Source: an optimization exercise on an open RTL-to-GDS flow (aim: small area). Production flows keep margins and buffers that such runs may drop.
At most, simulation tests tie the RTL to the original design; equivalence was not proved.
The series may have gaps, and a smaller design here may also do less where the tests do not look.
The RTL of runs 2 and 3 was laid out without a check of its function. The clock port is modelled as an ideal driver; clocking choices that lean on that would not hold on a real chip.

## flow/design.v

```verilog
`timescale 1ns / 1ps
module apb_master#(parameter addr_width =5 , data_width = 16) (
    input bit pclk,
    input bit preset_n,
    input logic pready,
    input logic transfer,
    input logic [data_width - 1 : 0] prdata,
    input logic [addr_width - 1 : 0] apb_paddr,
    input logic [data_width - 1 : 0] apb_pwdata,
    input logic apb_control,
    output logic [addr_width - 1 : 0] paddr,
    output logic pselx,
    output bit penable,
    output logic pwrite,
    output logic [data_width - 1 : 0] pwdata,
    output logic [data_width / 8 - 1 : 0] pstrb,
    output logic [data_width - 1 : 0] apb_prdata
);
logic sel_q, en_q;
logic [data_width - 1 : 0] temp_apb_prdata;
always_ff @(posedge pclk, negedge preset_n) begin
    if (!preset_n) begin
        sel_q <= 1'b0;
        en_q  <= 1'b0;
    end else if (en_q) begin
        sel_q <= !pready;
        en_q  <= !pready;
    end else if (sel_q) begin
        sel_q <= transfer;
        en_q  <= transfer;
    end else begin
        sel_q <= transfer;
        en_q  <= 1'b0;
    end
end
assign pselx   = sel_q;
assign penable = en_q;
assign paddr   = sel_q ? apb_paddr : '0;
assign pwdata  = (sel_q && apb_control) ? apb_pwdata : '0;
assign pwrite  = apb_control;
assign pstrb   = (pwrite && pselx && penable) ? '1 : '0;
always_ff @(posedge pclk, negedge preset_n) begin
    if (!preset_n)
        temp_apb_prdata <= '0;
    else if (pready && !apb_control)
        temp_apb_prdata <= prdata;
end
assign apb_prdata = temp_apb_prdata;
endmodule
`timescale 1ns / 1ps
module apb_slave#(
    parameter addr_width = 5,
    parameter data_width = 16
)(
    input  logic pclk,
    input  logic preset_n,
    input  logic pselx,
    input  logic penable,
    input  logic pwrite,
    input  logic [addr_width - 1 : 0] paddr,
    input  logic [data_width - 1 : 0] pwdata,
    output logic [data_width - 1 : 0] apb_spwdata,
    output logic [data_width - 1 : 0] prdata,
    output logic pready
);
    localparam int N = 2**addr_width;
    localparam int H = N / 2;
    localparam logic [1:0] IDLE = 2'b00, SETUP = 2'b01, ACCESS = 2'b10;
    logic [1:0] present_state, next_state;
    always_ff @(posedge pclk or negedge preset_n) begin
        if (!preset_n)
            present_state <= IDLE;
        else
            present_state <= next_state;
    end
    always_comb begin
        case (present_state)
            IDLE:    next_state = (pselx && !penable) ? SETUP : IDLE;
            SETUP:   next_state = (pselx && penable) ? ACCESS : IDLE;
            ACCESS:  next_state = !pselx ? IDLE : SETUP;
            default: next_state = IDLE;
        endcase
    end
    always_ff @(posedge pclk or negedge preset_n) begin
        if (!preset_n)
            pready <= 1'b0;
        else
            pready <= (present_state == ACCESS);
    end
    logic [data_width-1:0] ring [0:N-1];
    logic [data_width-1:0] rd_q;
    logic [addr_width-1:0] cnt;
    logic                  wr_pend, rd_pend;
    logic [addr_width-1:0] hold_addr;
    wire                   wr   = pready && pwrite;
    wire                   rd   = pready && !pwrite;
    wire [addr_width-1:0]  pos  = hold_addr + cnt;
    wire                   wr_do = wr_pend && !pos[0];
    wire                   rd_do = rd_pend && !pos[0];
    always_ff @(posedge pclk) begin
        cnt     <= cnt + 1'b1;
        wr_pend <= wr || (wr_pend && pos[0]);
        rd_pend <= rd || (rd_pend && pos[0]);
        if (pready)
            hold_addr <= paddr;
    end
    logic [H-1:0] psel, wsel, wseln, rseln;
    always_comb
        for (int k = 0; k < H; k++) begin
            psel[k]  = (pos[addr_width-1:1] == k[addr_width-2:0]);
            wsel[k]  = wr_do && psel[k];
            wseln[k] = !wsel[k];
            rseln[k] = !psel[k];
        end
    for (genvar p = 0; p < N; p++) begin : g_ring
        if (p % 2 == 1) begin : g_load
            wire [data_width-1:0] a = (p % 4 == 1) ? apb_spwdata : ~apb_spwdata;
            for (genvar i = 0; i < data_width; i++) begin : g_bit
                wire d;
                apb_imux u_mux (.s(wsel[p/2]), .sn(wseln[p/2]), .a(a[i]), .b(ring[p-1][i]), .y(d));
                always_ff @(posedge pclk)
                    ring[p][i] <= d;
            end
        end else begin : g_shift
            always_ff @(posedge pclk)
                ring[p] <= ring[(p + N - 1) % N];
        end
    end
    always_ff @(posedge pclk) begin
        if (wr)
            apb_spwdata <= pwdata;
    end
    localparam logic [H-1:0] INV = 16'hAAAA;
    logic [data_width-1:0] rdata;
    for (genvar i = 0; i < data_width; i++) begin : g_rd
        logic [H-1:0] col;
        for (genvar k = 0; k < H; k++) begin : g_col
            assign col[k] = ring[2*k][i];
        end
        apb_rmux #(.N(H), .INV(INV)) u_rmux (.s(psel), .sn(rseln), .d(col), .y(rdata[i]));
    end
    assign prdata = rd_do ? rdata : rd_q;
    always_ff @(posedge pclk)
        rd_q <= prdata;
endmodule
module apb_imux (
    input  logic s,
    input  logic sn,
    input  logic a,
    input  logic b,
    output logic y
);
    assign y = ~((sn | a) & (s | b));
endmodule
module apb_rmux #(parameter N = 16, parameter logic [N-1:0] INV = '0) (
    input  logic [N-1:0] s,
    input  logic [N-1:0] sn,
    input  logic [N-1:0] d,
    output logic         y
);
    always_comb begin
        y = 1'b0;
        for (int k = 0; k < N; k++)
            if (INV[k])
                y = y | !(sn[k] | d[k]);
            else
                y = y | (s[k] & d[k]);
    end
endmodule
`timescale 1ns / 1ps
module apb_wrapper#(parameter addr_width = 5, data_width = 16)(
    input bit pclk,                   
    input bit preset_n,               
    input logic transfer,  
    input logic [addr_width - 1 : 0] apb_paddr,  
    input logic [data_width - 1 : 0] apb_pwdata,  
    input logic apb_control ,         
    output logic [data_width - 1 : 0] apb_spwdata,   
    output logic [data_width - 1 : 0] apb_prdata  
    );
    logic [addr_width-1:0] paddr;
    logic pselx;
    bit penable;
    logic pwrite;
    logic [data_width-1:0] pwdata;
    logic [data_width/8-1:0] pstrb; 
    logic                    pready;
    logic [data_width -1:0]  prdata;
    apb_master #(.addr_width(addr_width), .data_width(data_width)) DUT (
        .pclk(pclk),
        .preset_n(preset_n),
        .pready(pready),
        .transfer(transfer),
        .prdata(prdata),
        .apb_paddr(apb_paddr),
        .apb_pwdata(apb_pwdata),
        .apb_control(apb_control),
        .paddr(paddr),
        .pselx(pselx),
        .penable(penable),
        .pwrite(pwrite),
        .pwdata(pwdata),
        .pstrb(pstrb),
        .apb_prdata(apb_prdata)
    );
     apb_slave #(
        .addr_width(addr_width),
        .data_width(data_width)
    ) dut (
        .pclk       (pclk),
        .preset_n   (preset_n),
        .pselx      (pselx),
        .penable    (penable),
        .pwrite     (pwrite),
        .paddr      (paddr),
        .pwdata     (pwdata),
        .apb_spwdata(apb_spwdata),
        .prdata     (prdata),
        .pready     (pready)
    );
endmodule
```

## flow/flow/run.sh

```bash
#!/bin/bash
# Layout flow: the standard flow (standard.sh, unchanged synthesis), with
# options changed through ORFS's own variables:
#  - clock tree synthesis without dummy loads, with clkbuf_8 buffers and
#    larger sink clusters,
#  - port buffers of the smallest buffer cell.
# make's full output goes to standard.log here; ORFS's per-step logs stay
# under orfs/logs/.
set -euo pipefail
export CTS_ARGS="-sink_clustering_enable -repair_clock_nets -dont_use_dummy_load -buf_list sky130_fd_sc_hd__clkbuf_8 -sink_clustering_size 16 -sink_clustering_max_diameter 60"
export BUFFER_PORTS_ARGS="-buffer_cell sky130_fd_sc_hd__buf_1"
bash standard.sh > standard.log 2>&1
```

## flow/standard.sh

```bash
#!/bin/bash
# synth_recipe.tcl (not shown) runs the flow's synth.tcl, then flattens the netlist and writes it again
# the make line also repeats each setting of config.mk as NAME=value (left out here)
make -C /OpenROAD-flow-scripts/flow DESIGN_CONFIG=/design/flow/config.mk WORK_HOME=/design/flow/orfs CLKGATE_MAP_FILE= SYNTH_SCRIPT=/design/flow/synth_recipe.tcl "${@:-finish}"
```

## flow/config.mk

```make
export PLATFORM = sky130hd
export DESIGN_NAME = apb_wrapper
export DESIGN_NICKNAME = apb_wrapper
export VERILOG_FILES = /design/flow/design.v
export SDC_FILE = /design/flow/constraint.sdc
export NUM_CORES = 4
export LEC_CHECK = 0
export CAP_MARGIN = 20
export CORE_MARGIN = 2
export CORE_UTILIZATION = 40
export GPL_TIMING_DRIVEN = 0
export SLEW_MARGIN = 20
export SYNTH_HIERARCHICAL = 1
export SYNTH_MINIMUM_KEEP_SIZE = 0
```

## flow/constraint.sdc

```tcl
create_clock -name core_clock -period 5.0 [get_ports {pclk}]
set_input_delay 1.0000 -clock core_clock [delete_from_list [all_inputs] [get_ports {pclk}]]
set_output_delay 1.0000 -clock core_clock [all_outputs]
set_load 0.01 [all_outputs]
```

==> run_1/pins.png <==
The bar under the picture is 50 um long. Pins as bars across the die edge, other pins in gray.
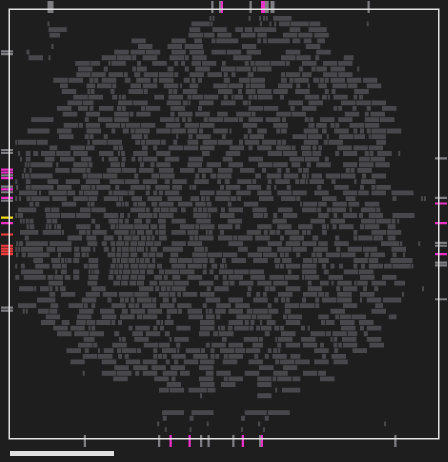
magenta -> apb_pwdata  # pins 16, direction input, edge 6 left, 4 bottom, 3 right, 3 top
red -> apb_paddr  # pins 5, direction input, edge left
yellow -> transfer  # pins 1, direction input, edge left
all pins by edge = 22 left, 14 top, 11 bottom, 10 right

==> run_1/final_placement.png <==
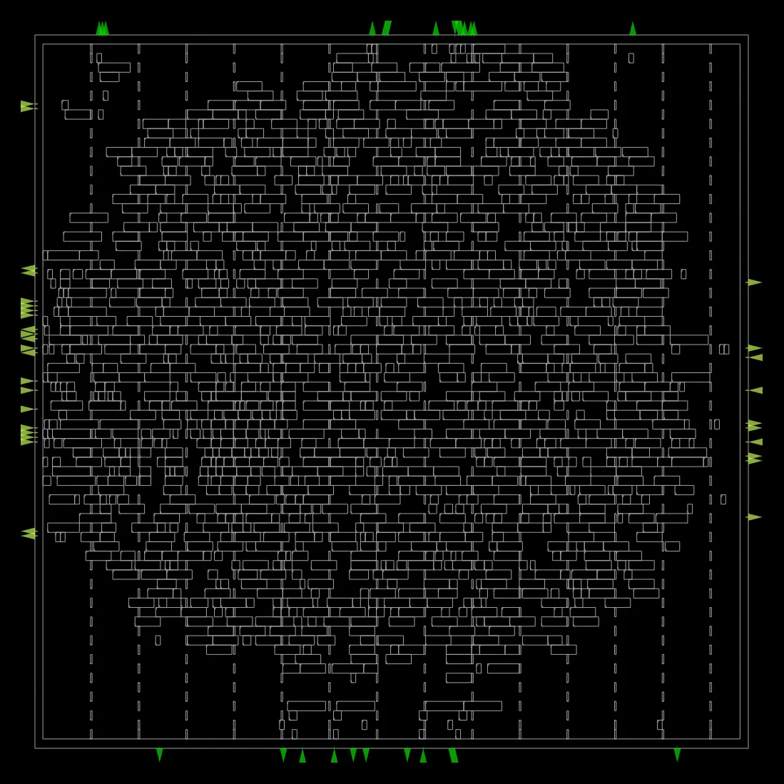
fillcell total: 3,655
Core Footprint: 0.0406 mm2
non-filler instance count after layout: 1,877

==> impl_summary.log, run 1 <==
INFO  metric grt_pass1_vias = 11,300
INFO  metric timing_worst_slew_pin_value = 1.27 ns
INFO  metric drtAntennaViolNets = 0
INFO  metric dp_hpwl = 32.2 mm
INFO  metric postcts_setup_bufs = 0
INFO  metric slowest_stage = sky130_fd_sc_hd__nand3_1
INFO  metric gpl.final_weighted_congestion = 0.826
INFO  metric vias = 11,300
INFO  metric count_of_inserted_antenna_diode_cells = 0
INFO  metric grt_antenna_before_repair = 1
INFO  metric arrival = 4.67 ns
INFO  metric setup_viol = 0
INFO  metric slew_headroom = 15.3%
INFO  metric row_count = 74
INFO  metric starting_utilization_of_the_core_area = 40.4%
INFO  metric final.setup.tns = 0 ns
INFO  metric mostFrequentLayoutCell = sky130_fd_sc_hd__dfxtp_1
INFO  metric timing.final.max_slew_violations = 0
INFO  metric clkTransAtPathRegs = 0.10 ns
INFO  metric register_area = 0.0119 mm2
INFO  metric global_route_wire_length_before_repair = 74.6 mm
INFO  metric hp-class = in -> async
INFO  metric finalHoldViolations = 0
INFO  metric areaGrowthSynthToFinish = 12.4%
INFO  metric cp-start-kind = flip-flop
INFO  metric final_core_utilization = 45.4%
INFO  metric worst-setup-path-type = reg -> reg
INFO  metric detailedPlace.worstSlack = 0.935 ns
INFO  metric drt_pre_antenna_iters = 5
INFO  metric cts-buffers-inserted = 43
INFO  metric maxCapViolations = 0
INFO  metric root_buffer = sky130_fd_sc_hd__clkbuf_8
INFO  metric layout.cells.most_common_list = sky130_fd_sc_hd__dfxtp_1 (535), sky130_fd_sc_hd__o22ai_1 (288), sky130_fd_sc_hd__buf_1 (55), sky130_fd_sc_hd__clkbuf_8 (43), sky130_fd_sc_hd__nor2_1 (34)
INFO  metric path_max_fanout = 16
INFO  metric dieArea = 0.0427 mm2
INFO  metric worst-r2r-cell-count = 13
INFO  metric grt.total_usage = 24.4%
INFO  metric number_of_drc_markers_in_iteration_0 = 1,223
INFO  metric route.final.wire_length = 52.2 mm
INFO  metric wl_per_cell = 27.8 um
INFO  metric design_area = 0.0185 mm2
INFO  metric drt-vias-per-instance = 6.03
INFO  metric fin_hold_ws = 0.295 ns
INFO  metric multi_input_comb_area = 0.00450 mm2
INFO  metric nets_in_the_synthesized_netlist = 1,235
INFO  metric min_period_over_period = 83.6%
INFO  metric h-tree-depth = 2
INFO  metric critical-path-top-delay-family = simple AND/OR/NAND/NOR gates
INFO  metric worst_slack = 0.822 ns
INFO  metric yosysWarningCount = 11
INFO  metric boundaryPins = 57
INFO  metric worstPathBufferInverterCount = 2
INFO  metric grt_max_degree = 18
INFO  metric clock_latency = 0.59 ns
INFO  metric period_needed = 4.18 ns
INFO  metric port-buffer-count = 56
INFO  metric max_clock_freq = 239 MHz
INFO  metric cp_cell_sequence = ha_1, fa_1, a21o_1, a21oi_2, xor2_1, buf_4, buf_6, nand3_1, o22ai_1, a221oi_1, nand4_1, mux2_2, mux2_4
INFO  metric critPathMaxStageDelay = 0.91 ns
INFO  metric outcome = timing/DRC/antenna clean
INFO  metric design.final.nets = 1,378
INFO  metric postCtsHoldBufs = 0
INFO  metric grt.overflow.total = 0
INFO  metric drive_above_1_share = 17.0%
INFO  metric synth.cell_area = 0.0164 mm2
INFO  metric setup_repair_after_global_routing_missed_its_margin = no
INFO  metric dpl_cell_area = 0.0178 mm2
INFO  metric cp_num_cells = 13
INFO  metric postCtsResizedCells = 0
INFO  metric syn-mean-instance-area = 13.6 um2
INFO  metric cp.required = 5.49 ns
INFO  metric detail_route.drc_violations = 0
INFO  metric clock_tree.buffer_depth = 3
INFO  metric netlist_instances = 1,204
INFO  metric r2r_slack = 0.82 ns
INFO  metric fin_worst_skew = 0.0453 ns
INFO  metric cts_tree = done
INFO  metric critical_path_end_type = flip-flop
INFO  metric dpl.cell_count = 1,834
INFO  metric clock_sinks = 577
==> run_1/pdn.png <==
The bar under the picture is 50 um long. Pins as bars on the die edge.
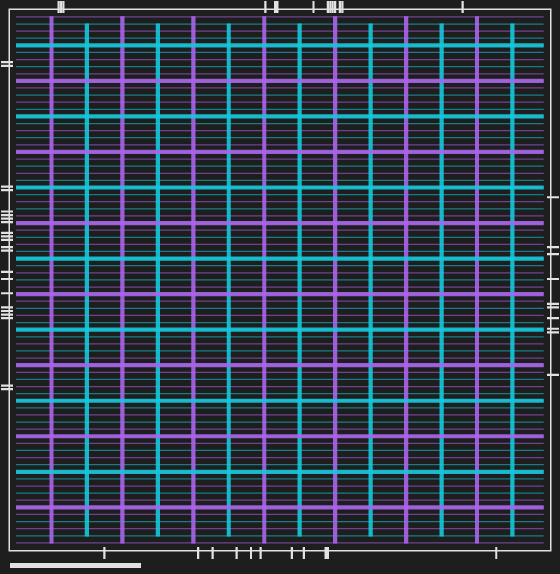
purple -> VSS
cyan -> VDD
signal pins = 57
met4 straps = 14
met5 straps = 14
rows = 74
Chip Height: 207 um
die width: 207 um

run 1: layer usage:
metal / global-route usage, % / wire length (um) / vias to the layer above
met5: 0 / 0 / -
met4: 10.4 / 2400 / 0
met3: 6.33 / 5520 / 188
met2: 36.8 / 22400 / 668
met1: 33.2 / 21800 / 5574
li1: - / - / 4881
run 1: cell type report:
type,instances,area share [%]
multi-input combinational,587,24.4
timing repair buffer,98,3.40
tap,532,3.61
inverter,19,0.386
clock buffer,43,3.21
buffer,21,0.759
sequential,577,64.3
run 1: flip-flops by register name (all words and copies together) (netlist names):
signal and flops:
DUT.sel_q 1, dut.present_state 2, DUT.temp_apb_prdata 16, dut.apb_spwdata 16
dut.pready 1, dut.wr_pend 1, dut.rd_pend 1, dut.hold_addr 5
dut.rd_q 16, dut.ring 512, DUT.en_q 1, dut.cnt 5
run 1: final timing paths:
path / from / endpoint
setup / recovery: dut.hold_addr[0]$_DFFE_PP_ / DUT.temp_apb_prdata[4]$_DFFE_PN0P_
hold / removal: preset_n / DUT.temp_apb_prdata[9]$_DFFE_PN0P_
setup reg to reg: dut.hold_addr[0]$_DFFE_PP_ / DUT.temp_apb_prdata[4]$_DFFE_PN0P_
hold reg to reg: dut.ring[7][13]$_DFF_P_ / dut.ring[8][13]$_DFF_P_
max in group asynchronous: preset_n / DUT.temp_apb_prdata[6]$_DFFE_PN0P_
min in group core_clock: dut.ring[7][13]$_DFF_P_ / dut.ring[8][13]$_DFF_P_
==> run 2: changes to the inputs <==
--- a/flow/design.v
+++ b/flow/design.v
@@ -90,5 +90,4 @@
     logic [data_width-1:0] ring [0:N-1];
-    logic [data_width-1:0] rd_q;
     logic [addr_width-1:0] cnt;
-    logic                  wr_pend, rd_pend;
+    logic                  wr_hold, rd_hold;
     logic [addr_width-1:0] hold_addr;
@@ -96,11 +95,12 @@
     wire                   rd   = pready && !pwrite;
-    wire [addr_width-1:0]  pos  = hold_addr + cnt;
-    wire                   wr_do = wr_pend && !pos[0];
-    wire                   rd_do = rd_pend && !pos[0];
+    wire [addr_width-1:0]  base = (wr_hold || rd_hold) ? hold_addr : paddr;
+    wire [addr_width-1:0]  pos  = base + cnt;
+    wire                   load = wr_hold || (wr && !pos[0]);
+    wire                   rload = rd_hold || (rd && !pos[0]);
+    wire [data_width-1:0]  wbus = wr_hold ? apb_spwdata : pwdata;
     always_ff @(posedge pclk) begin
-        cnt     <= cnt + 1'b1;
-        wr_pend <= wr || (wr_pend && pos[0]);
-        rd_pend <= rd || (rd_pend && pos[0]);
-        if (pready)
-            hold_addr <= paddr;
+        cnt       <= cnt + 1'b1;
+        wr_hold   <= wr && pos[0];
+        rd_hold   <= rd && pos[0];
+        hold_addr <= paddr;
     end
@@ -110,3 +110,3 @@
             psel[k]  = (pos[addr_width-1:1] == k[addr_width-2:0]);
-            wsel[k]  = wr_do && psel[k];
+            wsel[k]  = load && psel[k];
             wseln[k] = !wsel[k];
@@ -116,3 +116,3 @@
         if (p % 2 == 1) begin : g_load
-            wire [data_width-1:0] a = (p % 4 == 1) ? apb_spwdata : ~apb_spwdata;
+            wire [data_width-1:0] a = (p % 4 == 1) ? wbus : ~wbus;
             for (genvar i = 0; i < data_width; i++) begin : g_bit
@@ -141,5 +141,6 @@
     end
-    assign prdata = rd_do ? rdata : rd_q;
-    always_ff @(posedge pclk)
-        rd_q <= prdata;
+    always_ff @(posedge pclk) begin
+        if (rload)
+            prdata <= rdata;
+    end
 endmodule
--- a/flow/config.mk
+++ b/flow/config.mk
@@ -7,3 +7,3 @@
 export LEC_CHECK = 0
-export CAP_MARGIN = 20
+export CAP_MARGIN = 0
 export CORE_MARGIN = 2
@@ -11,3 +11,3 @@
 export GPL_TIMING_DRIVEN = 0
-export SLEW_MARGIN = 20
+export SLEW_MARGIN = 0
 export SYNTH_HIERARCHICAL = 1
==> run_2/pdn.png <==
The bar under the picture is 50 um long. Pins as bars on the die edge.
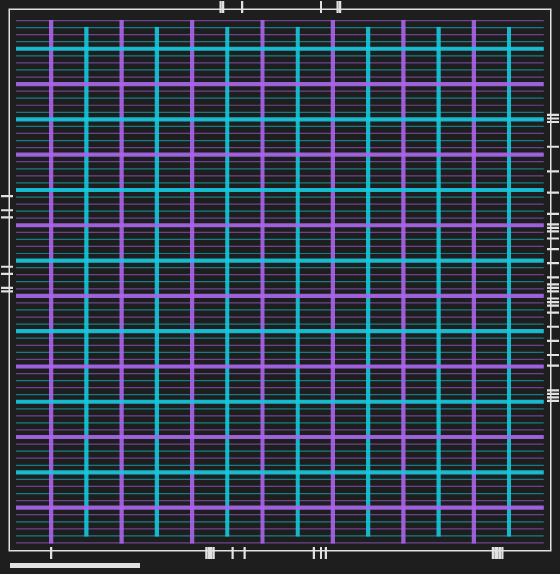
purple -> VSS
cyan -> VDD
rows = 74
met4 straps = 14
met1 rails = 75
met5 straps = 14
signal pins = 57
die width: 208 um
Chip Height: 208 um

==> run_2/cts_layout.png <==
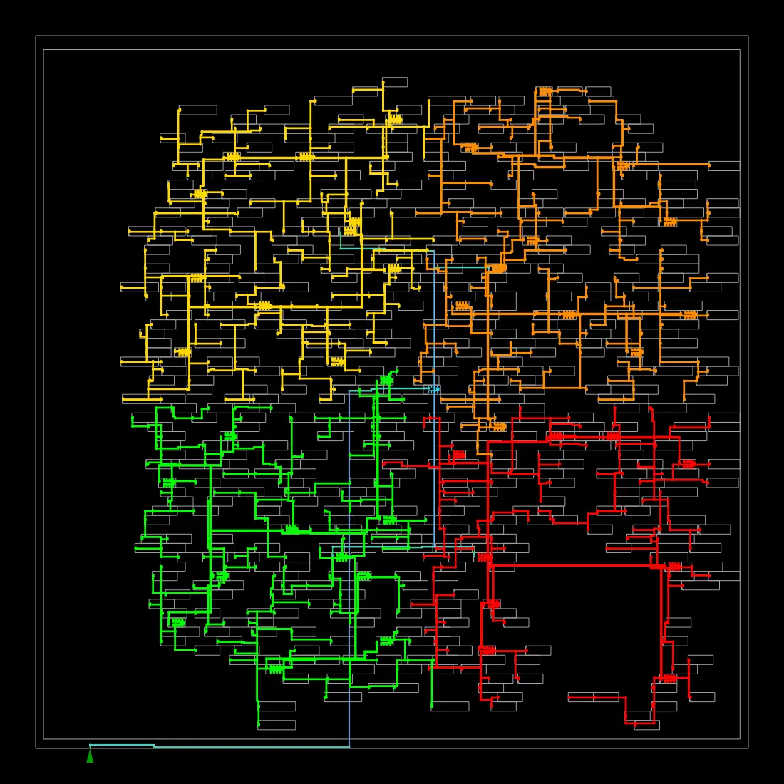
number of CTS-inserted buffers: 43
Max H-tree Level: 2
sequential cell count of the final layout: 577
cell at the root of the clock tree: sky130_fd_sc_hd__clkbuf_8
Clock Sinks: 577

==> impl_summary.log, run 2 <==
INFO  metric hold_end = dut.ring[20][9]$_DFF_P_
INFO  metric netlist_instances = 1,235 (+2.6%)
INFO  metric drt_pre_antenna_iters = 5 (unchanged)
INFO  metric grt.total_usage = 24.1% (-0.32 points)
INFO  metric design.final.nets = 1,390 (+0.87%)
INFO  metric areaGrowthSynthToFinish = 11.5%
INFO  metric vias = 11,400 (+0.67%)
INFO  metric grt_antenna_before_repair = 0 (-1)
INFO  metric number_of_drc_markers_in_iteration_0 = 1,150 (-6.0%)
INFO  metric timing.final.max_slew_violations = 0 (unchanged)
INFO  metric cp.required = 5.24 ns (-0.25 ns)
INFO  metric critical_path.reg2reg.endpoint = dut.prdata[0]$_DFFE_PP_
INFO  metric arrival = 5.05 ns (+0.38 ns)
INFO  metric grt.overflow.total = 0 (unchanged)
INFO  metric coreArea = 0.0409 mm2 (+0.68%)
INFO  metric boundaryPins = 57 (unchanged)
INFO  metric r2r_start = DUT.sel_q$_DFF_PN0_
INFO  metric critical_path_end_type = flip-flop
INFO  metric min_period_over_period = 96.2% (+13 points)
INFO  metric grt_max_degree = 22 (+4)
INFO  metric clock_tree.buffer_depth = 3 (unchanged)
INFO  metric detail_route.drc_violations = 0 (unchanged)
INFO  metric slew_headroom = 13.5% (-1.8 points)
INFO  metric register_area = 0.0120 mm2 (+0.93%)
INFO  metric r2r_slack = 0.19 ns (-0.63 ns)
INFO  metric cts_tree = done
INFO  metric timing_worst_slew_pin_value = 1.30 ns (+0.0270 ns)
INFO  metric nets_in_the_synthesized_netlist = 1,268 (+2.7%)
INFO  metric max_clock_freq = 208 MHz (-13%)
INFO  metric syn-mean-instance-area = 13.5 um2 (-1.1%)
INFO  metric postCtsHoldBufs = 0 (unchanged)
INFO  metric final_core_utilization = 45.4% (about the same)
INFO  metric critPathMaxStageDelay = 0.95 ns (+0.04 ns)
INFO  metric maxCapViolations = 0 (unchanged)
INFO  metric hp-class = reg -> reg
INFO  metric count_of_inserted_antenna_diode_cells = 0 (unchanged)
INFO  metric row_count = 74 (unchanged)
INFO  metric mostFrequentLayoutCell = sky130_fd_sc_hd__dfxtp_1
INFO  metric global_route_wire_length_before_repair = 75.7 mm (+1.5%)
INFO  metric gpl.final_weighted_congestion = 0.886 (+7.3%)
INFO  metric holdCritStartpoint = dut.ring[19][9]$_DFF_P_
INFO  metric period_needed = 4.81 ns (+0.631 ns)
INFO  metric fill_cells = 3,728 (+2.0%)
INFO  metric multi_input_comb_area = 0.00457 mm2 (+1.5%)
INFO  metric path_max_fanout = 16 (unchanged)
INFO  metric synth.cell_area = 0.0167 mm2 (+1.4%)
INFO  metric worst-r2r-cell-count = 14 (+1)
INFO  metric port-buffer-count = 56 (unchanged)
INFO  metric clkTransAtPathRegs = 0.10 ns (about the same)
INFO  metric cp_cell_sequence = clkbuf_1, and2_1, mux2_2, ha_1, inv_1, fa_1, nor2b_1, a221oi_4, xnor3_2, buf_2, nand2_1, nor2_1, a211oi_1, nand4_1
INFO  metric cp-start-kind = flip-flop
INFO  metric starting_utilization_of_the_core_area = 40.7% (+0.29 points)
INFO  metric wl_per_cell = 28.0 um (+0.74%)
INFO  metric finalHoldViolations = 0 (unchanged)
INFO  metric worst-setup-path-type = reg -> reg
INFO  metric setup_repair_after_global_routing_missed_its_margin = no
INFO  metric number_of_cells_on_the_worst_hold_path = 0
INFO  metric grt_pass1_vias = 11,200 (-0.93%)
INFO  metric largest_register_ff_count = 512 (unchanged)
INFO  metric dp_hpwl = 32.4 mm (+0.48%)
INFO  metric setup_viol = 0 (unchanged)
INFO  metric route.final.wire_length = 52.9 mm (+1.3%)
INFO  metric top_register = dut.ring
INFO  metric yosysWarningCount = 11 (unchanged)
INFO  metric slowest_stage = sky130_fd_sc_hd__nand2_1
INFO  metric drive_above_1_share = 14.0% (-2.9 points)
INFO  metric postcts_setup_bufs = 0 (unchanged)
INFO  metric outcome = timing/DRC/antenna clean
INFO  metric clock_latency = 0.60 ns (about the same)
INFO  metric dieArea = 0.0433 mm2 (+1.4%)
INFO  metric drtAntennaViolNets = 0 (unchanged)
INFO  metric drt-vias-per-instance = 6.03 (+0.14%)
INFO  metric fin_worst_skew = 0.0612 ns (+0.0159 ns)
INFO  metric layout.cells.most_common_list = sky130_fd_sc_hd__dfxtp_1 (524), sky130_fd_sc_hd__o22ai_1 (288), sky130_fd_sc_hd__buf_1 (57), sky130_fd_sc_hd__clkbuf_8 (43), sky130_fd_sc_hd__nor2_1 (35)
==> run_2/pins.png <==
The bar under the picture is 50 um long. Pins as bars across the die edge, other pins in gray.
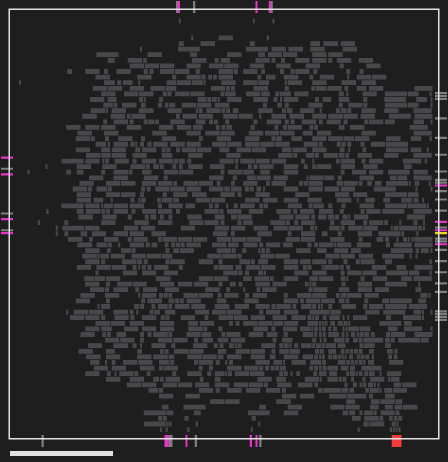
yellow -> transfer  # pins 1, direction input, edge right
red -> apb_paddr  # pins 5, direction input, edge bottom
magenta -> apb_pwdata  # pins 16, direction input, edge 5 bottom, 4 left, 4 right, 3 top

[run 2: timing repair]
item	4_1_cts	5_1_grt
hold endpoints to repair	0	0
endpoints found under the setup margin	0	5
gates resized for setup	0	6
[run 2: worst max path at each step]
stage                                   end  depth (start not counted)  slack (ns)                start
floorplan           dut.prdata[0]$_DFFE_PP_                         12        0.74         apb_paddr[0]
global placement    dut.prdata[9]$_DFFE_PP_                         13       -0.84         apb_paddr[0]
detailed placement  dut.prdata[5]$_DFFE_PP_                         14        -0.1         apb_paddr[0]
CTS                 dut.prdata[9]$_DFFE_PP_                         14         0.1  DUT.sel_q$_DFF_PN0_
global route        dut.prdata[9]$_DFFE_PP_                         14        0.01  DUT.sel_q$_DFF_PN0_
finish              dut.prdata[0]$_DFFE_PP_                         14        0.19  DUT.sel_q$_DFF_PN0_
[run 2: stage by stage]
stage	setup TNS, ns	setup slack [ns]	hold slack, ns	std cells	instance area, um2
6_report	0	0.192	0.273	1887	18600
5_1_grt	0	0.0118	0.278	1887	18600
4_1_cts	0	0.0959	0.279	1886	18500
3_5_place_dp	-0.481	-0.0971	0.312	1843	17900
3_3_place_gp	-13.85	-0.836	0.310	1823	17500
2_1_floorplan	0	0.742	0.310	1235	16700
[run 2: cell type report]
class                           instances  area share, %
Tap cell                              532           3.58
Buffer                                 20          0.701
Inverter                               21          0.424
Timing Repair Buffer                   77           3.03
Multi-Input combinational cell        617           24.6
Clock buffer                           43           3.19
Sequential cell                       577           64.5
[run 2: worst max-delay path, delay by kind of cell (launching register included)]
family	cells	cell delay (ns)
AOI/OAI and AO/OA	2	0.39
muxes	1	0.15
adders and majority gates	2	0.60
xor gates and xnor gates	1	0.45
DFF	1	0.45
buffers and inverters	3	0.62
and+or+nand+nor	5	1.79
[run 2: routing by layer]
| layer | vias to the layer above | global-route usage (%) | routed length [um] |
|---|---|---|---|
| li1 | 4942 | - | - |
| met1 | 5569 | 31.0 | 21400 |
| met2 | 690 | 37.5 | 23200 |
| met3 | 186 | 6.96 | 5750 |
| met4 | 0 | 10.9 | 2600 |
| met5 | - | 0 | 0 |
==> run 3: changes to the inputs <==
--- a/flow/config.mk
+++ b/flow/config.mk
@@ -7,3 +7,3 @@
 export LEC_CHECK = 0
-export CAP_MARGIN = 0
+export CAP_MARGIN = 20
 export CORE_MARGIN = 2
@@ -11,3 +11,3 @@
 export GPL_TIMING_DRIVEN = 0
-export SLEW_MARGIN = 0
+export SLEW_MARGIN = 20
 export SYNTH_HIERARCHICAL = 1
==> run_3/drive_strength.png <==
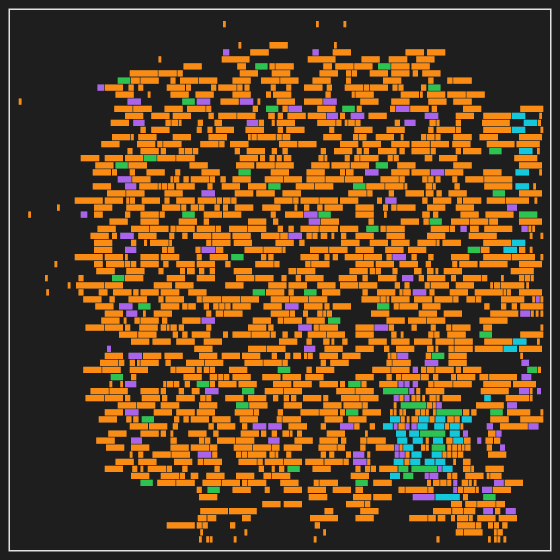
cyan -> drive 3 to 4  # cells 36
green -> drive 6 and up  # cells 53
orange -> drive 1 or less  # cells 1,158
purple -> drive 2  # cells 93

==> run_3/pins.png <==
The bar under the picture is 50 um long. Pins as bars across the die edge, other pins in gray.
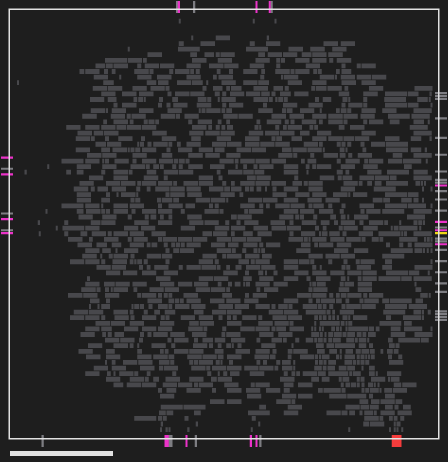
magenta -> apb_pwdata  # pins 16, direction input, edge 5 bottom, 4 left, 4 right, 3 top
red -> apb_paddr  # pins 5, direction input, edge bottom
yellow -> transfer  # pins 1, direction input, edge right
all pins by edge = 29 right, 15 bottom, 7 left, 6 top
quantity of I/O buffers inserted on ports: 56

==> impl_summary.log, run 3 <==
INFO  metric root_buffer = sky130_fd_sc_hd__clkbuf_8
INFO  metric cp_num_cells = 14 (unchanged)
INFO  metric dpl.cell_count = 1,828 (-0.81%)
INFO  metric critical-path-top-delay-family = simple AND/OR/NAND/NOR gates
INFO  metric dieArea = 0.0433 mm2 (unchanged)
INFO  metric layout.cells.non_filler = 1,873 (-0.74%)
INFO  metric global_route_wire_length_before_repair = 74.5 mm (-1.6%)
INFO  metric hp-class = reg -> reg
INFO  metric postCtsHoldBufs = 0 (unchanged)
INFO  metric critPathMaxStageDelay = 0.62 ns (-0.33 ns)
INFO  metric top_register = dut.ring
INFO  metric cp_cell_sequence = clkbuf_1, and2_1, mux2_2, ha_1, inv_1, fa_1, nor2b_1, a221oi_4, xor3_1, buf_2, nand2_2, o2bb2ai_2, a211oi_2, nand4_1
INFO  metric route.final.wire_length = 52.8 mm (-0.11%)
INFO  metric h-tree-depth = 2 (unchanged)
INFO  metric vias = 11,400 (+0.0088%)
INFO  metric clkTransAtPathRegs = 0.10 ns (about the same)
INFO  metric starting_utilization_of_the_core_area = 40.7% (unchanged)
INFO  metric drtAntennaViolNets = 0 (unchanged)
INFO  metric maxCapViolations = 0 (unchanged)
INFO  metric multi_input_comb_area = 0.00468 mm2 (+2.4%)
INFO  metric drt_pre_antenna_iters = 6 (+1)
INFO  metric grt.overflow.total = 0 (unchanged)
INFO  metric grt_antenna_before_repair = 1 (+1)
INFO  metric grt_max_degree = 22 (unchanged)
INFO  metric dp_hpwl = 30.0 mm (-7.5%)
INFO  metric outcome = timing/DRC/antenna clean
INFO  metric worst-r2r-cell-count = 14 (unchanged)
INFO  metric cts_tree = done
INFO  metric cp-start-kind = flip-flop
INFO  metric cp.required = 5.23 ns (about the same)
INFO  metric final.setup.tns = 0 ns (unchanged)
INFO  metric synth.cell_area = 0.0167 mm2 (unchanged)
INFO  metric cts-buffers-inserted = 43 (unchanged)
INFO  metric gpl.final_weighted_congestion = 0.886 (unchanged)
INFO  metric fp.dieW = 208 um (unchanged)
INFO  metric worst-setup-path-type = reg -> reg
INFO  metric max_clock_freq = 220 MHz (+5.6%)
INFO  metric netlist_instances = 1,235 (unchanged)
INFO  metric clock_sinks = 577 (unchanged)
INFO  metric critical_path.startpoint = DUT.sel_q$_DFF_PN0_
INFO  metric worstPathBufferInverterCount = 3 (unchanged)
INFO  metric slowest_stage = sky130_fd_sc_hd__nand2_2
INFO  metric grt_pass1_vias = 11,000 (-1.7%)
INFO  metric timing.final.max_slew_violations = 0 (unchanged)
INFO  metric grt.total_usage = 23.8% (-0.25 points)
INFO  metric setup_repair_after_global_routing_missed_its_margin = no
INFO  metric critical_path_end_type = flip-flop
INFO  metric number_of_cells_on_the_worst_hold_path = 0 (unchanged)
INFO  metric slew_headroom = 14.5% (+1.0 points)
INFO  metric syn-mean-instance-area = 13.5 um2 (unchanged)
INFO  metric path_max_fanout = 16 (unchanged)
INFO  metric wl_per_cell = 28.2 um (+0.64%)
INFO  metric setup_viol = 0 (unchanged)
INFO  metric fin_worst_skew = 0.0596 ns (-0.00162 ns)
INFO  metric chipHeight = 208 um (unchanged)
INFO  metric design.final.nets = 1,375 (-1.1%)
INFO  metric clock_latency = 0.60 ns (about the same)
INFO  metric drt-vias-per-instance = 6.08 (+0.76%)
INFO  metric largest_register_ff_count = 512 (unchanged)
INFO  metric finalHoldViolations = 0 (unchanged)
INFO  metric boundaryPins = 57 (unchanged)
INFO  metric coreArea = 0.0409 mm2 (unchanged)
INFO  metric holdCritStartpoint = dut.ring[1][1]$_DFF_P_
INFO  metric timing_worst_slew_pin_value = 1.28 ns (-0.0187 ns)
INFO  metric nets_in_the_synthesized_netlist = 1,268 (unchanged)
INFO  metric yosysWarningCount = 11 (unchanged)
INFO  metric postcts_setup_bufs = 0 (unchanged)
INFO  metric clock_tree.buffer_depth = 3 (unchanged)
==> run_3/cts_layout.png <==
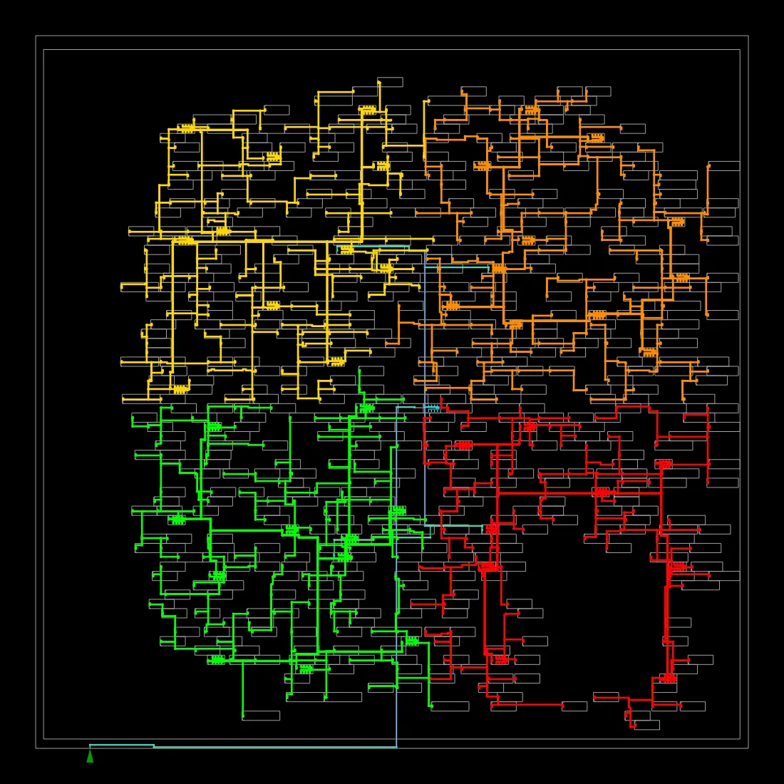

-- run 3: cell count changes in the layout (fill, tap and decap cells not counted), sizes merged --
| cell | change |
|---|---|
| clkbuf | +2 |
| diode | +1 |
| buf | -17 |
-- run 3: layer usage --
metal,global-route usage (%),wire length [um],vias to the layer above
li1,-,-,4914
met1,32.3,21600,5526
met2,36.2,22800,758
met3,5.92,5820,190
met4,10.3,2620,0
met5,0,0,-
-- run 3: final timing paths --
| path | end | slack, ns |
|---|---|---|
| max | dut.prdata[5]$_DFFE_PP_ | 0.45 |
| min | dut.ring[2][1]$_DFF_P_ | 0.29 |
| max reg2reg | dut.prdata[5]$_DFFE_PP_ | 0.45 |
| min reg2reg | dut.ring[2][1]$_DFF_P_ | 0.29 |
| max in group asynchronous | DUT.temp_apb_prdata[11]$_DFFE_PN0P_ | 4.26 |
| min in group asynchronous | DUT.sel_q$_DFF_PN0_ | 0.38 |
-- run 3: final cells by class --
class	count	share of cell area, %
Tap cell	532	3.60
Antenna cell	1	0.0135
Inverter	21	0.426
Timing Repair Buffer	62	1.98
Multi-Input combinational cell	617	25.3
Buffer	20	0.704
Sequential cell	577	64.8
Clock buffer	43	3.20
-- run 3: through the flow --
step | worst slack [ns] | utilization [%] | hold WS, ns | instance area [um2]
6_report | 0.449 | 45.2 | 0.291 | 18500
5_1_grt | 0.130 | 45.2 | 0.294 | 18500
4_1_cts | 0.192 | 45.1 | 0.296 | 18400
3_5_place_dp | -0.00111 | 43.6 | 0.312 | 17900
3_3_place_gp | -0.836 | 42.8 | 0.310 | 17500
2_1_floorplan | 0.742 | - | 0.310 | 16700
==> run 4: changes to the inputs <==
--- a/flow/design.v
+++ b/flow/design.v
@@ -90,4 +90,5 @@
     logic [data_width-1:0] ring [0:N-1];
+    logic [data_width-1:0] rd_q;
     logic [addr_width-1:0] cnt;
-    logic                  wr_hold, rd_hold;
+    logic                  wr_pend, rd_pend;
     logic [addr_width-1:0] hold_addr;
@@ -95,12 +96,11 @@
     wire                   rd   = pready && !pwrite;
-    wire [addr_width-1:0]  base = (wr_hold || rd_hold) ? hold_addr : paddr;
-    wire [addr_width-1:0]  pos  = base + cnt;
-    wire                   load = wr_hold || (wr && !pos[0]);
-    wire                   rload = rd_hold || (rd && !pos[0]);
-    wire [data_width-1:0]  wbus = wr_hold ? apb_spwdata : pwdata;
+    wire [addr_width-1:0]  pos  = hold_addr + cnt;
+    wire                   wr_do = wr_pend && !pos[0];
+    wire                   rd_do = rd_pend && !pos[0];
     always_ff @(posedge pclk) begin
-        cnt       <= cnt + 1'b1;
-        wr_hold   <= wr && pos[0];
-        rd_hold   <= rd && pos[0];
-        hold_addr <= paddr;
+        cnt     <= cnt + 1'b1;
+        wr_pend <= wr || (wr_pend && pos[0]);
+        rd_pend <= rd || (rd_pend && pos[0]);
+        if (pready)
+            hold_addr <= paddr;
     end
@@ -110,3 +110,3 @@
             psel[k]  = (pos[addr_width-1:1] == k[addr_width-2:0]);
-            wsel[k]  = load && psel[k];
+            wsel[k]  = wr_do && psel[k];
             wseln[k] = !wsel[k];
@@ -116,3 +116,3 @@
         if (p % 2 == 1) begin : g_load
-            wire [data_width-1:0] a = (p % 4 == 1) ? wbus : ~wbus;
+            wire [data_width-1:0] a = (p % 4 == 1) ? apb_spwdata : ~apb_spwdata;
             for (genvar i = 0; i < data_width; i++) begin : g_bit
@@ -141,6 +141,5 @@
     end
-    always_ff @(posedge pclk) begin
-        if (rload)
-            prdata <= rdata;
-    end
+    assign prdata = rd_do ? rdata : rd_q;
+    always_ff @(posedge pclk)
+        rd_q <= prdata;
 endmodule
==> flow/flow/run.sh (replaced) <==
#!/bin/bash
# Layout flow: the standard flow (standard.sh) with these changes, made
# through ORFS's own variables and a wrapper around the synthesis script:
#  - synthesis: the standard flow's synthesis script unchanged, except that ABC maps the
#    logic for area (flow/abc_area.script) instead of ORFS's delay script;
#    registers are mapped before ABC runs, so they are the standard ones,
#  - clock tree synthesis without dummy loads, with clkbuf_8 buffers and
#    smaller sink clusters,
#  - port buffers of the smallest buffer cell.
# make's full output goes to standard.log here; ORFS's per-step logs stay
# under orfs/logs/.
set -euo pipefail
here=$(pwd)
flowdir=$(cd "$(dirname "$0")" && pwd)

orig=$(grep -o 'SYNTH_SCRIPT=[^ ]*' standard.sh | head -1 | cut -d= -f2-)
cat > "$here/area_synth.tcl" <<EOT
# ABC with the area script; drop the delay target and its constraints
proc abc {args} {
  set keep {}
  set skip 0
  foreach a \$args {
    if {\$skip} { set skip 0; continue }
    if {\$a in {-script -D -constr}} { set skip 1; continue }
    lappend keep \$a
  }
  yosys abc -script $flowdir/abc_area.script {*}\$keep
}
source $orig
EOT
sed "s#SYNTH_SCRIPT=[^ ]*#SYNTH_SCRIPT=$here/area_synth.tcl#" standard.sh > area_standard.sh

export CTS_ARGS="-sink_clustering_enable -repair_clock_nets -dont_use_dummy_load -buf_list sky130_fd_sc_hd__clkbuf_8 -sink_clustering_size 16 -sink_clustering_max_diameter 60"
export BUFFER_PORTS_ARGS="-buffer_cell sky130_fd_sc_hd__buf_1"
bash area_standard.sh > standard.log 2>&1
==> flow/flow/abc_area.script (new file) <==
strash
dch
amap
--- a/flow/config.mk
+++ b/flow/config.mk
@@ -11,2 +11,3 @@
 export GPL_TIMING_DRIVEN = 0
+export SETUP_SLACK_MARGIN = 0.2
 export SLEW_MARGIN = 20
==> run_4/pdn.png <==
The bar under the picture is 50 um long. Pins as bars on the die edge.
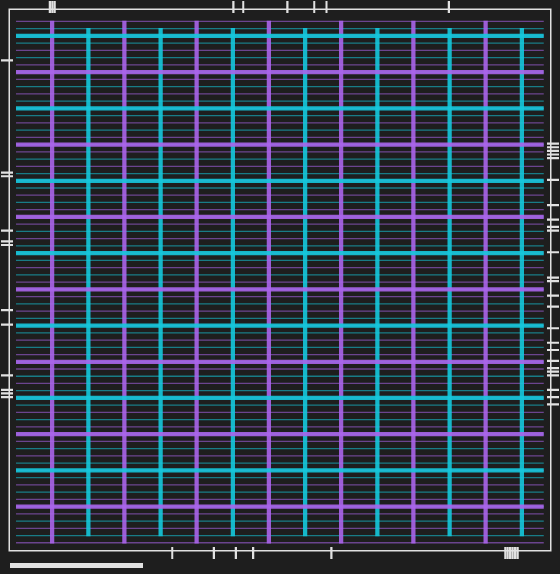
cyan -> VDD
purple -> VSS
met4 straps = 14
signal pins = 57
rows = 72

==> run_4/cts_layout.png <==
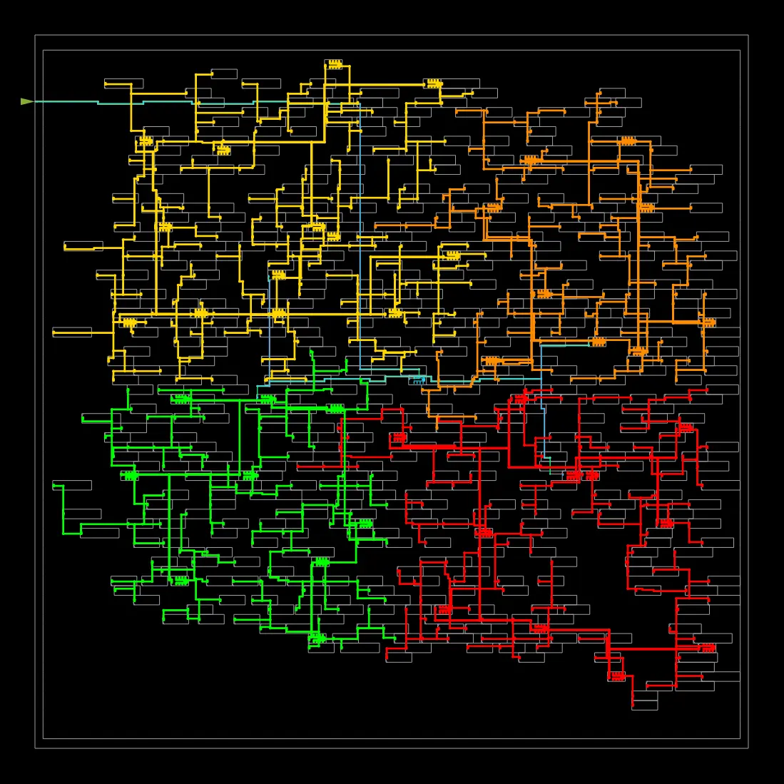

==> impl_summary.log, run 4 <==
INFO  metric outcome = timing/DRC/antenna clean
INFO  metric route.final.wire_length = 48.7 mm (-7.8%)
INFO  metric postCtsHoldBufs = 0 (unchanged)
INFO  metric boundaryPins = 57 (unchanged)
INFO  metric nets_in_the_synthesized_netlist = 1,220 (-3.8%)
INFO  metric yosysWarningCount = 11 (unchanged)
INFO  metric fill_cells = 3,517
INFO  metric cp.required = 5.48 ns (+0.25 ns)
INFO  metric h-tree-depth = 2 (unchanged)
INFO  metric arrival = 5.07 ns
INFO  metric fp.dieW = 203 um (-2.5%)
INFO  metric worst-setup-path-type = reg -> reg
INFO  metric number_of_drc_markers_in_iteration_0 = 1,215
INFO  metric dieArea = 0.0412 mm2 (-4.9%)
INFO  metric row_count = 72
INFO  metric dp_hpwl = 26.9 mm (-10%)
INFO  metric hp-class = reg -> reg
INFO  metric max_clock_freq = 218 MHz (-0.94%)
INFO  metric design_area = 0.0178 mm2 (-3.9%)
INFO  metric period_needed = 4.59 ns
INFO  metric maxCapViolations = 0 (unchanged)
INFO  metric grt.total_usage = 23.2% (-0.62 points)
INFO  metric cts_tree = done
INFO  metric layout.cells.non_filler = 1,830 (-2.3%)
INFO  metric number_of_cells_on_the_worst_hold_path = 0 (unchanged)
INFO  metric setup_viol = 0 (unchanged)
INFO  metric synth.cell_area = 0.0158 mm2 (-5.0%)
INFO  metric dpl.cell_count = 1,765 (-3.4%)
INFO  metric detail_route.drc_violations = 0
INFO  metric drt-vias-per-instance = 5.96 (-1.9%)
INFO  metric min_period_over_period = 91.9%
INFO  metric dpl_cell_area = 0.0169 mm2 (-5.2%)
INFO  metric slew_headroom = 25.4% (+11 points)
INFO  metric drtAntennaViolNets = 0 (unchanged)
INFO  metric netlist_instances = 1,189 (-3.7%)
INFO  metric areaGrowthSynthToFinish = 12.3%
INFO  metric vias = 10,900 (-4.2%)
INFO  metric mostFrequentLayoutCell = sky130_fd_sc_hd__dfxtp_1
INFO  metric timing_worst_slew_pin_value = 1.11 ns (-0.168 ns)
INFO  metric fin_hold_ws = 0.275 ns (-0.0162 ns)
INFO  metric chipHeight = 203 um (-2.5%)
INFO  metric coreArea = 0.0388 mm2 (-5.1%)
INFO  metric drt_pre_antenna_iters = 7 (+1)
INFO  metric clock_sinks = 577 (unchanged)
INFO  metric cts-buffers-inserted = 43 (unchanged)
INFO  metric finalHoldViolations = 0 (unchanged)
INFO  metric critical_path_end_type = flip-flop
INFO  metric wl_per_cell = 26.6 um (-5.6%)
INFO  metric port-buffer-count = 56 (unchanged)
INFO  metric root_buffer = sky130_fd_sc_hd__clkbuf_8
INFO  metric worst-r2r-cell-count = 13 (-1)
INFO  metric final_core_utilization = 45.7% (+0.57 points)
INFO  metric count_of_inserted_antenna_diode_cells = 0 (-1)
INFO  metric timing.final.max_slew_violations = 0 (unchanged)
INFO  metric clock_tree.buffer_depth = 3 (unchanged)
INFO  metric largest_register_ff_count = 512 (unchanged)
INFO  metric gpl.final_weighted_congestion = 0.806 (-9.1%)
INFO  metric path_max_fanout = 17 (+1)
INFO  metric grt_antenna_before_repair = 0 (-1)
INFO  metric grt.overflow.total = 0 (unchanged)
INFO  metric design.final.nets = 1,345 (-2.2%)
INFO  metric syn-mean-instance-area = 13.3 um2 (-1.3%)
INFO  metric global_route_wire_length_before_repair = 69.1 mm (-7.3%)
INFO  metric layout.cells.most_common_list = sky130_fd_sc_hd__dfxtp_1 (535), sky130_fd_sc_hd__o22ai_1 (290), sky130_fd_sc_hd__a22o_1 (96), sky130_fd_sc_hd__buf_1 (55), sky130_fd_sc_hd__clkinv_1 (46)
INFO  metric clkTransAtPathRegs = 0.10 ns (about the same)
INFO  metric cp-start-kind = flip-flop
INFO  metric setup_repair_after_global_routing_missed_its_margin = yes
INFO  metric grt_max_degree = 22 (unchanged)
INFO  metric grt_pass1_vias = 10,500 (-4.0%)
INFO  metric top_register = dut.ring
INFO  metric drive_above_1_share = 8.84%
INFO  metric starting_utilization_of_the_core_area = 40.7% (+0.046 points)
==> run_4/clock_map.png <==
The bar under the picture is 50 um long.
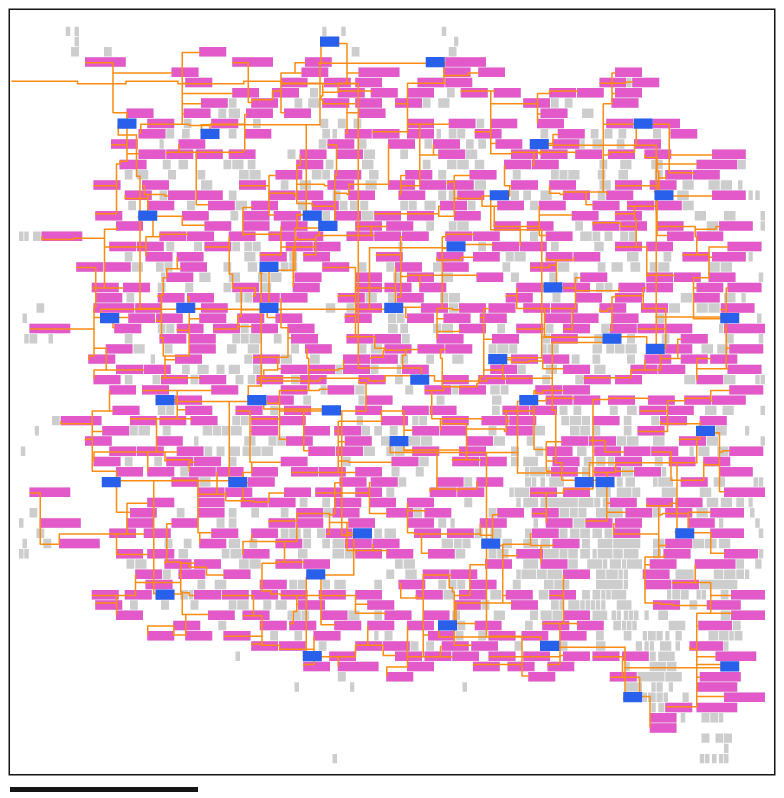
orange -> clock wires  # length 5,570 um
magenta -> flip-flops  # count 577
blue -> cells driving clock nets  # count 43
routed clock nets = 44
flops lie = all over the die
insertion delay to the later sink of the worst-skew pair: 0.62 ns
Worst Clk Skew: 0.0605 ns

[run 4: cell types whose count changed in the layout (fill, tap and decap cells not counted), sizes merged, moves of 17 or more]
cell / delta
mux2: -20
a22o: +96
mux2i: -17
inv: -19
nand2: -17
clkinv: +58
or4: +32
nor2: -20
nor2b: +21
a221oi: -33
o2bb2ai: -32
nand4: -18
and3: -18
a211oi: -34
[run 4: final timing paths]
kind	startpoint	to	slack (ns)
max in group asynchronous	preset_n	DUT.temp_apb_prdata[1]$_DFFE_PN0P_	4.27
setup / recovery	dut.hold_addr[0]$_DFFE_PP_	dut.ring[17][6]$_DFF_P_	0.41
setup reg to reg	dut.hold_addr[0]$_DFFE_PP_	dut.ring[17][6]$_DFF_P_	0.41
min in group asynchronous	preset_n	DUT.temp_apb_prdata[9]$_DFFE_PN0P_	0.35
hold reg to reg	dut.ring[15][5]$_DFF_P_	dut.ring[16][5]$_DFF_P_	0.28
hold / removal	dut.ring[15][5]$_DFF_P_	dut.ring[16][5]$_DFF_P_	0.28
[run 4: final cells by class]
class	instances	area [um2]	area share [%]
plain buffers	1	7.51	0.0423
repair buffers	80	469	2.64
well taps	518	648	3.65
flip-flops and latches	577	11900	66.8
inverters	64	275	1.55
clock buffers	43	592	3.33
multi-input cells	547	3900	22.0
[run 4: what timing repair did]
item	in CTS	in global routing
setup endpoints to repair	209	116
resized for setup	14	6
pin swaps	4	5
buffers inserted	6	16
[run 4: through the flow]
stage          setup slack [ns]  setup TNS (ns)
3_5_place_dp             -0.362          -20.30
5_1_grt                   0.194               0
2_1_floorplan              1.22               0
6_report                  0.406               0
3_3_place_gp              -2.56         -473.84
4_1_cts                   0.215               0
[run 4: layer usage]
metal | global-route usage [%] | part of all wire (%) | vias to the layer above
li1 | - | - | 4782
met1 | 31.7 | 42 | 5374
met2 | 35.7 | 44 | 620
met3 | 5.10 | 11 | 138
met4 | 9.57 | 3.7 | 0
met5 | 0 | 0 | -
[run 4: worst max-delay path: stages (launching register included)]
cell and delay (ns):
sky130_fd_sc_hd__edfxtp_1 0.39, sky130_fd_sc_hd__ha_1 0.23, sky130_fd_sc_hd__fa_1 0.38, sky130_fd_sc_hd__clkinv_1 0.06
sky130_fd_sc_hd__nor2_1 0.05, sky130_fd_sc_hd__o32ai_1 0.28, sky130_fd_sc_hd__a21oi_1 0.17, sky130_fd_sc_hd__clkinv_1 0.08
sky130_fd_sc_hd__nand2_1 0.17, sky130_fd_sc_hd__nor2_4 0.67, sky130_fd_sc_hd__clkinv_1 0.25, sky130_fd_sc_hd__nor2_4 0.68
sky130_fd_sc_hd__clkinvlp_4 0.76, sky130_fd_sc_hd__o22ai_1 0.29
==> run 5: changes to the inputs <==
--- a/flow/design.v
+++ b/flow/design.v
@@ -93,6 +93,5 @@
     logic                  wr_pend, rd_pend;
-    logic [addr_width-1:0] hold_addr;
-    wire                   wr   = pready && pwrite;
-    wire                   rd   = pready && !pwrite;
-    wire [addr_width-1:0]  pos  = hold_addr + cnt;
+    logic [addr_width-1:0] pos;
+    wire                   wr    = pready && pwrite;
+    wire                   rd    = pready && !pwrite;
     wire                   wr_do = wr_pend && !pos[0];
@@ -103,4 +102,3 @@
         rd_pend <= rd || (rd_pend && pos[0]);
-        if (pready)
-            hold_addr <= paddr;
+        pos     <= pready ? paddr + cnt + 1'b1 : pos + 1'b1;
     end
--- a/flow/config.mk
+++ b/flow/config.mk
@@ -9,5 +9,4 @@
 export CORE_MARGIN = 2
-export CORE_UTILIZATION = 40
+export CORE_UTILIZATION = 55
 export GPL_TIMING_DRIVEN = 0
-export SETUP_SLACK_MARGIN = 0.2
 export SLEW_MARGIN = 20
==> run_5/cts_layout.png <==
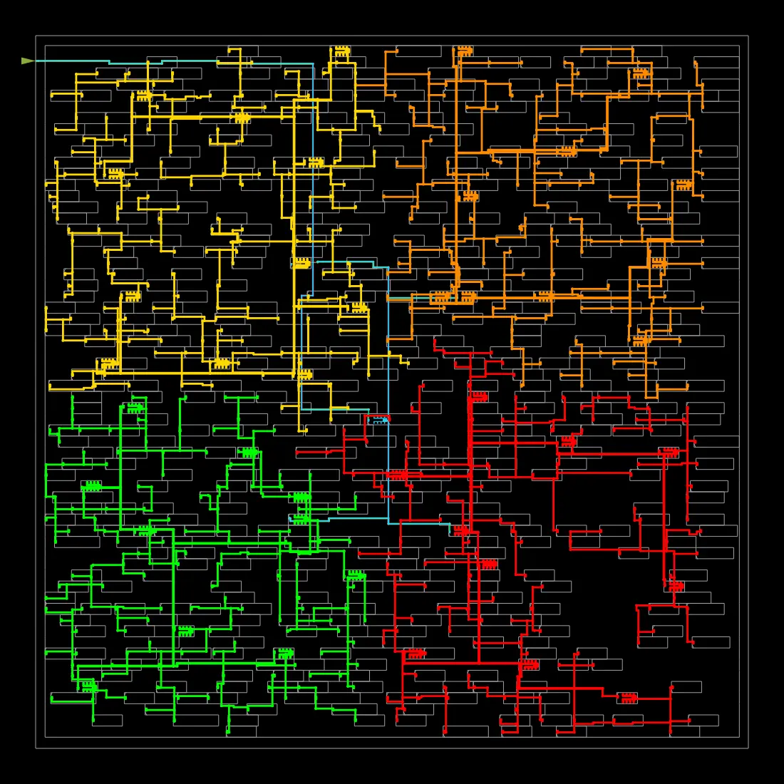
number of CTS-inserted buffers: 42

==> run_5/clock_map.png <==
The bar under the picture is 50 um long.
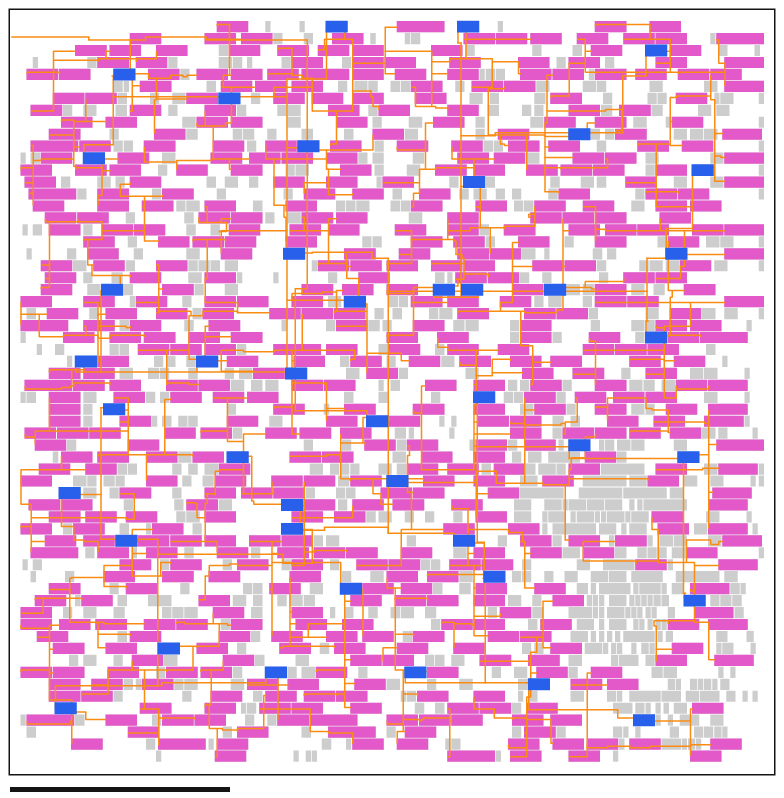
orange -> clock wires  # length 5,330 um
blue -> cells driving clock nets  # count 42
magenta -> flip-flops  # count 577
routed clock nets = 43
insertion delay to the later sink of the worst-skew pair: 0.58 ns
Worst Clk Skew: 0.0319 ns

==> impl_summary.log, run 5 <==
INFO  metric detail_route.drc_violations = 0 (unchanged)
INFO  metric top_register = dut.ring
INFO  metric setup_repair_after_global_routing_missed_its_margin = no
INFO  metric number_of_drc_markers_in_iteration_0 = 1,291 (+6.3%)
INFO  metric maxCapViolations = 0 (unchanged)
INFO  metric starting_utilization_of_the_core_area = 55.5% (+15 points)
INFO  metric path_max_fanout = 17 (unchanged)
INFO  metric h-tree-depth = 2 (unchanged)
INFO  metric yosysWarningCount = 11 (unchanged)
INFO  metric synth.cell_area = 0.0159 mm2 (+0.21%)
INFO  metric drtAntennaViolNets = 0 (unchanged)
INFO  metric grt.total_usage = 32.5% (+9.2 points)
INFO  metric design_area = 0.0177 mm2 (-0.59%)
INFO  metric port-buffer-count = 56 (unchanged)
INFO  metric fin_hold_ws = 0.307 ns (+0.0317 ns)
INFO  metric postCtsHoldBufs = 0 (unchanged)
INFO  metric clkTransAtPathRegs = 0.10 ns (about the same)
INFO  metric postCtsResizedCells = 0 (-14)
INFO  metric drt_pre_antenna_iters = 7 (unchanged)
INFO  metric boundaryPins = 57 (unchanged)
INFO  metric layout.cells.non_filler = 1,700 (-7.1%)
INFO  metric dpl_cell_area = 0.0171 mm2 (+0.86%)
INFO  metric dp_hpwl = 27.2 mm (+1.4%)
INFO  metric critPathMaxStageDelay = 1.12 ns (+0.36 ns)
INFO  metric timing_worst_slew_pin_value = 1.16 ns (+0.0460 ns)
INFO  metric dpl.cell_count = 1,658 (-6.1%)
INFO  metric postcts_setup_bufs = 0 (-6)
INFO  metric worst_slack = 0.481 ns (+0.0750 ns)
INFO  metric root_buffer = sky130_fd_sc_hd__clkbuf_8
INFO  metric grt_antenna_before_repair = 0 (unchanged)
INFO  metric gpl.final_weighted_congestion = 0.811 (+0.57%)
INFO  metric route.final.wire_length = 49.9 mm (+2.4%)
INFO  metric mostFrequentLayoutCell = sky130_fd_sc_hd__dfxtp_1
INFO  metric chipHeight = 174 um (-14%)
INFO  metric drive_above_1_share = 6.61% (-2.2 points)
INFO  metric final.setup.tns = 0 ns (unchanged)
INFO  metric wl_per_cell = 29.3 um (+10%)
INFO  metric dieArea = 0.0302 mm2 (-27%)
INFO  metric cp.required = 5.44 ns (-0.04 ns)
INFO  metric hp-class = reg -> reg
INFO  metric setup_viol = 0 (unchanged)
INFO  metric finalHoldViolations = 0 (unchanged)
INFO  metric cts_tree = done
INFO  metric count_of_inserted_antenna_diode_cells = 0 (unchanged)
INFO  metric slowest_stage = sky130_fd_sc_hd__clkinv_1
INFO  metric coreArea = 0.0285 mm2 (-26%)
INFO  metric worst-setup-path-type = reg -> reg
INFO  metric critical-path-top-delay-family = buffers and inverters
INFO  metric vias = 11,000 (+0.93%)
INFO  metric arrival = 4.96 ns (-0.11 ns)
INFO  metric cp-start-kind = flip-flop
INFO  metric design.final.nets = 1,350 (+0.37%)
INFO  metric netlist_instances = 1,204 (+1.3%)
INFO  metric nets_in_the_synthesized_netlist = 1,236 (+1.3%)
INFO  metric drt-vias-per-instance = 6.48 (+8.7%)
INFO  metric critical_path.most_common_cell = sky130_fd_sc_hd__clkinv_1
INFO  metric outcome = timing/DRC/antenna clean
INFO  metric global_route_wire_length_before_repair = 70.4 mm (+1.8%)
INFO  metric fp.dieW = 174 um (-14%)
INFO  metric areaGrowthSynthToFinish = 11.4%
INFO  metric slew_headroom = 22.3% (-3.1 points)
INFO  metric layout.cells.most_common_list = sky130_fd_sc_hd__dfxtp_1 (540), sky130_fd_sc_hd__o22ai_1 (291), sky130_fd_sc_hd__a22o_1 (96), sky130_fd_sc_hd__clkinv_1 (64), sky130_fd_sc_hd__buf_1 (55)
INFO  metric timing.final.max_slew_violations = 0 (unchanged)
INFO  metric clock_sinks = 577 (unchanged)
INFO  metric grt_pass1_vias = 10,400 (-1.6%)
INFO  metric detailedPlace.worstSlack = 0.778 ns (+1.14 ns)
INFO  metric grt.overflow.total = 0 (unchanged)
INFO  metric grt_max_degree = 22 (unchanged)
INFO  metric syn-mean-instance-area = 13.2 um2 (-1.0%)
INFO  metric largest_register_ff_count = 512 (unchanged)
INFO  metric row_count = 62 (-14%)
INFO  metric min_period_over_period = 90.4% (-1.5 points)
INFO  metric cp_cell_sequence = clkinv_1, nand2_1, nor2_1, clkinv_1, nor2_4, clkinv_1, o22ai_1
INFO  metric max_clock_freq = 221 MHz (+1.7%)
INFO  metric final_core_utilization = 61.9% (+16 points)
INFO  metric period_needed = 4.52 ns (-0.0750 ns)
INFO  metric critical_path_end_type = flip-flop
INFO  metric worstPathBufferInverterCount = 3 (-1)
INFO  metric clock_tree.buffer_depth = 3 (unchanged)
==> run_5/drive_strength.png <==
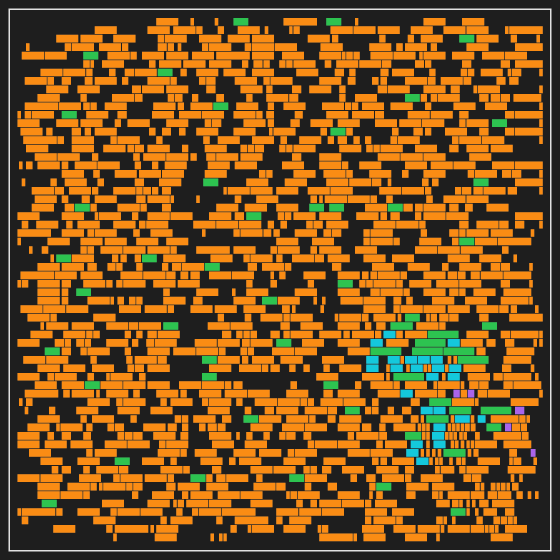
purple -> drive 2  # cells 5
orange -> drive 1 or less  # cells 1,229
cyan -> drive 3 to 4  # cells 26
green -> drive 6 and up  # cells 56

run 5: per-layer routing:
layer  routed length, um  share of wire (%)  global-route usage, %  vias to the layer above
li1                    -                  -                      -                     4801
met1               21000                 42                   46.2                     5414
met2               21200                 42                   48.4                      639
met3                5510                 11                   7.04                      162
met4                2160                4.3                   13.1                        0
met5                   0                  0                      0                        -
run 5: cell type report:
type | count | area (um2)
clock buffers | 42 | 578
well taps | 384 | 480
inverters | 64 | 240
repair buffers | 70 | 547
multi-input cells | 562 | 3990
fillers | 2338 | 10900
flip-flops and latches | 577 | 11800
plain buffers | 1 | 7.51
run 5: worst paths after layout:
kind,endpoint,cells after the start,from,slack (ns)
max,dut.ring[3][10]$_DFF_P_,7,dut.pos[3]$_DFF_P_,0.48
min reg2reg,dut.ring[6][7]$_DFF_P_,0,dut.ring[5][7]$_DFF_P_,0.31
max in group asynchronous,DUT.temp_apb_prdata[12]$_DFFE_PN0P_,1,preset_n,4.26
max reg2reg,dut.ring[3][10]$_DFF_P_,7,dut.pos[3]$_DFF_P_,0.48
min,dut.ring[6][7]$_DFF_P_,0,dut.ring[5][7]$_DFF_P_,0.31
min in group asynchronous,DUT.sel_q$_DFF_PN0_,1,preset_n,0.38
==> run 6: changes to the inputs <==
--- a/flow/config.mk
+++ b/flow/config.mk
@@ -9,3 +9,3 @@
 export CORE_MARGIN = 2
-export CORE_UTILIZATION = 55
+export CORE_UTILIZATION = 40
 export GPL_TIMING_DRIVEN = 0
==> run_6/pdn.png <==
The bar under the picture is 50 um long. Pins as bars on the die edge.
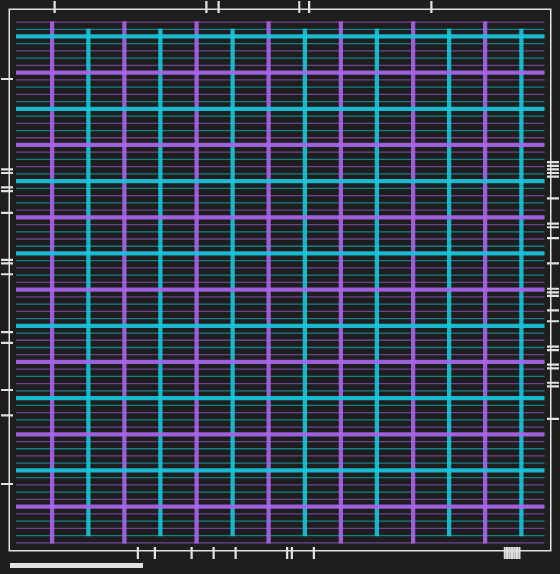
purple -> VSS
cyan -> VDD
met4 straps = 14
rows = 72
met5 straps = 14
met1 rails = 73
signal pins = 57
Core Footprint: 0.0389 mm2
die width: 203 um

==> run_6/clock_map.png <==
The bar under the picture is 50 um long.
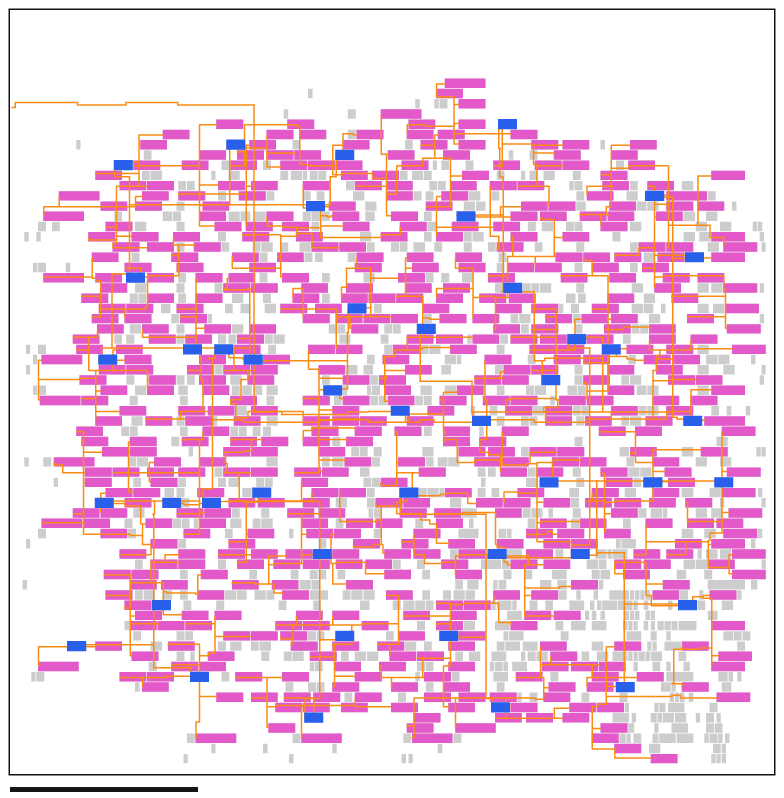
orange -> clock wires  # length 5,550 um
magenta -> flip-flops  # count 577
blue -> cells driving clock nets  # count 43
flops lie = all over the die
routed clock nets = 44
insertion delay to the later sink of the worst-skew pair: 0.59 ns
Worst Clk Skew: 0.0701 ns

==> impl_summary.log, run 6 <==
INFO  metric outcome = timing/DRC/antenna clean
INFO  metric detail_route.drc_violations = 0 (unchanged)
INFO  metric arrival = 4.90 ns (-0.06 ns)
INFO  metric port-buffer-count = 56 (unchanged)
INFO  metric number_of_drc_markers_in_iteration_0 = 1,024 (-21%)
INFO  metric dpl_cell_area = 0.0170 mm2 (-0.67%)
INFO  metric largest_register_ff_count = 512 (unchanged)
INFO  metric h-tree-depth = 2 (unchanged)
INFO  metric postCtsResizedCells = 0 (unchanged)
INFO  metric number_of_cells_on_the_worst_hold_path = 0 (unchanged)
INFO  metric worst-r2r-cell-count = 6 (-1)
INFO  metric vias = 10,900 (-0.86%)
INFO  metric drt-vias-per-instance = 5.98 (-7.7%)
INFO  metric path_max_fanout = 17 (unchanged)
INFO  metric multi_input_comb_area = 0.00397 mm2 (-0.38%)
INFO  metric timing.final.max_slew_violations = 0 (unchanged)
INFO  metric design.final.nets = 1,341 (-0.67%)
INFO  metric setup_repair_after_global_routing_missed_its_margin = no
INFO  metric period_needed = 4.42 ns (-0.0948 ns)
INFO  metric clock_sinks = 577 (unchanged)
INFO  metric slew_headroom = 21.0% (-1.4 points)
INFO  metric grt.total_usage = 23.3% (-9.2 points)
INFO  metric grt_pass1_vias = 10,600 (+2.1%)
INFO  metric gpl.final_weighted_congestion = 0.791 (-2.4%)
INFO  metric finalHoldViolations = 0 (unchanged)
INFO  metric drtAntennaViolNets = 0 (unchanged)
INFO  metric postcts_setup_bufs = 0 (unchanged)
INFO  metric count_of_inserted_antenna_diode_cells = 0 (unchanged)
INFO  metric cp-start-kind = flip-flop
INFO  metric top_register = dut.ring
INFO  metric wl_per_cell = 26.8 um (-8.5%)
INFO  metric final_core_utilization = 45.1% (-17 points)
INFO  metric hp-class = reg -> reg
INFO  metric grt_max_degree = 22 (unchanged)
INFO  metric max_clock_freq = 226 MHz (+2.1%)
INFO  metric dp_hpwl = 27.1 mm (-0.47%)
INFO  metric drt_pre_antenna_iters = 8 (+1)
INFO  metric boundaryPins = 57 (unchanged)
INFO  metric worst-setup-path-type = reg -> reg
INFO  metric clkTransAtPathRegs = 0.09 ns (about the same)
INFO  metric global_route_wire_length_before_repair = 68.3 mm (-2.9%)
INFO  metric dieArea = 0.0412 mm2 (+37%)
INFO  metric min_period_over_period = 88.5% (-1.9 points)
INFO  metric starting_utilization_of_the_core_area = 40.7% (-15 points)
INFO  metric root_buffer = sky130_fd_sc_hd__clkbuf_8
INFO  metric cts-buffers-inserted = 43 (+2.4%)
INFO  metric syn-mean-instance-area = 13.2 um2 (unchanged)
INFO  metric clock_tree.buffer_depth = 3 (unchanged)
INFO  metric register_area = 0.0118 mm2 (unchanged)
INFO  metric postCtsHoldBufs = 0 (unchanged)
INFO  metric drive_above_1_share = 5.97% (-0.64 points)
INFO  metric cp.required = 5.47 ns (+0.03 ns)
INFO  metric cts_tree = done
INFO  metric critical_path_end_type = flip-flop
INFO  metric netlist_instances = 1,204 (unchanged)
INFO  metric fill_cells = 3,589 (+54%)
INFO  metric synth.cell_area = 0.0159 mm2 (unchanged)
INFO  metric grt.overflow.total = 0 (unchanged)
INFO  metric timing_worst_slew_pin_value = 1.18 ns (+0.0206 ns)
INFO  metric row_count = 72 (+16%)
INFO  metric maxCapViolations = 0 (unchanged)
INFO  metric yosysWarningCount = 11 (unchanged)
INFO  metric setup_viol = 0 (unchanged)
INFO  metric layout.cells.most_common_list = sky130_fd_sc_hd__dfxtp_1 (540), sky130_fd_sc_hd__o22ai_1 (291), sky130_fd_sc_hd__a22o_1 (96), sky130_fd_sc_hd__clkinv_1 (64), sky130_fd_sc_hd__buf_1 (55)
INFO  metric route.final.wire_length = 49.0 mm (-1.8%)
INFO  metric nets_in_the_synthesized_netlist = 1,236 (unchanged)
INFO  metric mostFrequentLayoutCell = sky130_fd_sc_hd__dfxtp_1
INFO  metric grt_antenna_before_repair = 1 (+1)
==> run_6/drive_strength.png <==
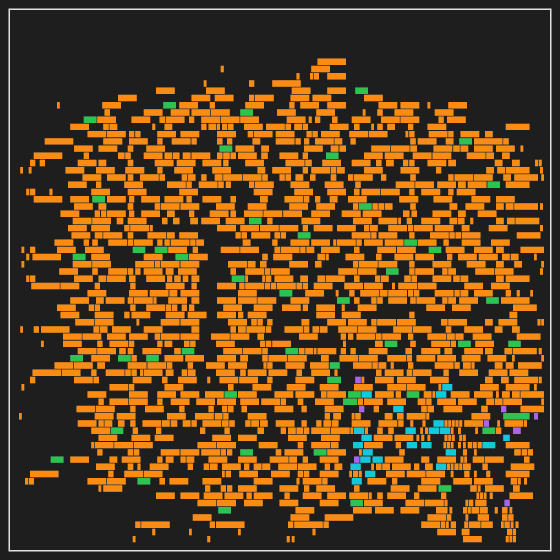
green -> drive 6 and up  # cells 47
purple -> drive 2  # cells 8
orange -> drive 1 or less  # cells 1,229
cyan -> drive 3 to 4  # cells 23
area overhead of the layout relative to synthesis: 10.7%
Post-Layout Inst Area: 0.0176 mm2
Non-Clock Buffer Count: 61
post-layout worst setup margin: 0.575 ns

==> run 6: changes by cell type in the layout (fill, tap and decap cells not counted), sizes merged <==
cell,delta
buf,-10
clkbuf,+1
==> run 6: layer usage <==
layer | part of all wire, % | GRT usage (%) | routed length, um | up-vias
li1 | - | - | - | 4810
met1 | 41 | 29.3 | 19900 | 5288
met2 | 45 | 36.8 | 21800 | 617
met3 | 9.4 | 5.99 | 4590 | 206
met4 | 5.5 | 12.3 | 2690 | 0
met5 | 0 | 0 | 0 | -
==> run 6: final cells by class <==
class	instances	area share (%)
plain buffers	1	0.0428
clock buffers	43	3.37
inverters	64	1.37
multi-input cells	562	22.6
flip-flops and latches	577	67.3
well taps	518	3.69
repair buffers	60	1.60
==> run 6: path summary, 6_finish.rpt <==
path	startpoint	to	slack, ns
worst max-delay path	dut.pos[3]$_DFF_P_	dut.ring[31][1]$_DFF_P_	0.58
min in group asynchronous	preset_n	DUT.temp_apb_prdata[13]$_DFFE_PN0P_	0.35
worst min register to register	dut.ring[19][12]$_DFF_P_	dut.ring[20][12]$_DFF_P_	0.28
worst min-delay path	dut.ring[19][12]$_DFF_P_	dut.ring[20][12]$_DFF_P_	0.28
worst max register to register	dut.pos[3]$_DFF_P_	dut.ring[31][1]$_DFF_P_	0.58
max in group asynchronous	preset_n	DUT.en_q$_DFF_PN0_	4.29
==> run 6: metrics by stage <==
step,std cells,hold WS [ns],setup TNS [ns],worst slack [ns]
finish,1825,0.276,0,0.575
global route,1825,0.277,0,0.534
CTS,1825,0.280,0,0.932
detailed placement,1782,0.312,0,0.917
global placement,1778,0.310,-150.63,-1.21
floorplan,1204,0.310,0,2.41
==> run 6: critical path, stage by stage, from the launching register on <==
cell	delay, ns
sky130_fd_sc_hd__dfxtp_1	0.41
sky130_fd_sc_hd__nand2_1	0.20
sky130_fd_sc_hd__nor2_1	0.16
sky130_fd_sc_hd__clkinv_1	0.92
sky130_fd_sc_hd__nor2_4	1.07
sky130_fd_sc_hd__clkinv_1	1.13
sky130_fd_sc_hd__o22ai_1	0.41
==> run 7: changes to the inputs <==
--- a/flow/config.mk
+++ b/flow/config.mk
@@ -7,3 +7,3 @@
 export LEC_CHECK = 0
-export CAP_MARGIN = 20
+export CAP_MARGIN = 0
 export CORE_MARGIN = 2
@@ -11,3 +11,3 @@
 export GPL_TIMING_DRIVEN = 0
-export SLEW_MARGIN = 20
+export SLEW_MARGIN = 0
 export SYNTH_HIERARCHICAL = 1
==> run_7/drive_strength.png <==
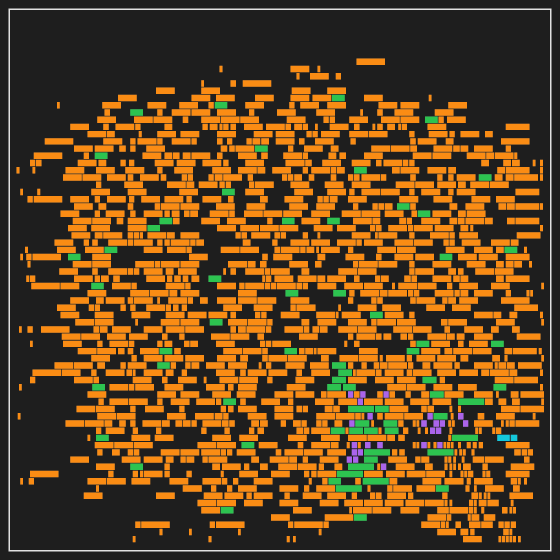
cyan -> drive 3 to 4  # cells 2
purple -> drive 2  # cells 24
orange -> drive 1 or less  # cells 1,234
green -> drive 6 and up  # cells 66

==> run_7/cts_layout.png <==
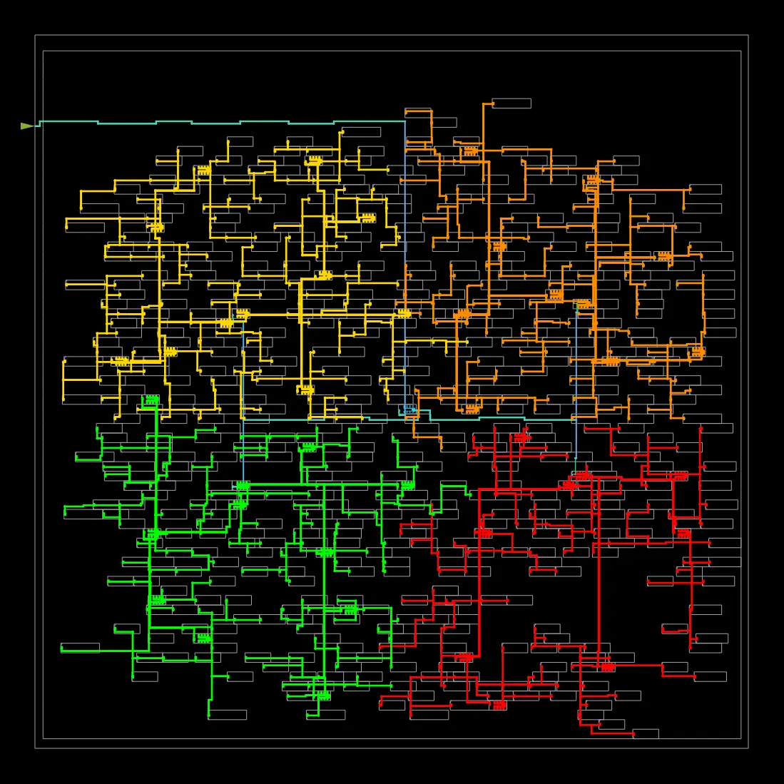

==> impl_summary.log, run 7 <==
INFO  metric r2r_slack = 0.78 ns (+0.20 ns)
INFO  metric h-tree-depth = 2 (unchanged)
INFO  metric grtUsageMet2 = 37.5% (+0.70 points)
INFO  metric critical_path.most_common_cell = sky130_fd_sc_hd__clkinv_1
INFO  metric postCtsResizedCells = 0 (unchanged)
INFO  metric grt_pass1_vias = 10,800 (+1.6%)
INFO  metric cts-buffers-inserted = 42 (-2.3%)
INFO  metric critical_path_end_type = flip-flop
INFO  metric worst-setup-path-type = reg -> reg
INFO  metric yosysWarningCount = 11 (unchanged)
INFO  metric layout.cells.non_filler = 1,844 (+1.0%)
INFO  metric final.setup.tns = 0 ns (unchanged)
INFO  metric slowest_stage = sky130_fd_sc_hd__clkinv_1
INFO  metric gpl.final_weighted_congestion = 0.791 (unchanged)
INFO  metric setup_viol = 0 (unchanged)
INFO  metric clock_tree.buffer_depth = 3 (unchanged)
INFO  metric starting_utilization_of_the_core_area = 40.7% (unchanged)
INFO  metric min_period_over_period = 84.4% (-4.1 points)
INFO  metric mostFrequentLayoutCell = sky130_fd_sc_hd__dfxtp_1
INFO  metric syn-mean-instance-area = 13.2 um2 (unchanged)
INFO  metric outcome = timing/DRC/antenna clean
INFO  metric boundaryPins = 57 (unchanged)
INFO  metric fp.dieW = 203 um (unchanged)
INFO  metric drtAntennaViolNets = 0 (unchanged)
INFO  metric met1_usage = 29.8% (+0.52 points)
INFO  metric critPathMaxStageDelay = 1.11 ns (-0.02 ns)
INFO  metric dpl.cell_count = 1,802 (+1.1%)
INFO  metric cp-start-kind = flip-flop
INFO  metric detail_route.drc_violations = 0 (unchanged)
INFO  metric gr-max-usage-layer = met2
INFO  metric timing_worst_slew_pin_value = 1.14 ns (-0.0335 ns)
INFO  metric wl_per_cell = 26.6 um (-0.71%)
INFO  metric cp_cell_sequence = nand2_1, nor2_1, clkinv_1, nor2_2, clkinv_1, o22ai_1
INFO  metric layout.cells.most_common_list = sky130_fd_sc_hd__dfxtp_1 (540), sky130_fd_sc_hd__o22ai_1 (291), sky130_fd_sc_hd__a22o_1 (96), sky130_fd_sc_hd__clkinv_1 (64), sky130_fd_sc_hd__buf_1 (56)
INFO  metric grt_max_degree = 22 (unchanged)
INFO  metric arrival = 4.70 ns (-0.20 ns)
INFO  metric coreArea = 0.0389 mm2 (unchanged)
INFO  metric port-buffer-count = 56 (unchanged)
INFO  metric grt.total_usage = 23.5% (+0.28 points)
INFO  metric largest_register_ff_count = 512 (unchanged)
INFO  metric worstPathBufferInverterCount = 2 (unchanged)
INFO  metric setup_repair_after_global_routing_missed_its_margin = no
INFO  metric row_count = 72 (unchanged)
INFO  metric design.final.nets = 1,360 (+1.4%)
INFO  metric global_route_wire_length_before_repair = 69.4 mm (+1.6%)
INFO  metric use_met3 = 5.23% (-0.75 points)
INFO  metric chipHeight = 203 um
INFO  metric path_max_fanout = 17 (unchanged)
INFO  metric max_clock_freq = 237 MHz (+4.8%)
INFO  metric finalHoldViolations = 0 (unchanged)
INFO  metric drt_pre_antenna_iters = 5 (-3)
INFO  metric period_needed = 4.22 ns (-0.204 ns)
INFO  metric postCtsHoldBufs = 0 (unchanged)
INFO  metric drt-vias-per-instance = 5.91 (-1.3%)
INFO  metric top_register = dut.ring
INFO  metric vias = 10,900 (-0.28%)
INFO  metric grt_antenna_before_repair = 0 (-1)
INFO  metric clkTransAtPathRegs = 0.10 ns (about the same)
INFO  metric postcts_setup_bufs = 0 (unchanged)
INFO  metric slew_headroom = 23.2% (+2.2 points)
INFO  metric dp_hpwl = 30.3 mm (+12%)
INFO  metric critical-path-top-delay-family = buffers and inverters
INFO  metric grt.overflow.total = 0 (unchanged)
INFO  metric cts_tree = done
INFO  metric cp.required = 5.48 ns (about the same)
INFO  metric dieArea = 0.0412 mm2 (unchanged)
INFO  metric nets_in_the_synthesized_netlist = 1,236 (unchanged)
INFO  metric maxCapViolations = 0 (unchanged)
INFO  metric areaGrowthSynthToFinish = 12.5%
INFO  metric drive_above_1_share = 6.94% (+0.97 points)
INFO  metric root_buffer = sky130_fd_sc_hd__clkbuf_8
INFO  metric synth.cell_area = 0.0159 mm2 (unchanged)
INFO  metric hp-class = reg -> reg
INFO  metric route.final.wire_length = 49.1 mm (+0.33%)
INFO  metric clock_sinks = 577 (unchanged)
INFO  metric number_of_drc_markers_in_iteration_0 = 1,052 (+2.7%)
INFO  metric count_of_inserted_antenna_diode_cells = 0 (unchanged)
INFO  metric fill_cells = 3,533 (-1.6%)
INFO  metric timing.final.max_slew_violations = 0 (unchanged)
INFO  metric netlist_instances = 1,204 (unchanged)
==> run_7/clock_map.png <==
The bar under the picture is 50 um long.
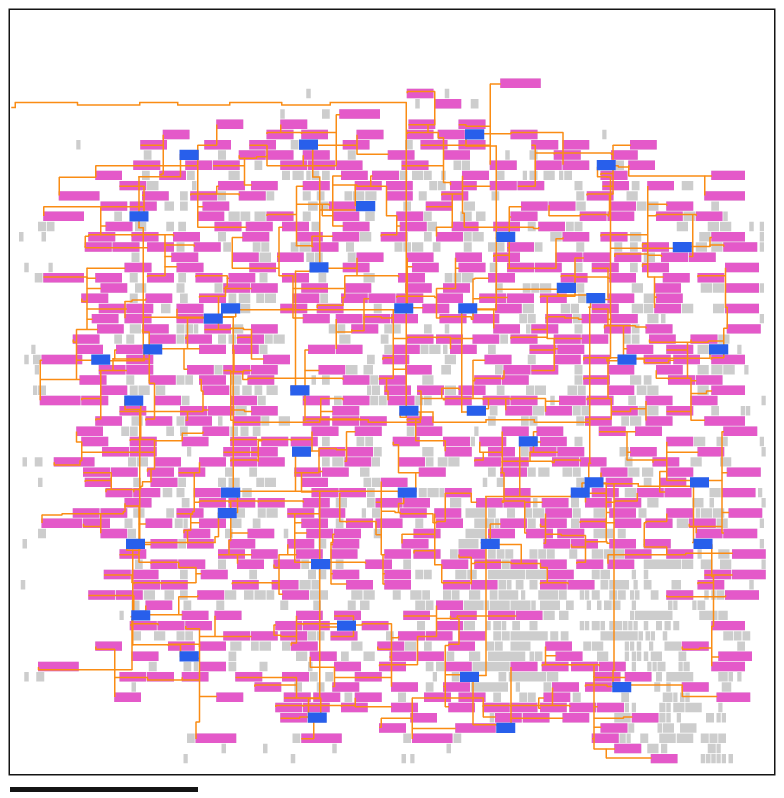
blue -> cells driving clock nets  # count 42
magenta -> flip-flops  # count 577
orange -> clock wires  # length 5,530 um
flops lie = all over the die
insertion delay to the later sink of the worst-skew pair: 0.61 ns
Worst Clk Skew: 0.0383 ns

[run 7: worst paths after layout]
path                                    startpoint                             endpoint  cells after the start
max                             dut.pos[1]$_DFF_P_              dut.ring[15][4]$_DFF_P_                      6
min                        dut.ring[19][2]$_DFF_P_              dut.ring[20][2]$_DFF_P_                      0
max reg2reg                     dut.pos[1]$_DFF_P_              dut.ring[15][4]$_DFF_P_                      6
min reg2reg                dut.ring[19][2]$_DFF_P_              dut.ring[20][2]$_DFF_P_                      0
max in group asynchronous                 preset_n   DUT.temp_apb_prdata[5]$_DFFE_PN0P_                      1
min in group asynchronous                 preset_n  DUT.temp_apb_prdata[15]$_DFFE_PN0P_                      1
[run 7: area by class of cell]
cell class | instances | area (um2) | share of cell area (%)
buffer | 1 | 7.51 | 0.0421
clock buffer | 42 | 578 | 3.24
inverter | 64 | 240 | 1.35
multi-input combinational | 562 | 3860 | 21.6
sequential | 577 | 11800 | 66.3
tap | 518 | 648 | 3.63
timing repair buffer | 80 | 683 | 3.83
[run 7: per-layer routing]
metal	vias to the layer above	wire [um]
met5	-	0
met1	5289	20000
met3	179	4370
li1	4839	-
met4	0	2800
met2	583	22000
[run 7: worst register-to-register path, stage by stage (launching register included)]
cell and delay, ns:
sky130_fd_sc_hd__dfxtp_1 0.41, sky130_fd_sc_hd__nand2_1 0.17, sky130_fd_sc_hd__nor2_1 0.15, sky130_fd_sc_hd__clkinv_1 0.85, sky130_fd_sc_hd__nor2_2 1.01, sky130_fd_sc_hd__clkinv_1 1.12, sky130_fd_sc_hd__o22ai_1 0.42
[run 7: stage by stage]
stage / cell area (um2) / hold slack, ns / worst slack (ns) / utilization, %
final: 17800 / 0.299 / 0.779 / 45.8
after global routing: 17800 / 0.314 / 0.682 / 45.8
after CTS: 17800 / 0.312 / 1.04 / 45.8
after detailed placement: 17300 / 0.312 / 1.05 / 44.3
after global placement: 16700 / 0.310 / -1.21 / 42.9
after floorplan: 15900 / 0.310 / 2.41 / -
==> run 8: changes to the inputs <==
--- a/flow/flow/run.sh
+++ b/flow/flow/run.sh
@@ -32,3 +32,3 @@
 
-export CTS_ARGS="-sink_clustering_enable -repair_clock_nets -dont_use_dummy_load -buf_list sky130_fd_sc_hd__clkbuf_8 -sink_clustering_size 16 -sink_clustering_max_diameter 60"
+export CTS_ARGS="-sink_clustering_enable -repair_clock_nets -dont_use_dummy_load -buf_list sky130_fd_sc_hd__clkbuf_8 -sink_clustering_size 20 -sink_clustering_max_diameter 60"
 export BUFFER_PORTS_ARGS="-buffer_cell sky130_fd_sc_hd__buf_1"
--- a/flow/config.mk
+++ b/flow/config.mk
@@ -7,3 +7,3 @@
 export LEC_CHECK = 0
-export CAP_MARGIN = 0
+export CAP_MARGIN = 20
 export CORE_MARGIN = 2
@@ -11,3 +11,3 @@
 export GPL_TIMING_DRIVEN = 0
-export SLEW_MARGIN = 0
+export SLEW_MARGIN = 20
 export SYNTH_HIERARCHICAL = 1
==> run_8/cts_layout.png <==
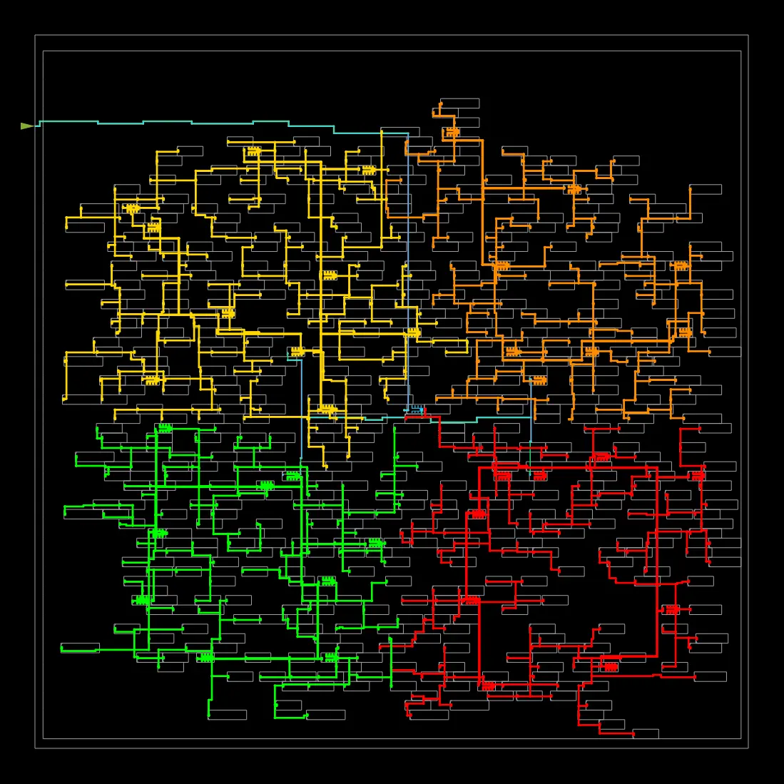
number of CTS-inserted buffers: 37

==> run_8/clock_map.png <==
The bar under the picture is 50 um long.
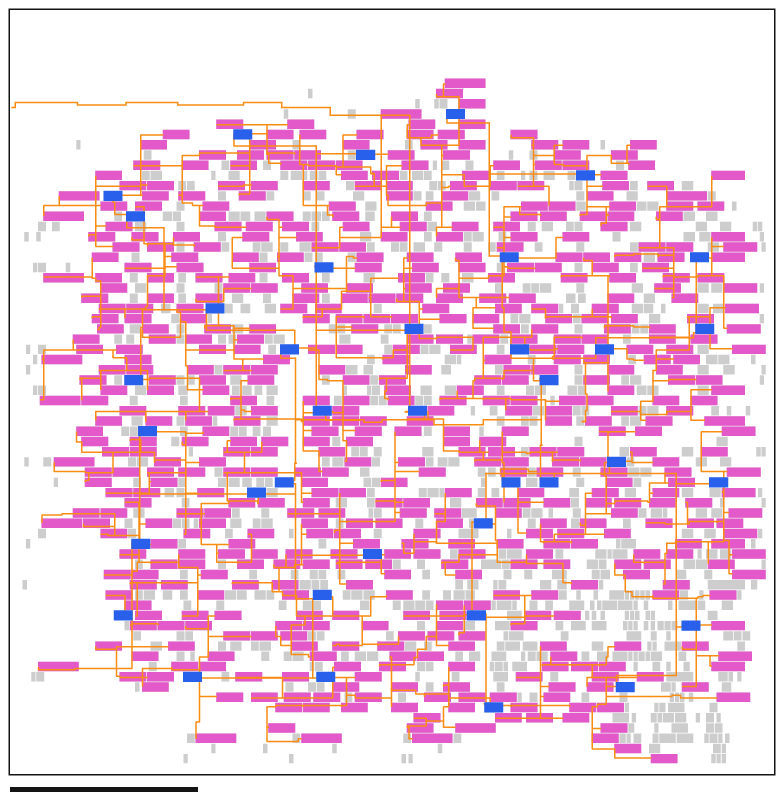
blue -> cells driving clock nets  # count 37
magenta -> flip-flops  # count 577
orange -> clock wires  # length 5,330 um
routed clock nets = 38
Worst Clk Skew: 0.0527 ns
insertion delay to the later sink of the worst-skew pair: 0.57 ns

==> impl_summary.log, run 8 <==
INFO  metric critical_path_end_type = flip-flop
INFO  metric clock_tree.buffer_depth = 3 (unchanged)
INFO  metric timing.final.max_slew_violations = 0 (unchanged)
INFO  metric outcome = timing/DRC/antenna clean
INFO  metric yosysWarningCount = 11 (unchanged)
INFO  metric worst-r2r-cell-count = 6 (unchanged)
INFO  metric design.final.nets = 1,335 (-1.8%)
INFO  metric wl_met1 = 19.9 mm (-0.34%)
INFO  metric detailroute.wirelength.met2 = 21.8 mm (-0.73%)
INFO  metric setup_repair_after_global_routing_missed_its_margin = no
INFO  metric wl_per_cell = 26.7 um (+0.22%)
INFO  metric cp_cell_sequence = nand2_1, nor2_1, clkinv_1, nor2_4, clkinv_1, o22ai_1
INFO  metric detail_route.drc_violations = 0 (unchanged)
INFO  metric fin_hold_ws = 0.294 ns (-0.00514 ns)
INFO  metric grt_max_degree = 22 (unchanged)
INFO  metric syn-mean-instance-area = 13.2 um2 (unchanged)
INFO  metric largest_register_ff_count = 512 (unchanged)
INFO  metric worst-setup-path-type = reg -> reg
INFO  metric h-tree-depth = 2 (unchanged)
INFO  metric r2r_start = dut.pos[3]$_DFF_P_
INFO  metric clock_sinks = 577 (unchanged)
INFO  metric clkTransAtPathRegs = 0.10 ns (about the same)
INFO  metric postCtsResizedCells = 0 (unchanged)
INFO  metric nets_in_the_synthesized_netlist = 1,236 (unchanged)
INFO  metric r2r_slack = 0.63 ns (-0.15 ns)
INFO  metric postCtsHoldBufs = 0 (unchanged)
INFO  metric grt_pass1_vias = 10,500 (-2.4%)
INFO  metric wl_met3 = 4.33 mm (-0.85%)
INFO  metric cts_tree = done
INFO  metric timing_worst_slew_pin_value = 1.19 ns (+0.0418 ns)
INFO  metric grt.total_usage = 23.1% (-0.45 points)
INFO  metric starting_utilization_of_the_core_area = 40.7% (unchanged)
INFO  metric root_buffer = sky130_fd_sc_hd__clkbuf_8
INFO  metric layout.cells.most_common_list = sky130_fd_sc_hd__dfxtp_1 (540), sky130_fd_sc_hd__o22ai_1 (291), sky130_fd_sc_hd__a22o_1 (96), sky130_fd_sc_hd__clkinv_1 (64), sky130_fd_sc_hd__buf_1 (55)
INFO  metric global_route_wire_length_before_repair = 68.1 mm (-1.8%)
INFO  metric number_of_cells_on_the_worst_hold_path = 0 (unchanged)
INFO  metric grt_antenna_before_repair = 1 (+1)
INFO  metric boundaryPins = 57 (unchanged)
INFO  metric dieArea = 0.0412 mm2 (unchanged)
INFO  metric max_clock_freq = 229 MHz (-3.5%)
INFO  metric grt.overflow.total = 0 (unchanged)
INFO  metric slew_headroom = 20.4% (-2.8 points)
INFO  metric mostFrequentLayoutCell = sky130_fd_sc_hd__dfxtp_1
INFO  metric slowest_stage = sky130_fd_sc_hd__clkinv_1
INFO  metric coreArea = 0.0389 mm2 (unchanged)
INFO  metric critical_path.startpoint = dut.pos[3]$_DFF_P_
INFO  metric gpl.final_weighted_congestion = 0.791 (unchanged)
INFO  metric row_count = 72 (unchanged)
INFO  metric netlist_instances = 1,204 (unchanged)
INFO  metric maxUsedRoutingLayer = met4
INFO  metric drt_pre_antenna_iters = 5 (unchanged)
INFO  metric top_register = dut.ring
INFO  metric period_needed = 4.37 ns (+0.153 ns)
INFO  metric drt-vias-per-instance = 5.96 (+0.91%)
INFO  metric port-buffer-count = 56 (unchanged)
INFO  metric hp-class = reg -> reg
INFO  metric count_of_inserted_antenna_diode_cells = 0 (unchanged)
INFO  metric drive_above_1_share = 5.53% (-1.4 points)
INFO  metric critical_path.most_common_cell = sky130_fd_sc_hd__clkinv_1
INFO  metric drtAntennaViolNets = 0 (unchanged)
INFO  metric postcts_setup_bufs = 0 (unchanged)
INFO  metric number_of_drc_markers_in_iteration_0 = 977 (-7.1%)
INFO  metric critPathMaxStageDelay = 1.14 ns (+0.03 ns)
INFO  metric cp-start-kind = flip-flop
INFO  metric finalHoldViolations = 0 (unchanged)
INFO  metric vias = 10,800 (-0.46%)
INFO  metric route.final.wire_length = 48.6 mm (-1.1%)
INFO  metric synth.cell_area = 0.0159 mm2 (unchanged)
INFO  metric cp.required = 5.43 ns (-0.05 ns)
INFO  metric critical_path.reg2reg.endpoint = dut.ring[15][4]$_DFF_P_
INFO  metric arrival = 4.81 ns (+0.11 ns)
INFO  metric hold_end = dut.ring[26][9]$_DFF_P_
INFO  metric setup_viol = 0 (unchanged)
INFO  metric min_period_over_period = 87.5% (+3.1 points)
INFO  metric holdCritStartpoint = dut.ring[25][9]$_DFF_P_
INFO  metric dp_hpwl = 27.1 mm (-11%)
INFO  metric path_max_fanout = 17 (unchanged)
INFO  metric areaGrowthSynthToFinish = 10.2%
INFO  metric fp.dieW = 203 um (unchanged)
INFO  metric maxCapViolations = 0 (unchanged)
==> run_8/pins.png <==
The bar under the picture is 50 um long. Pins as bars across the die edge, other pins in gray.
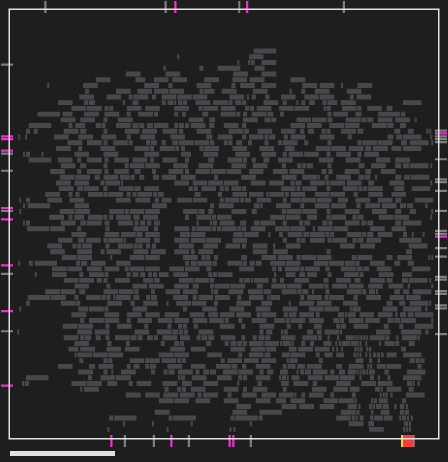
yellow -> transfer  # pins 1, direction input, edge bottom
magenta -> apb_pwdata  # pins 16, direction input, edge 8 left, 4 bottom, 2 right, 2 top
red -> apb_paddr  # pins 5, direction input, edge bottom
Chip Height: 203 um

## run 8: worst max path at each step
stage	slack (ns)	cells after the start	endpoint
6_report	0.63	6	dut.ring[15][4]$_DFF_P_
5_1_grt	0.55	6	dut.ring[15][4]$_DFF_P_
4_1_cts	0.92	6	dut.ring[15][4]$_DFF_P_
3_5_place_dp	0.92	6	dut.ring[15][4]$_DFF_P_
3_3_place_gp	-1.21	7	dut.ring[17][7]$_DFF_P_
2_1_floorplan	2.41	6	dut.ring[13][0]$_DFF_P_
## run 8: routing by layer
layer,GRT usage [%],up-vias
met3,5.30,180
met5,0,-
met4,11.5,0
met1,29.5,5311
met2,36.8,573
li1,-,4776
## run 8: final cells by class
class | count | area [um2]
fillers | 3593 | 21400
flip-flops and latches | 577 | 11800
multi-input cells | 562 | 3970
well taps | 518 | 648
clock buffers | 37 | 509
repair buffers | 60 | 280
inverters | 64 | 240
plain buffers | 1 | 7.51
## run 8: per-stage QoR
step                      setup slack, ns  util [%]  cells  cell area (um2)  TNS, ns
after floorplan                      2.41         -   1204            15900        0
after global placement              -1.21      42.9   1778            16700  -150.63
after detailed placement            0.917      43.6   1782            17000        0
after CTS                           0.919      44.9   1819            17500        0
after global routing                0.555      44.9   1819            17500        0
final                               0.626      44.9   1819            17500        0
## run 8: critical path: cells and delay by family (launching register included)
| kind | cells | cell delay [ns] |
|---|---|---|
| buf+inv | 2 | 1.99 |
| compound gates | 1 | 0.41 |
| flops | 1 | 0.42 |
| simple gates | 3 | 1.42 |
==> run 9: changes to the inputs <==
--- a/flow/flow/run.sh
+++ b/flow/flow/run.sh
@@ -32,3 +32,3 @@
 
-export CTS_ARGS="-sink_clustering_enable -repair_clock_nets -dont_use_dummy_load -buf_list sky130_fd_sc_hd__clkbuf_8 -sink_clustering_size 20 -sink_clustering_max_diameter 60"
+export CTS_ARGS="-sink_clustering_enable -repair_clock_nets -dont_use_dummy_load -buf_list sky130_fd_sc_hd__clkbuf_16 -sink_clustering_size 32 -sink_clustering_max_diameter 80"
 export BUFFER_PORTS_ARGS="-buffer_cell sky130_fd_sc_hd__buf_1"
==> run_9/cts_layout.png <==
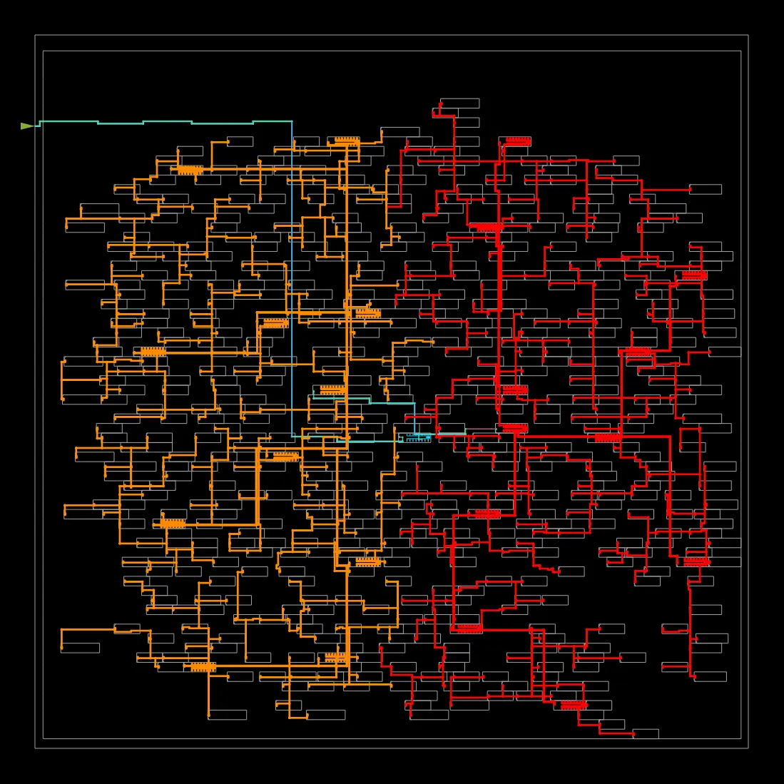
number of CTS-inserted buffers: 23
cell at the root of the clock tree: sky130_fd_sc_hd__clkbuf_16
Max H-tree Level: 1

==> run_9/clock_map.png <==
The bar under the picture is 50 um long.
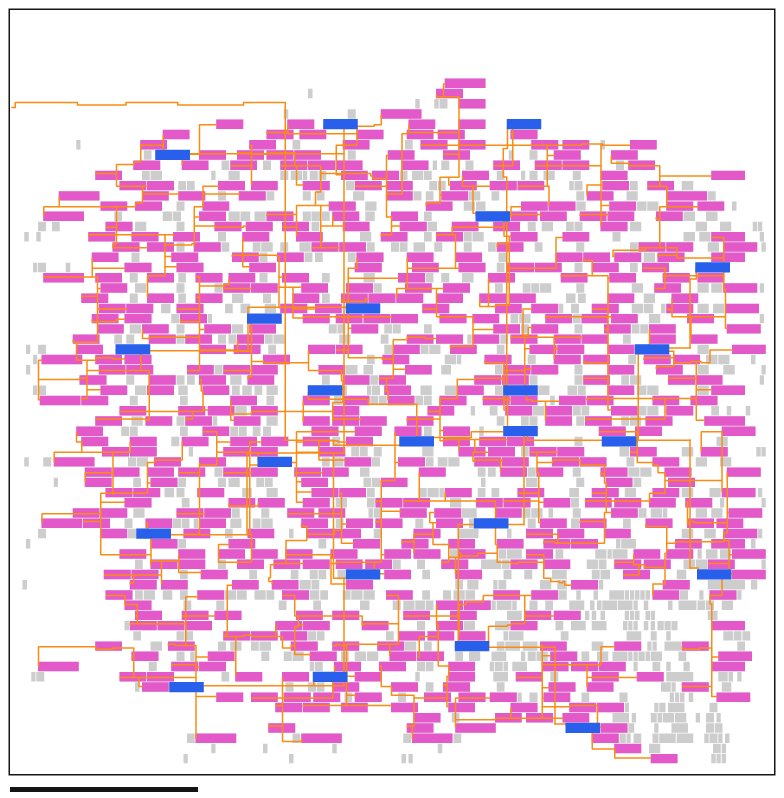
magenta -> flip-flops  # count 577
orange -> clock wires  # length 5,150 um
blue -> cells driving clock nets  # count 23
routed clock nets = 24
flops lie = all over the die

==> impl_summary.log, run 9 <==
INFO  metric layout.cells.most_common_list = sky130_fd_sc_hd__dfxtp_1 (540), sky130_fd_sc_hd__o22ai_1 (291), sky130_fd_sc_hd__a22o_1 (96), sky130_fd_sc_hd__clkinv_1 (64), sky130_fd_sc_hd__buf_1 (55)
INFO  metric r2r_slack = 0.59 ns (-0.04 ns)
INFO  metric netlist_instances = 1,204 (unchanged)
INFO  metric number_of_drc_markers_in_iteration_0 = 1,091 (+12%)
INFO  metric multi_input_comb_area = 0.00397 mm2 (unchanged)
INFO  metric syn-mean-instance-area = 13.2 um2 (unchanged)
INFO  metric arrival = 4.87 ns (+0.06 ns)
INFO  metric slew_headroom = 20.7% (+0.29 points)
INFO  metric clock_tree.buffer_depth = 3 (unchanged)
INFO  metric drtAntennaViolNets = 0 (unchanged)
INFO  metric coreArea = 0.0389 mm2 (unchanged)
INFO  metric drt-vias-per-instance = 5.94 (-0.28%)
INFO  metric chipHeight = 203 um (unchanged)
INFO  metric fin_hold_ws = 0.297 ns (+0.00321 ns)
INFO  metric max_clock_freq = 227 MHz (-0.84%)
INFO  metric clkTransAtPathRegs = 0.11 ns (about the same)
INFO  metric timing_worst_slew_pin_value = 1.18 ns (-0.00435 ns)
INFO  metric postCtsResizedCells = 0 (unchanged)
INFO  metric detail_route.drc_violations = 0 (unchanged)
INFO  metric number_of_cells_on_the_worst_hold_path = 0 (unchanged)
INFO  metric design.final.nets = 1,321 (-1.0%)
INFO  metric design_area = 0.0175 mm2 (+0.38%)
INFO  metric use_met3 = 5.33% (+0.032 points)
INFO  metric grt_pass1_vias = 10,300 (-1.7%)
INFO  metric detailedPlace.worstSlack = 0.917 ns (unchanged)
INFO  metric timing.final.max_slew_violations = 0 (unchanged)
INFO  metric dpl_cell_area = 0.0170 mm2 (unchanged)
INFO  metric maxCapViolations = 0 (unchanged)
INFO  metric fin_worst_skew = 0.0348 ns (-0.0180 ns)
INFO  metric hold_end = dut.ring[20][11]$_DFF_P_
INFO  metric min_period_over_period = 88.2% (+0.74 points)
INFO  metric register_area = 0.0118 mm2 (unchanged)
INFO  metric cp.required = 5.46 ns (+0.03 ns)
INFO  metric worst-setup-path-type = reg -> reg
INFO  metric finalHoldViolations = 0 (unchanged)
INFO  metric nets_in_the_synthesized_netlist = 1,236 (unchanged)
INFO  metric port-buffer-count = 56 (unchanged)
INFO  metric cp-start-kind = flip-flop
INFO  metric met1_usage = 29.9% (+0.42 points)
INFO  metric worst-r2r-cell-count = 6 (unchanged)
INFO  metric critical_path.reg2reg.endpoint = dut.ring[31][4]$_DFF_P_
INFO  metric vias = 10,700 (-1.1%)
INFO  metric gpl.final_weighted_congestion = 0.791 (unchanged)
INFO  metric count_of_inserted_antenna_diode_cells = 0 (unchanged)
INFO  metric clock_sinks = 577 (unchanged)
INFO  metric period_needed = 4.41 ns (+0.0371 ns)
INFO  metric areaGrowthSynthToFinish = 10.6%
INFO  metric worst_slack = 0.589 ns (-0.0371 ns)
INFO  metric route.final.wire_length = 48.6 mm (about the same)
INFO  metric largest_register_ff_count = 512 (unchanged)
INFO  metric dp_hpwl = 27.1 mm (unchanged)
INFO  metric grt.overflow.total = 0 (unchanged)
INFO  metric outcome = timing/DRC/antenna clean
INFO  metric setup_viol = 0 (unchanged)
INFO  metric global_route_wire_length_before_repair = 67.7 mm (-0.69%)
INFO  metric postcts_setup_bufs = 0 (unchanged)
INFO  metric final.setup.tns = 0 ns (unchanged)
INFO  metric starting_utilization_of_the_core_area = 40.7% (unchanged)
INFO  metric path_max_fanout = 17 (unchanged)
INFO  metric fill_cells = 3,577 (-0.45%)
INFO  metric mostFrequentLayoutCell = sky130_fd_sc_hd__dfxtp_1
INFO  metric hp-class = reg -> reg
INFO  metric grt_max_degree = 33 (+50%)
==> run_9/final_placement.png <==
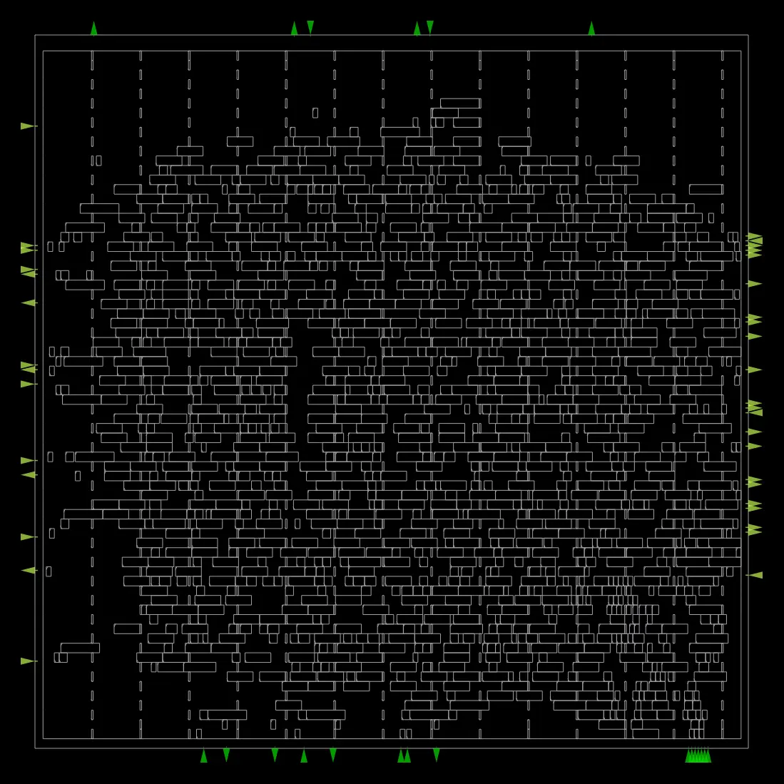
final core utilization: 45.1%
Row Count: 72
non-filler instance count after layout: 1,805
sequential share of cell area: 67.4%
inserted tap cell count: 518

## run 9: how the worst max path moves through the flow
stage / start / endpoint / slack [ns] / cells past startpoint
floorplan: dut.pos[2]$_DFF_P_ / dut.ring[13][0]$_DFF_P_ / 2.41 / 6
global placement: dut.pos[3]$_DFF_P_ / dut.ring[17][7]$_DFF_P_ / -1.21 / 7
detailed placement: dut.pos[3]$_DFF_P_ / dut.ring[15][4]$_DFF_P_ / 0.92 / 6
CTS: dut.pos[3]$_DFF_P_ / dut.ring[15][4]$_DFF_P_ / 0.91 / 6
global route: dut.pos[3]$_DFF_P_ / dut.ring[15][2]$_DFF_P_ / 0.51 / 6
finish: dut.pos[3]$_DFF_P_ / dut.ring[31][4]$_DFF_P_ / 0.59 / 6
## run 9: worst max-delay path, cell delays in order (launching register included)
cell and delay [ns]:
sky130_fd_sc_hd__dfxtp_1 0.43, sky130_fd_sc_hd__nand2_1 0.20, sky130_fd_sc_hd__nor2_1 0.16, sky130_fd_sc_hd__clkinv_1 0.92
sky130_fd_sc_hd__nor2_4 1.06, sky130_fd_sc_hd__clkinv_1 1.11, sky130_fd_sc_hd__o22ai_1 0.42
## run 9: per-stage QoR
step | cells
final | 1805
after global routing | 1805
after CTS | 1805
after detailed placement | 1782
after global placement | 1778
after floorplan | 1204
## run 9: cell type report
type                            count  share of cell area [%]
Sequential cell                   577                    67.4
Multi-Input combinational cell    562                    22.6
Tap cell                          518                    3.69
Clock buffer                       23                    3.28
Timing Repair Buffer               60                    1.60
Inverter                           64                    1.37
Buffer                              1                  0.0428
## run 9: metal layers
metal  vias to the layer above  wire length (um)
met5                         -                 0
met4                         0              2480
met3                       170              4510
met2                       552             21600
met1                      5237             20000
li1                       4767                 -

afterwards: timing with drivers on the ports:
The flow's constraints put no driver on any port. The routed layouts listed below were extracted and timed again, unchanged, in two steps. Step 1, drivers: a clkbuf_16 drives pclk and a buf_2 each remaining input, both assumed. Step 2 also shifts input and output timing later by t, the mid clock arrival at the registers, as if the neighbouring blocks saw the same clock. Three values: ideal ports, drivers, drivers and shift; two values: the first two.
| run | shift t [ns] | setup WS [ns] | hold slack, ns | worst setup path after step 2 |
|---|---|---|---|---|
| run 1 | 0.622 | 0.822 / 0.822 / 0.822 | 0.295 / 0.271 / 0.313 | register to register |
| run 2 | 0.619 | 0.192 / 0.192 / -0.034 | 0.273 / 0.273 / 0.273 | input to register |
| run 3 | 0.616 | 0.449 / 0.449 / 0.214 | 0.291 / 0.291 / 0.291 | input to register |
| run 4 | 0.637 | 0.406 / 0.406 / 0.406 | 0.275 / 0.275 / 0.275 | register to register |
| run 5 | 0.613 | 0.481 / 0.481 / 0.481 | 0.307 / 0.307 / 0.307 | register to register |
| run 6 | 0.617 | 0.575 / 0.575 / 0.575 | 0.276 / 0.276 / 0.276 | register to register |
| run 7 | 0.634 | 0.779 / 0.779 / 0.779 | 0.299 / 0.299 / 0.299 | register to register |
| run 8 | 0.595 | 0.626 / 0.626 / 0.626 | 0.294 / 0.294 / 0.294 | register to register |
| run 9 | 0.609 | 0.589 / 0.589 / 0.589 | 0.297 / 0.297 / 0.297 | register to register |
Met with ideal ports but missed after step 2: setup timing in run 2. The setup slack of run 3, which loses most, moves by 0.000 ns with the drivers and by -0.235 ns with both steps.
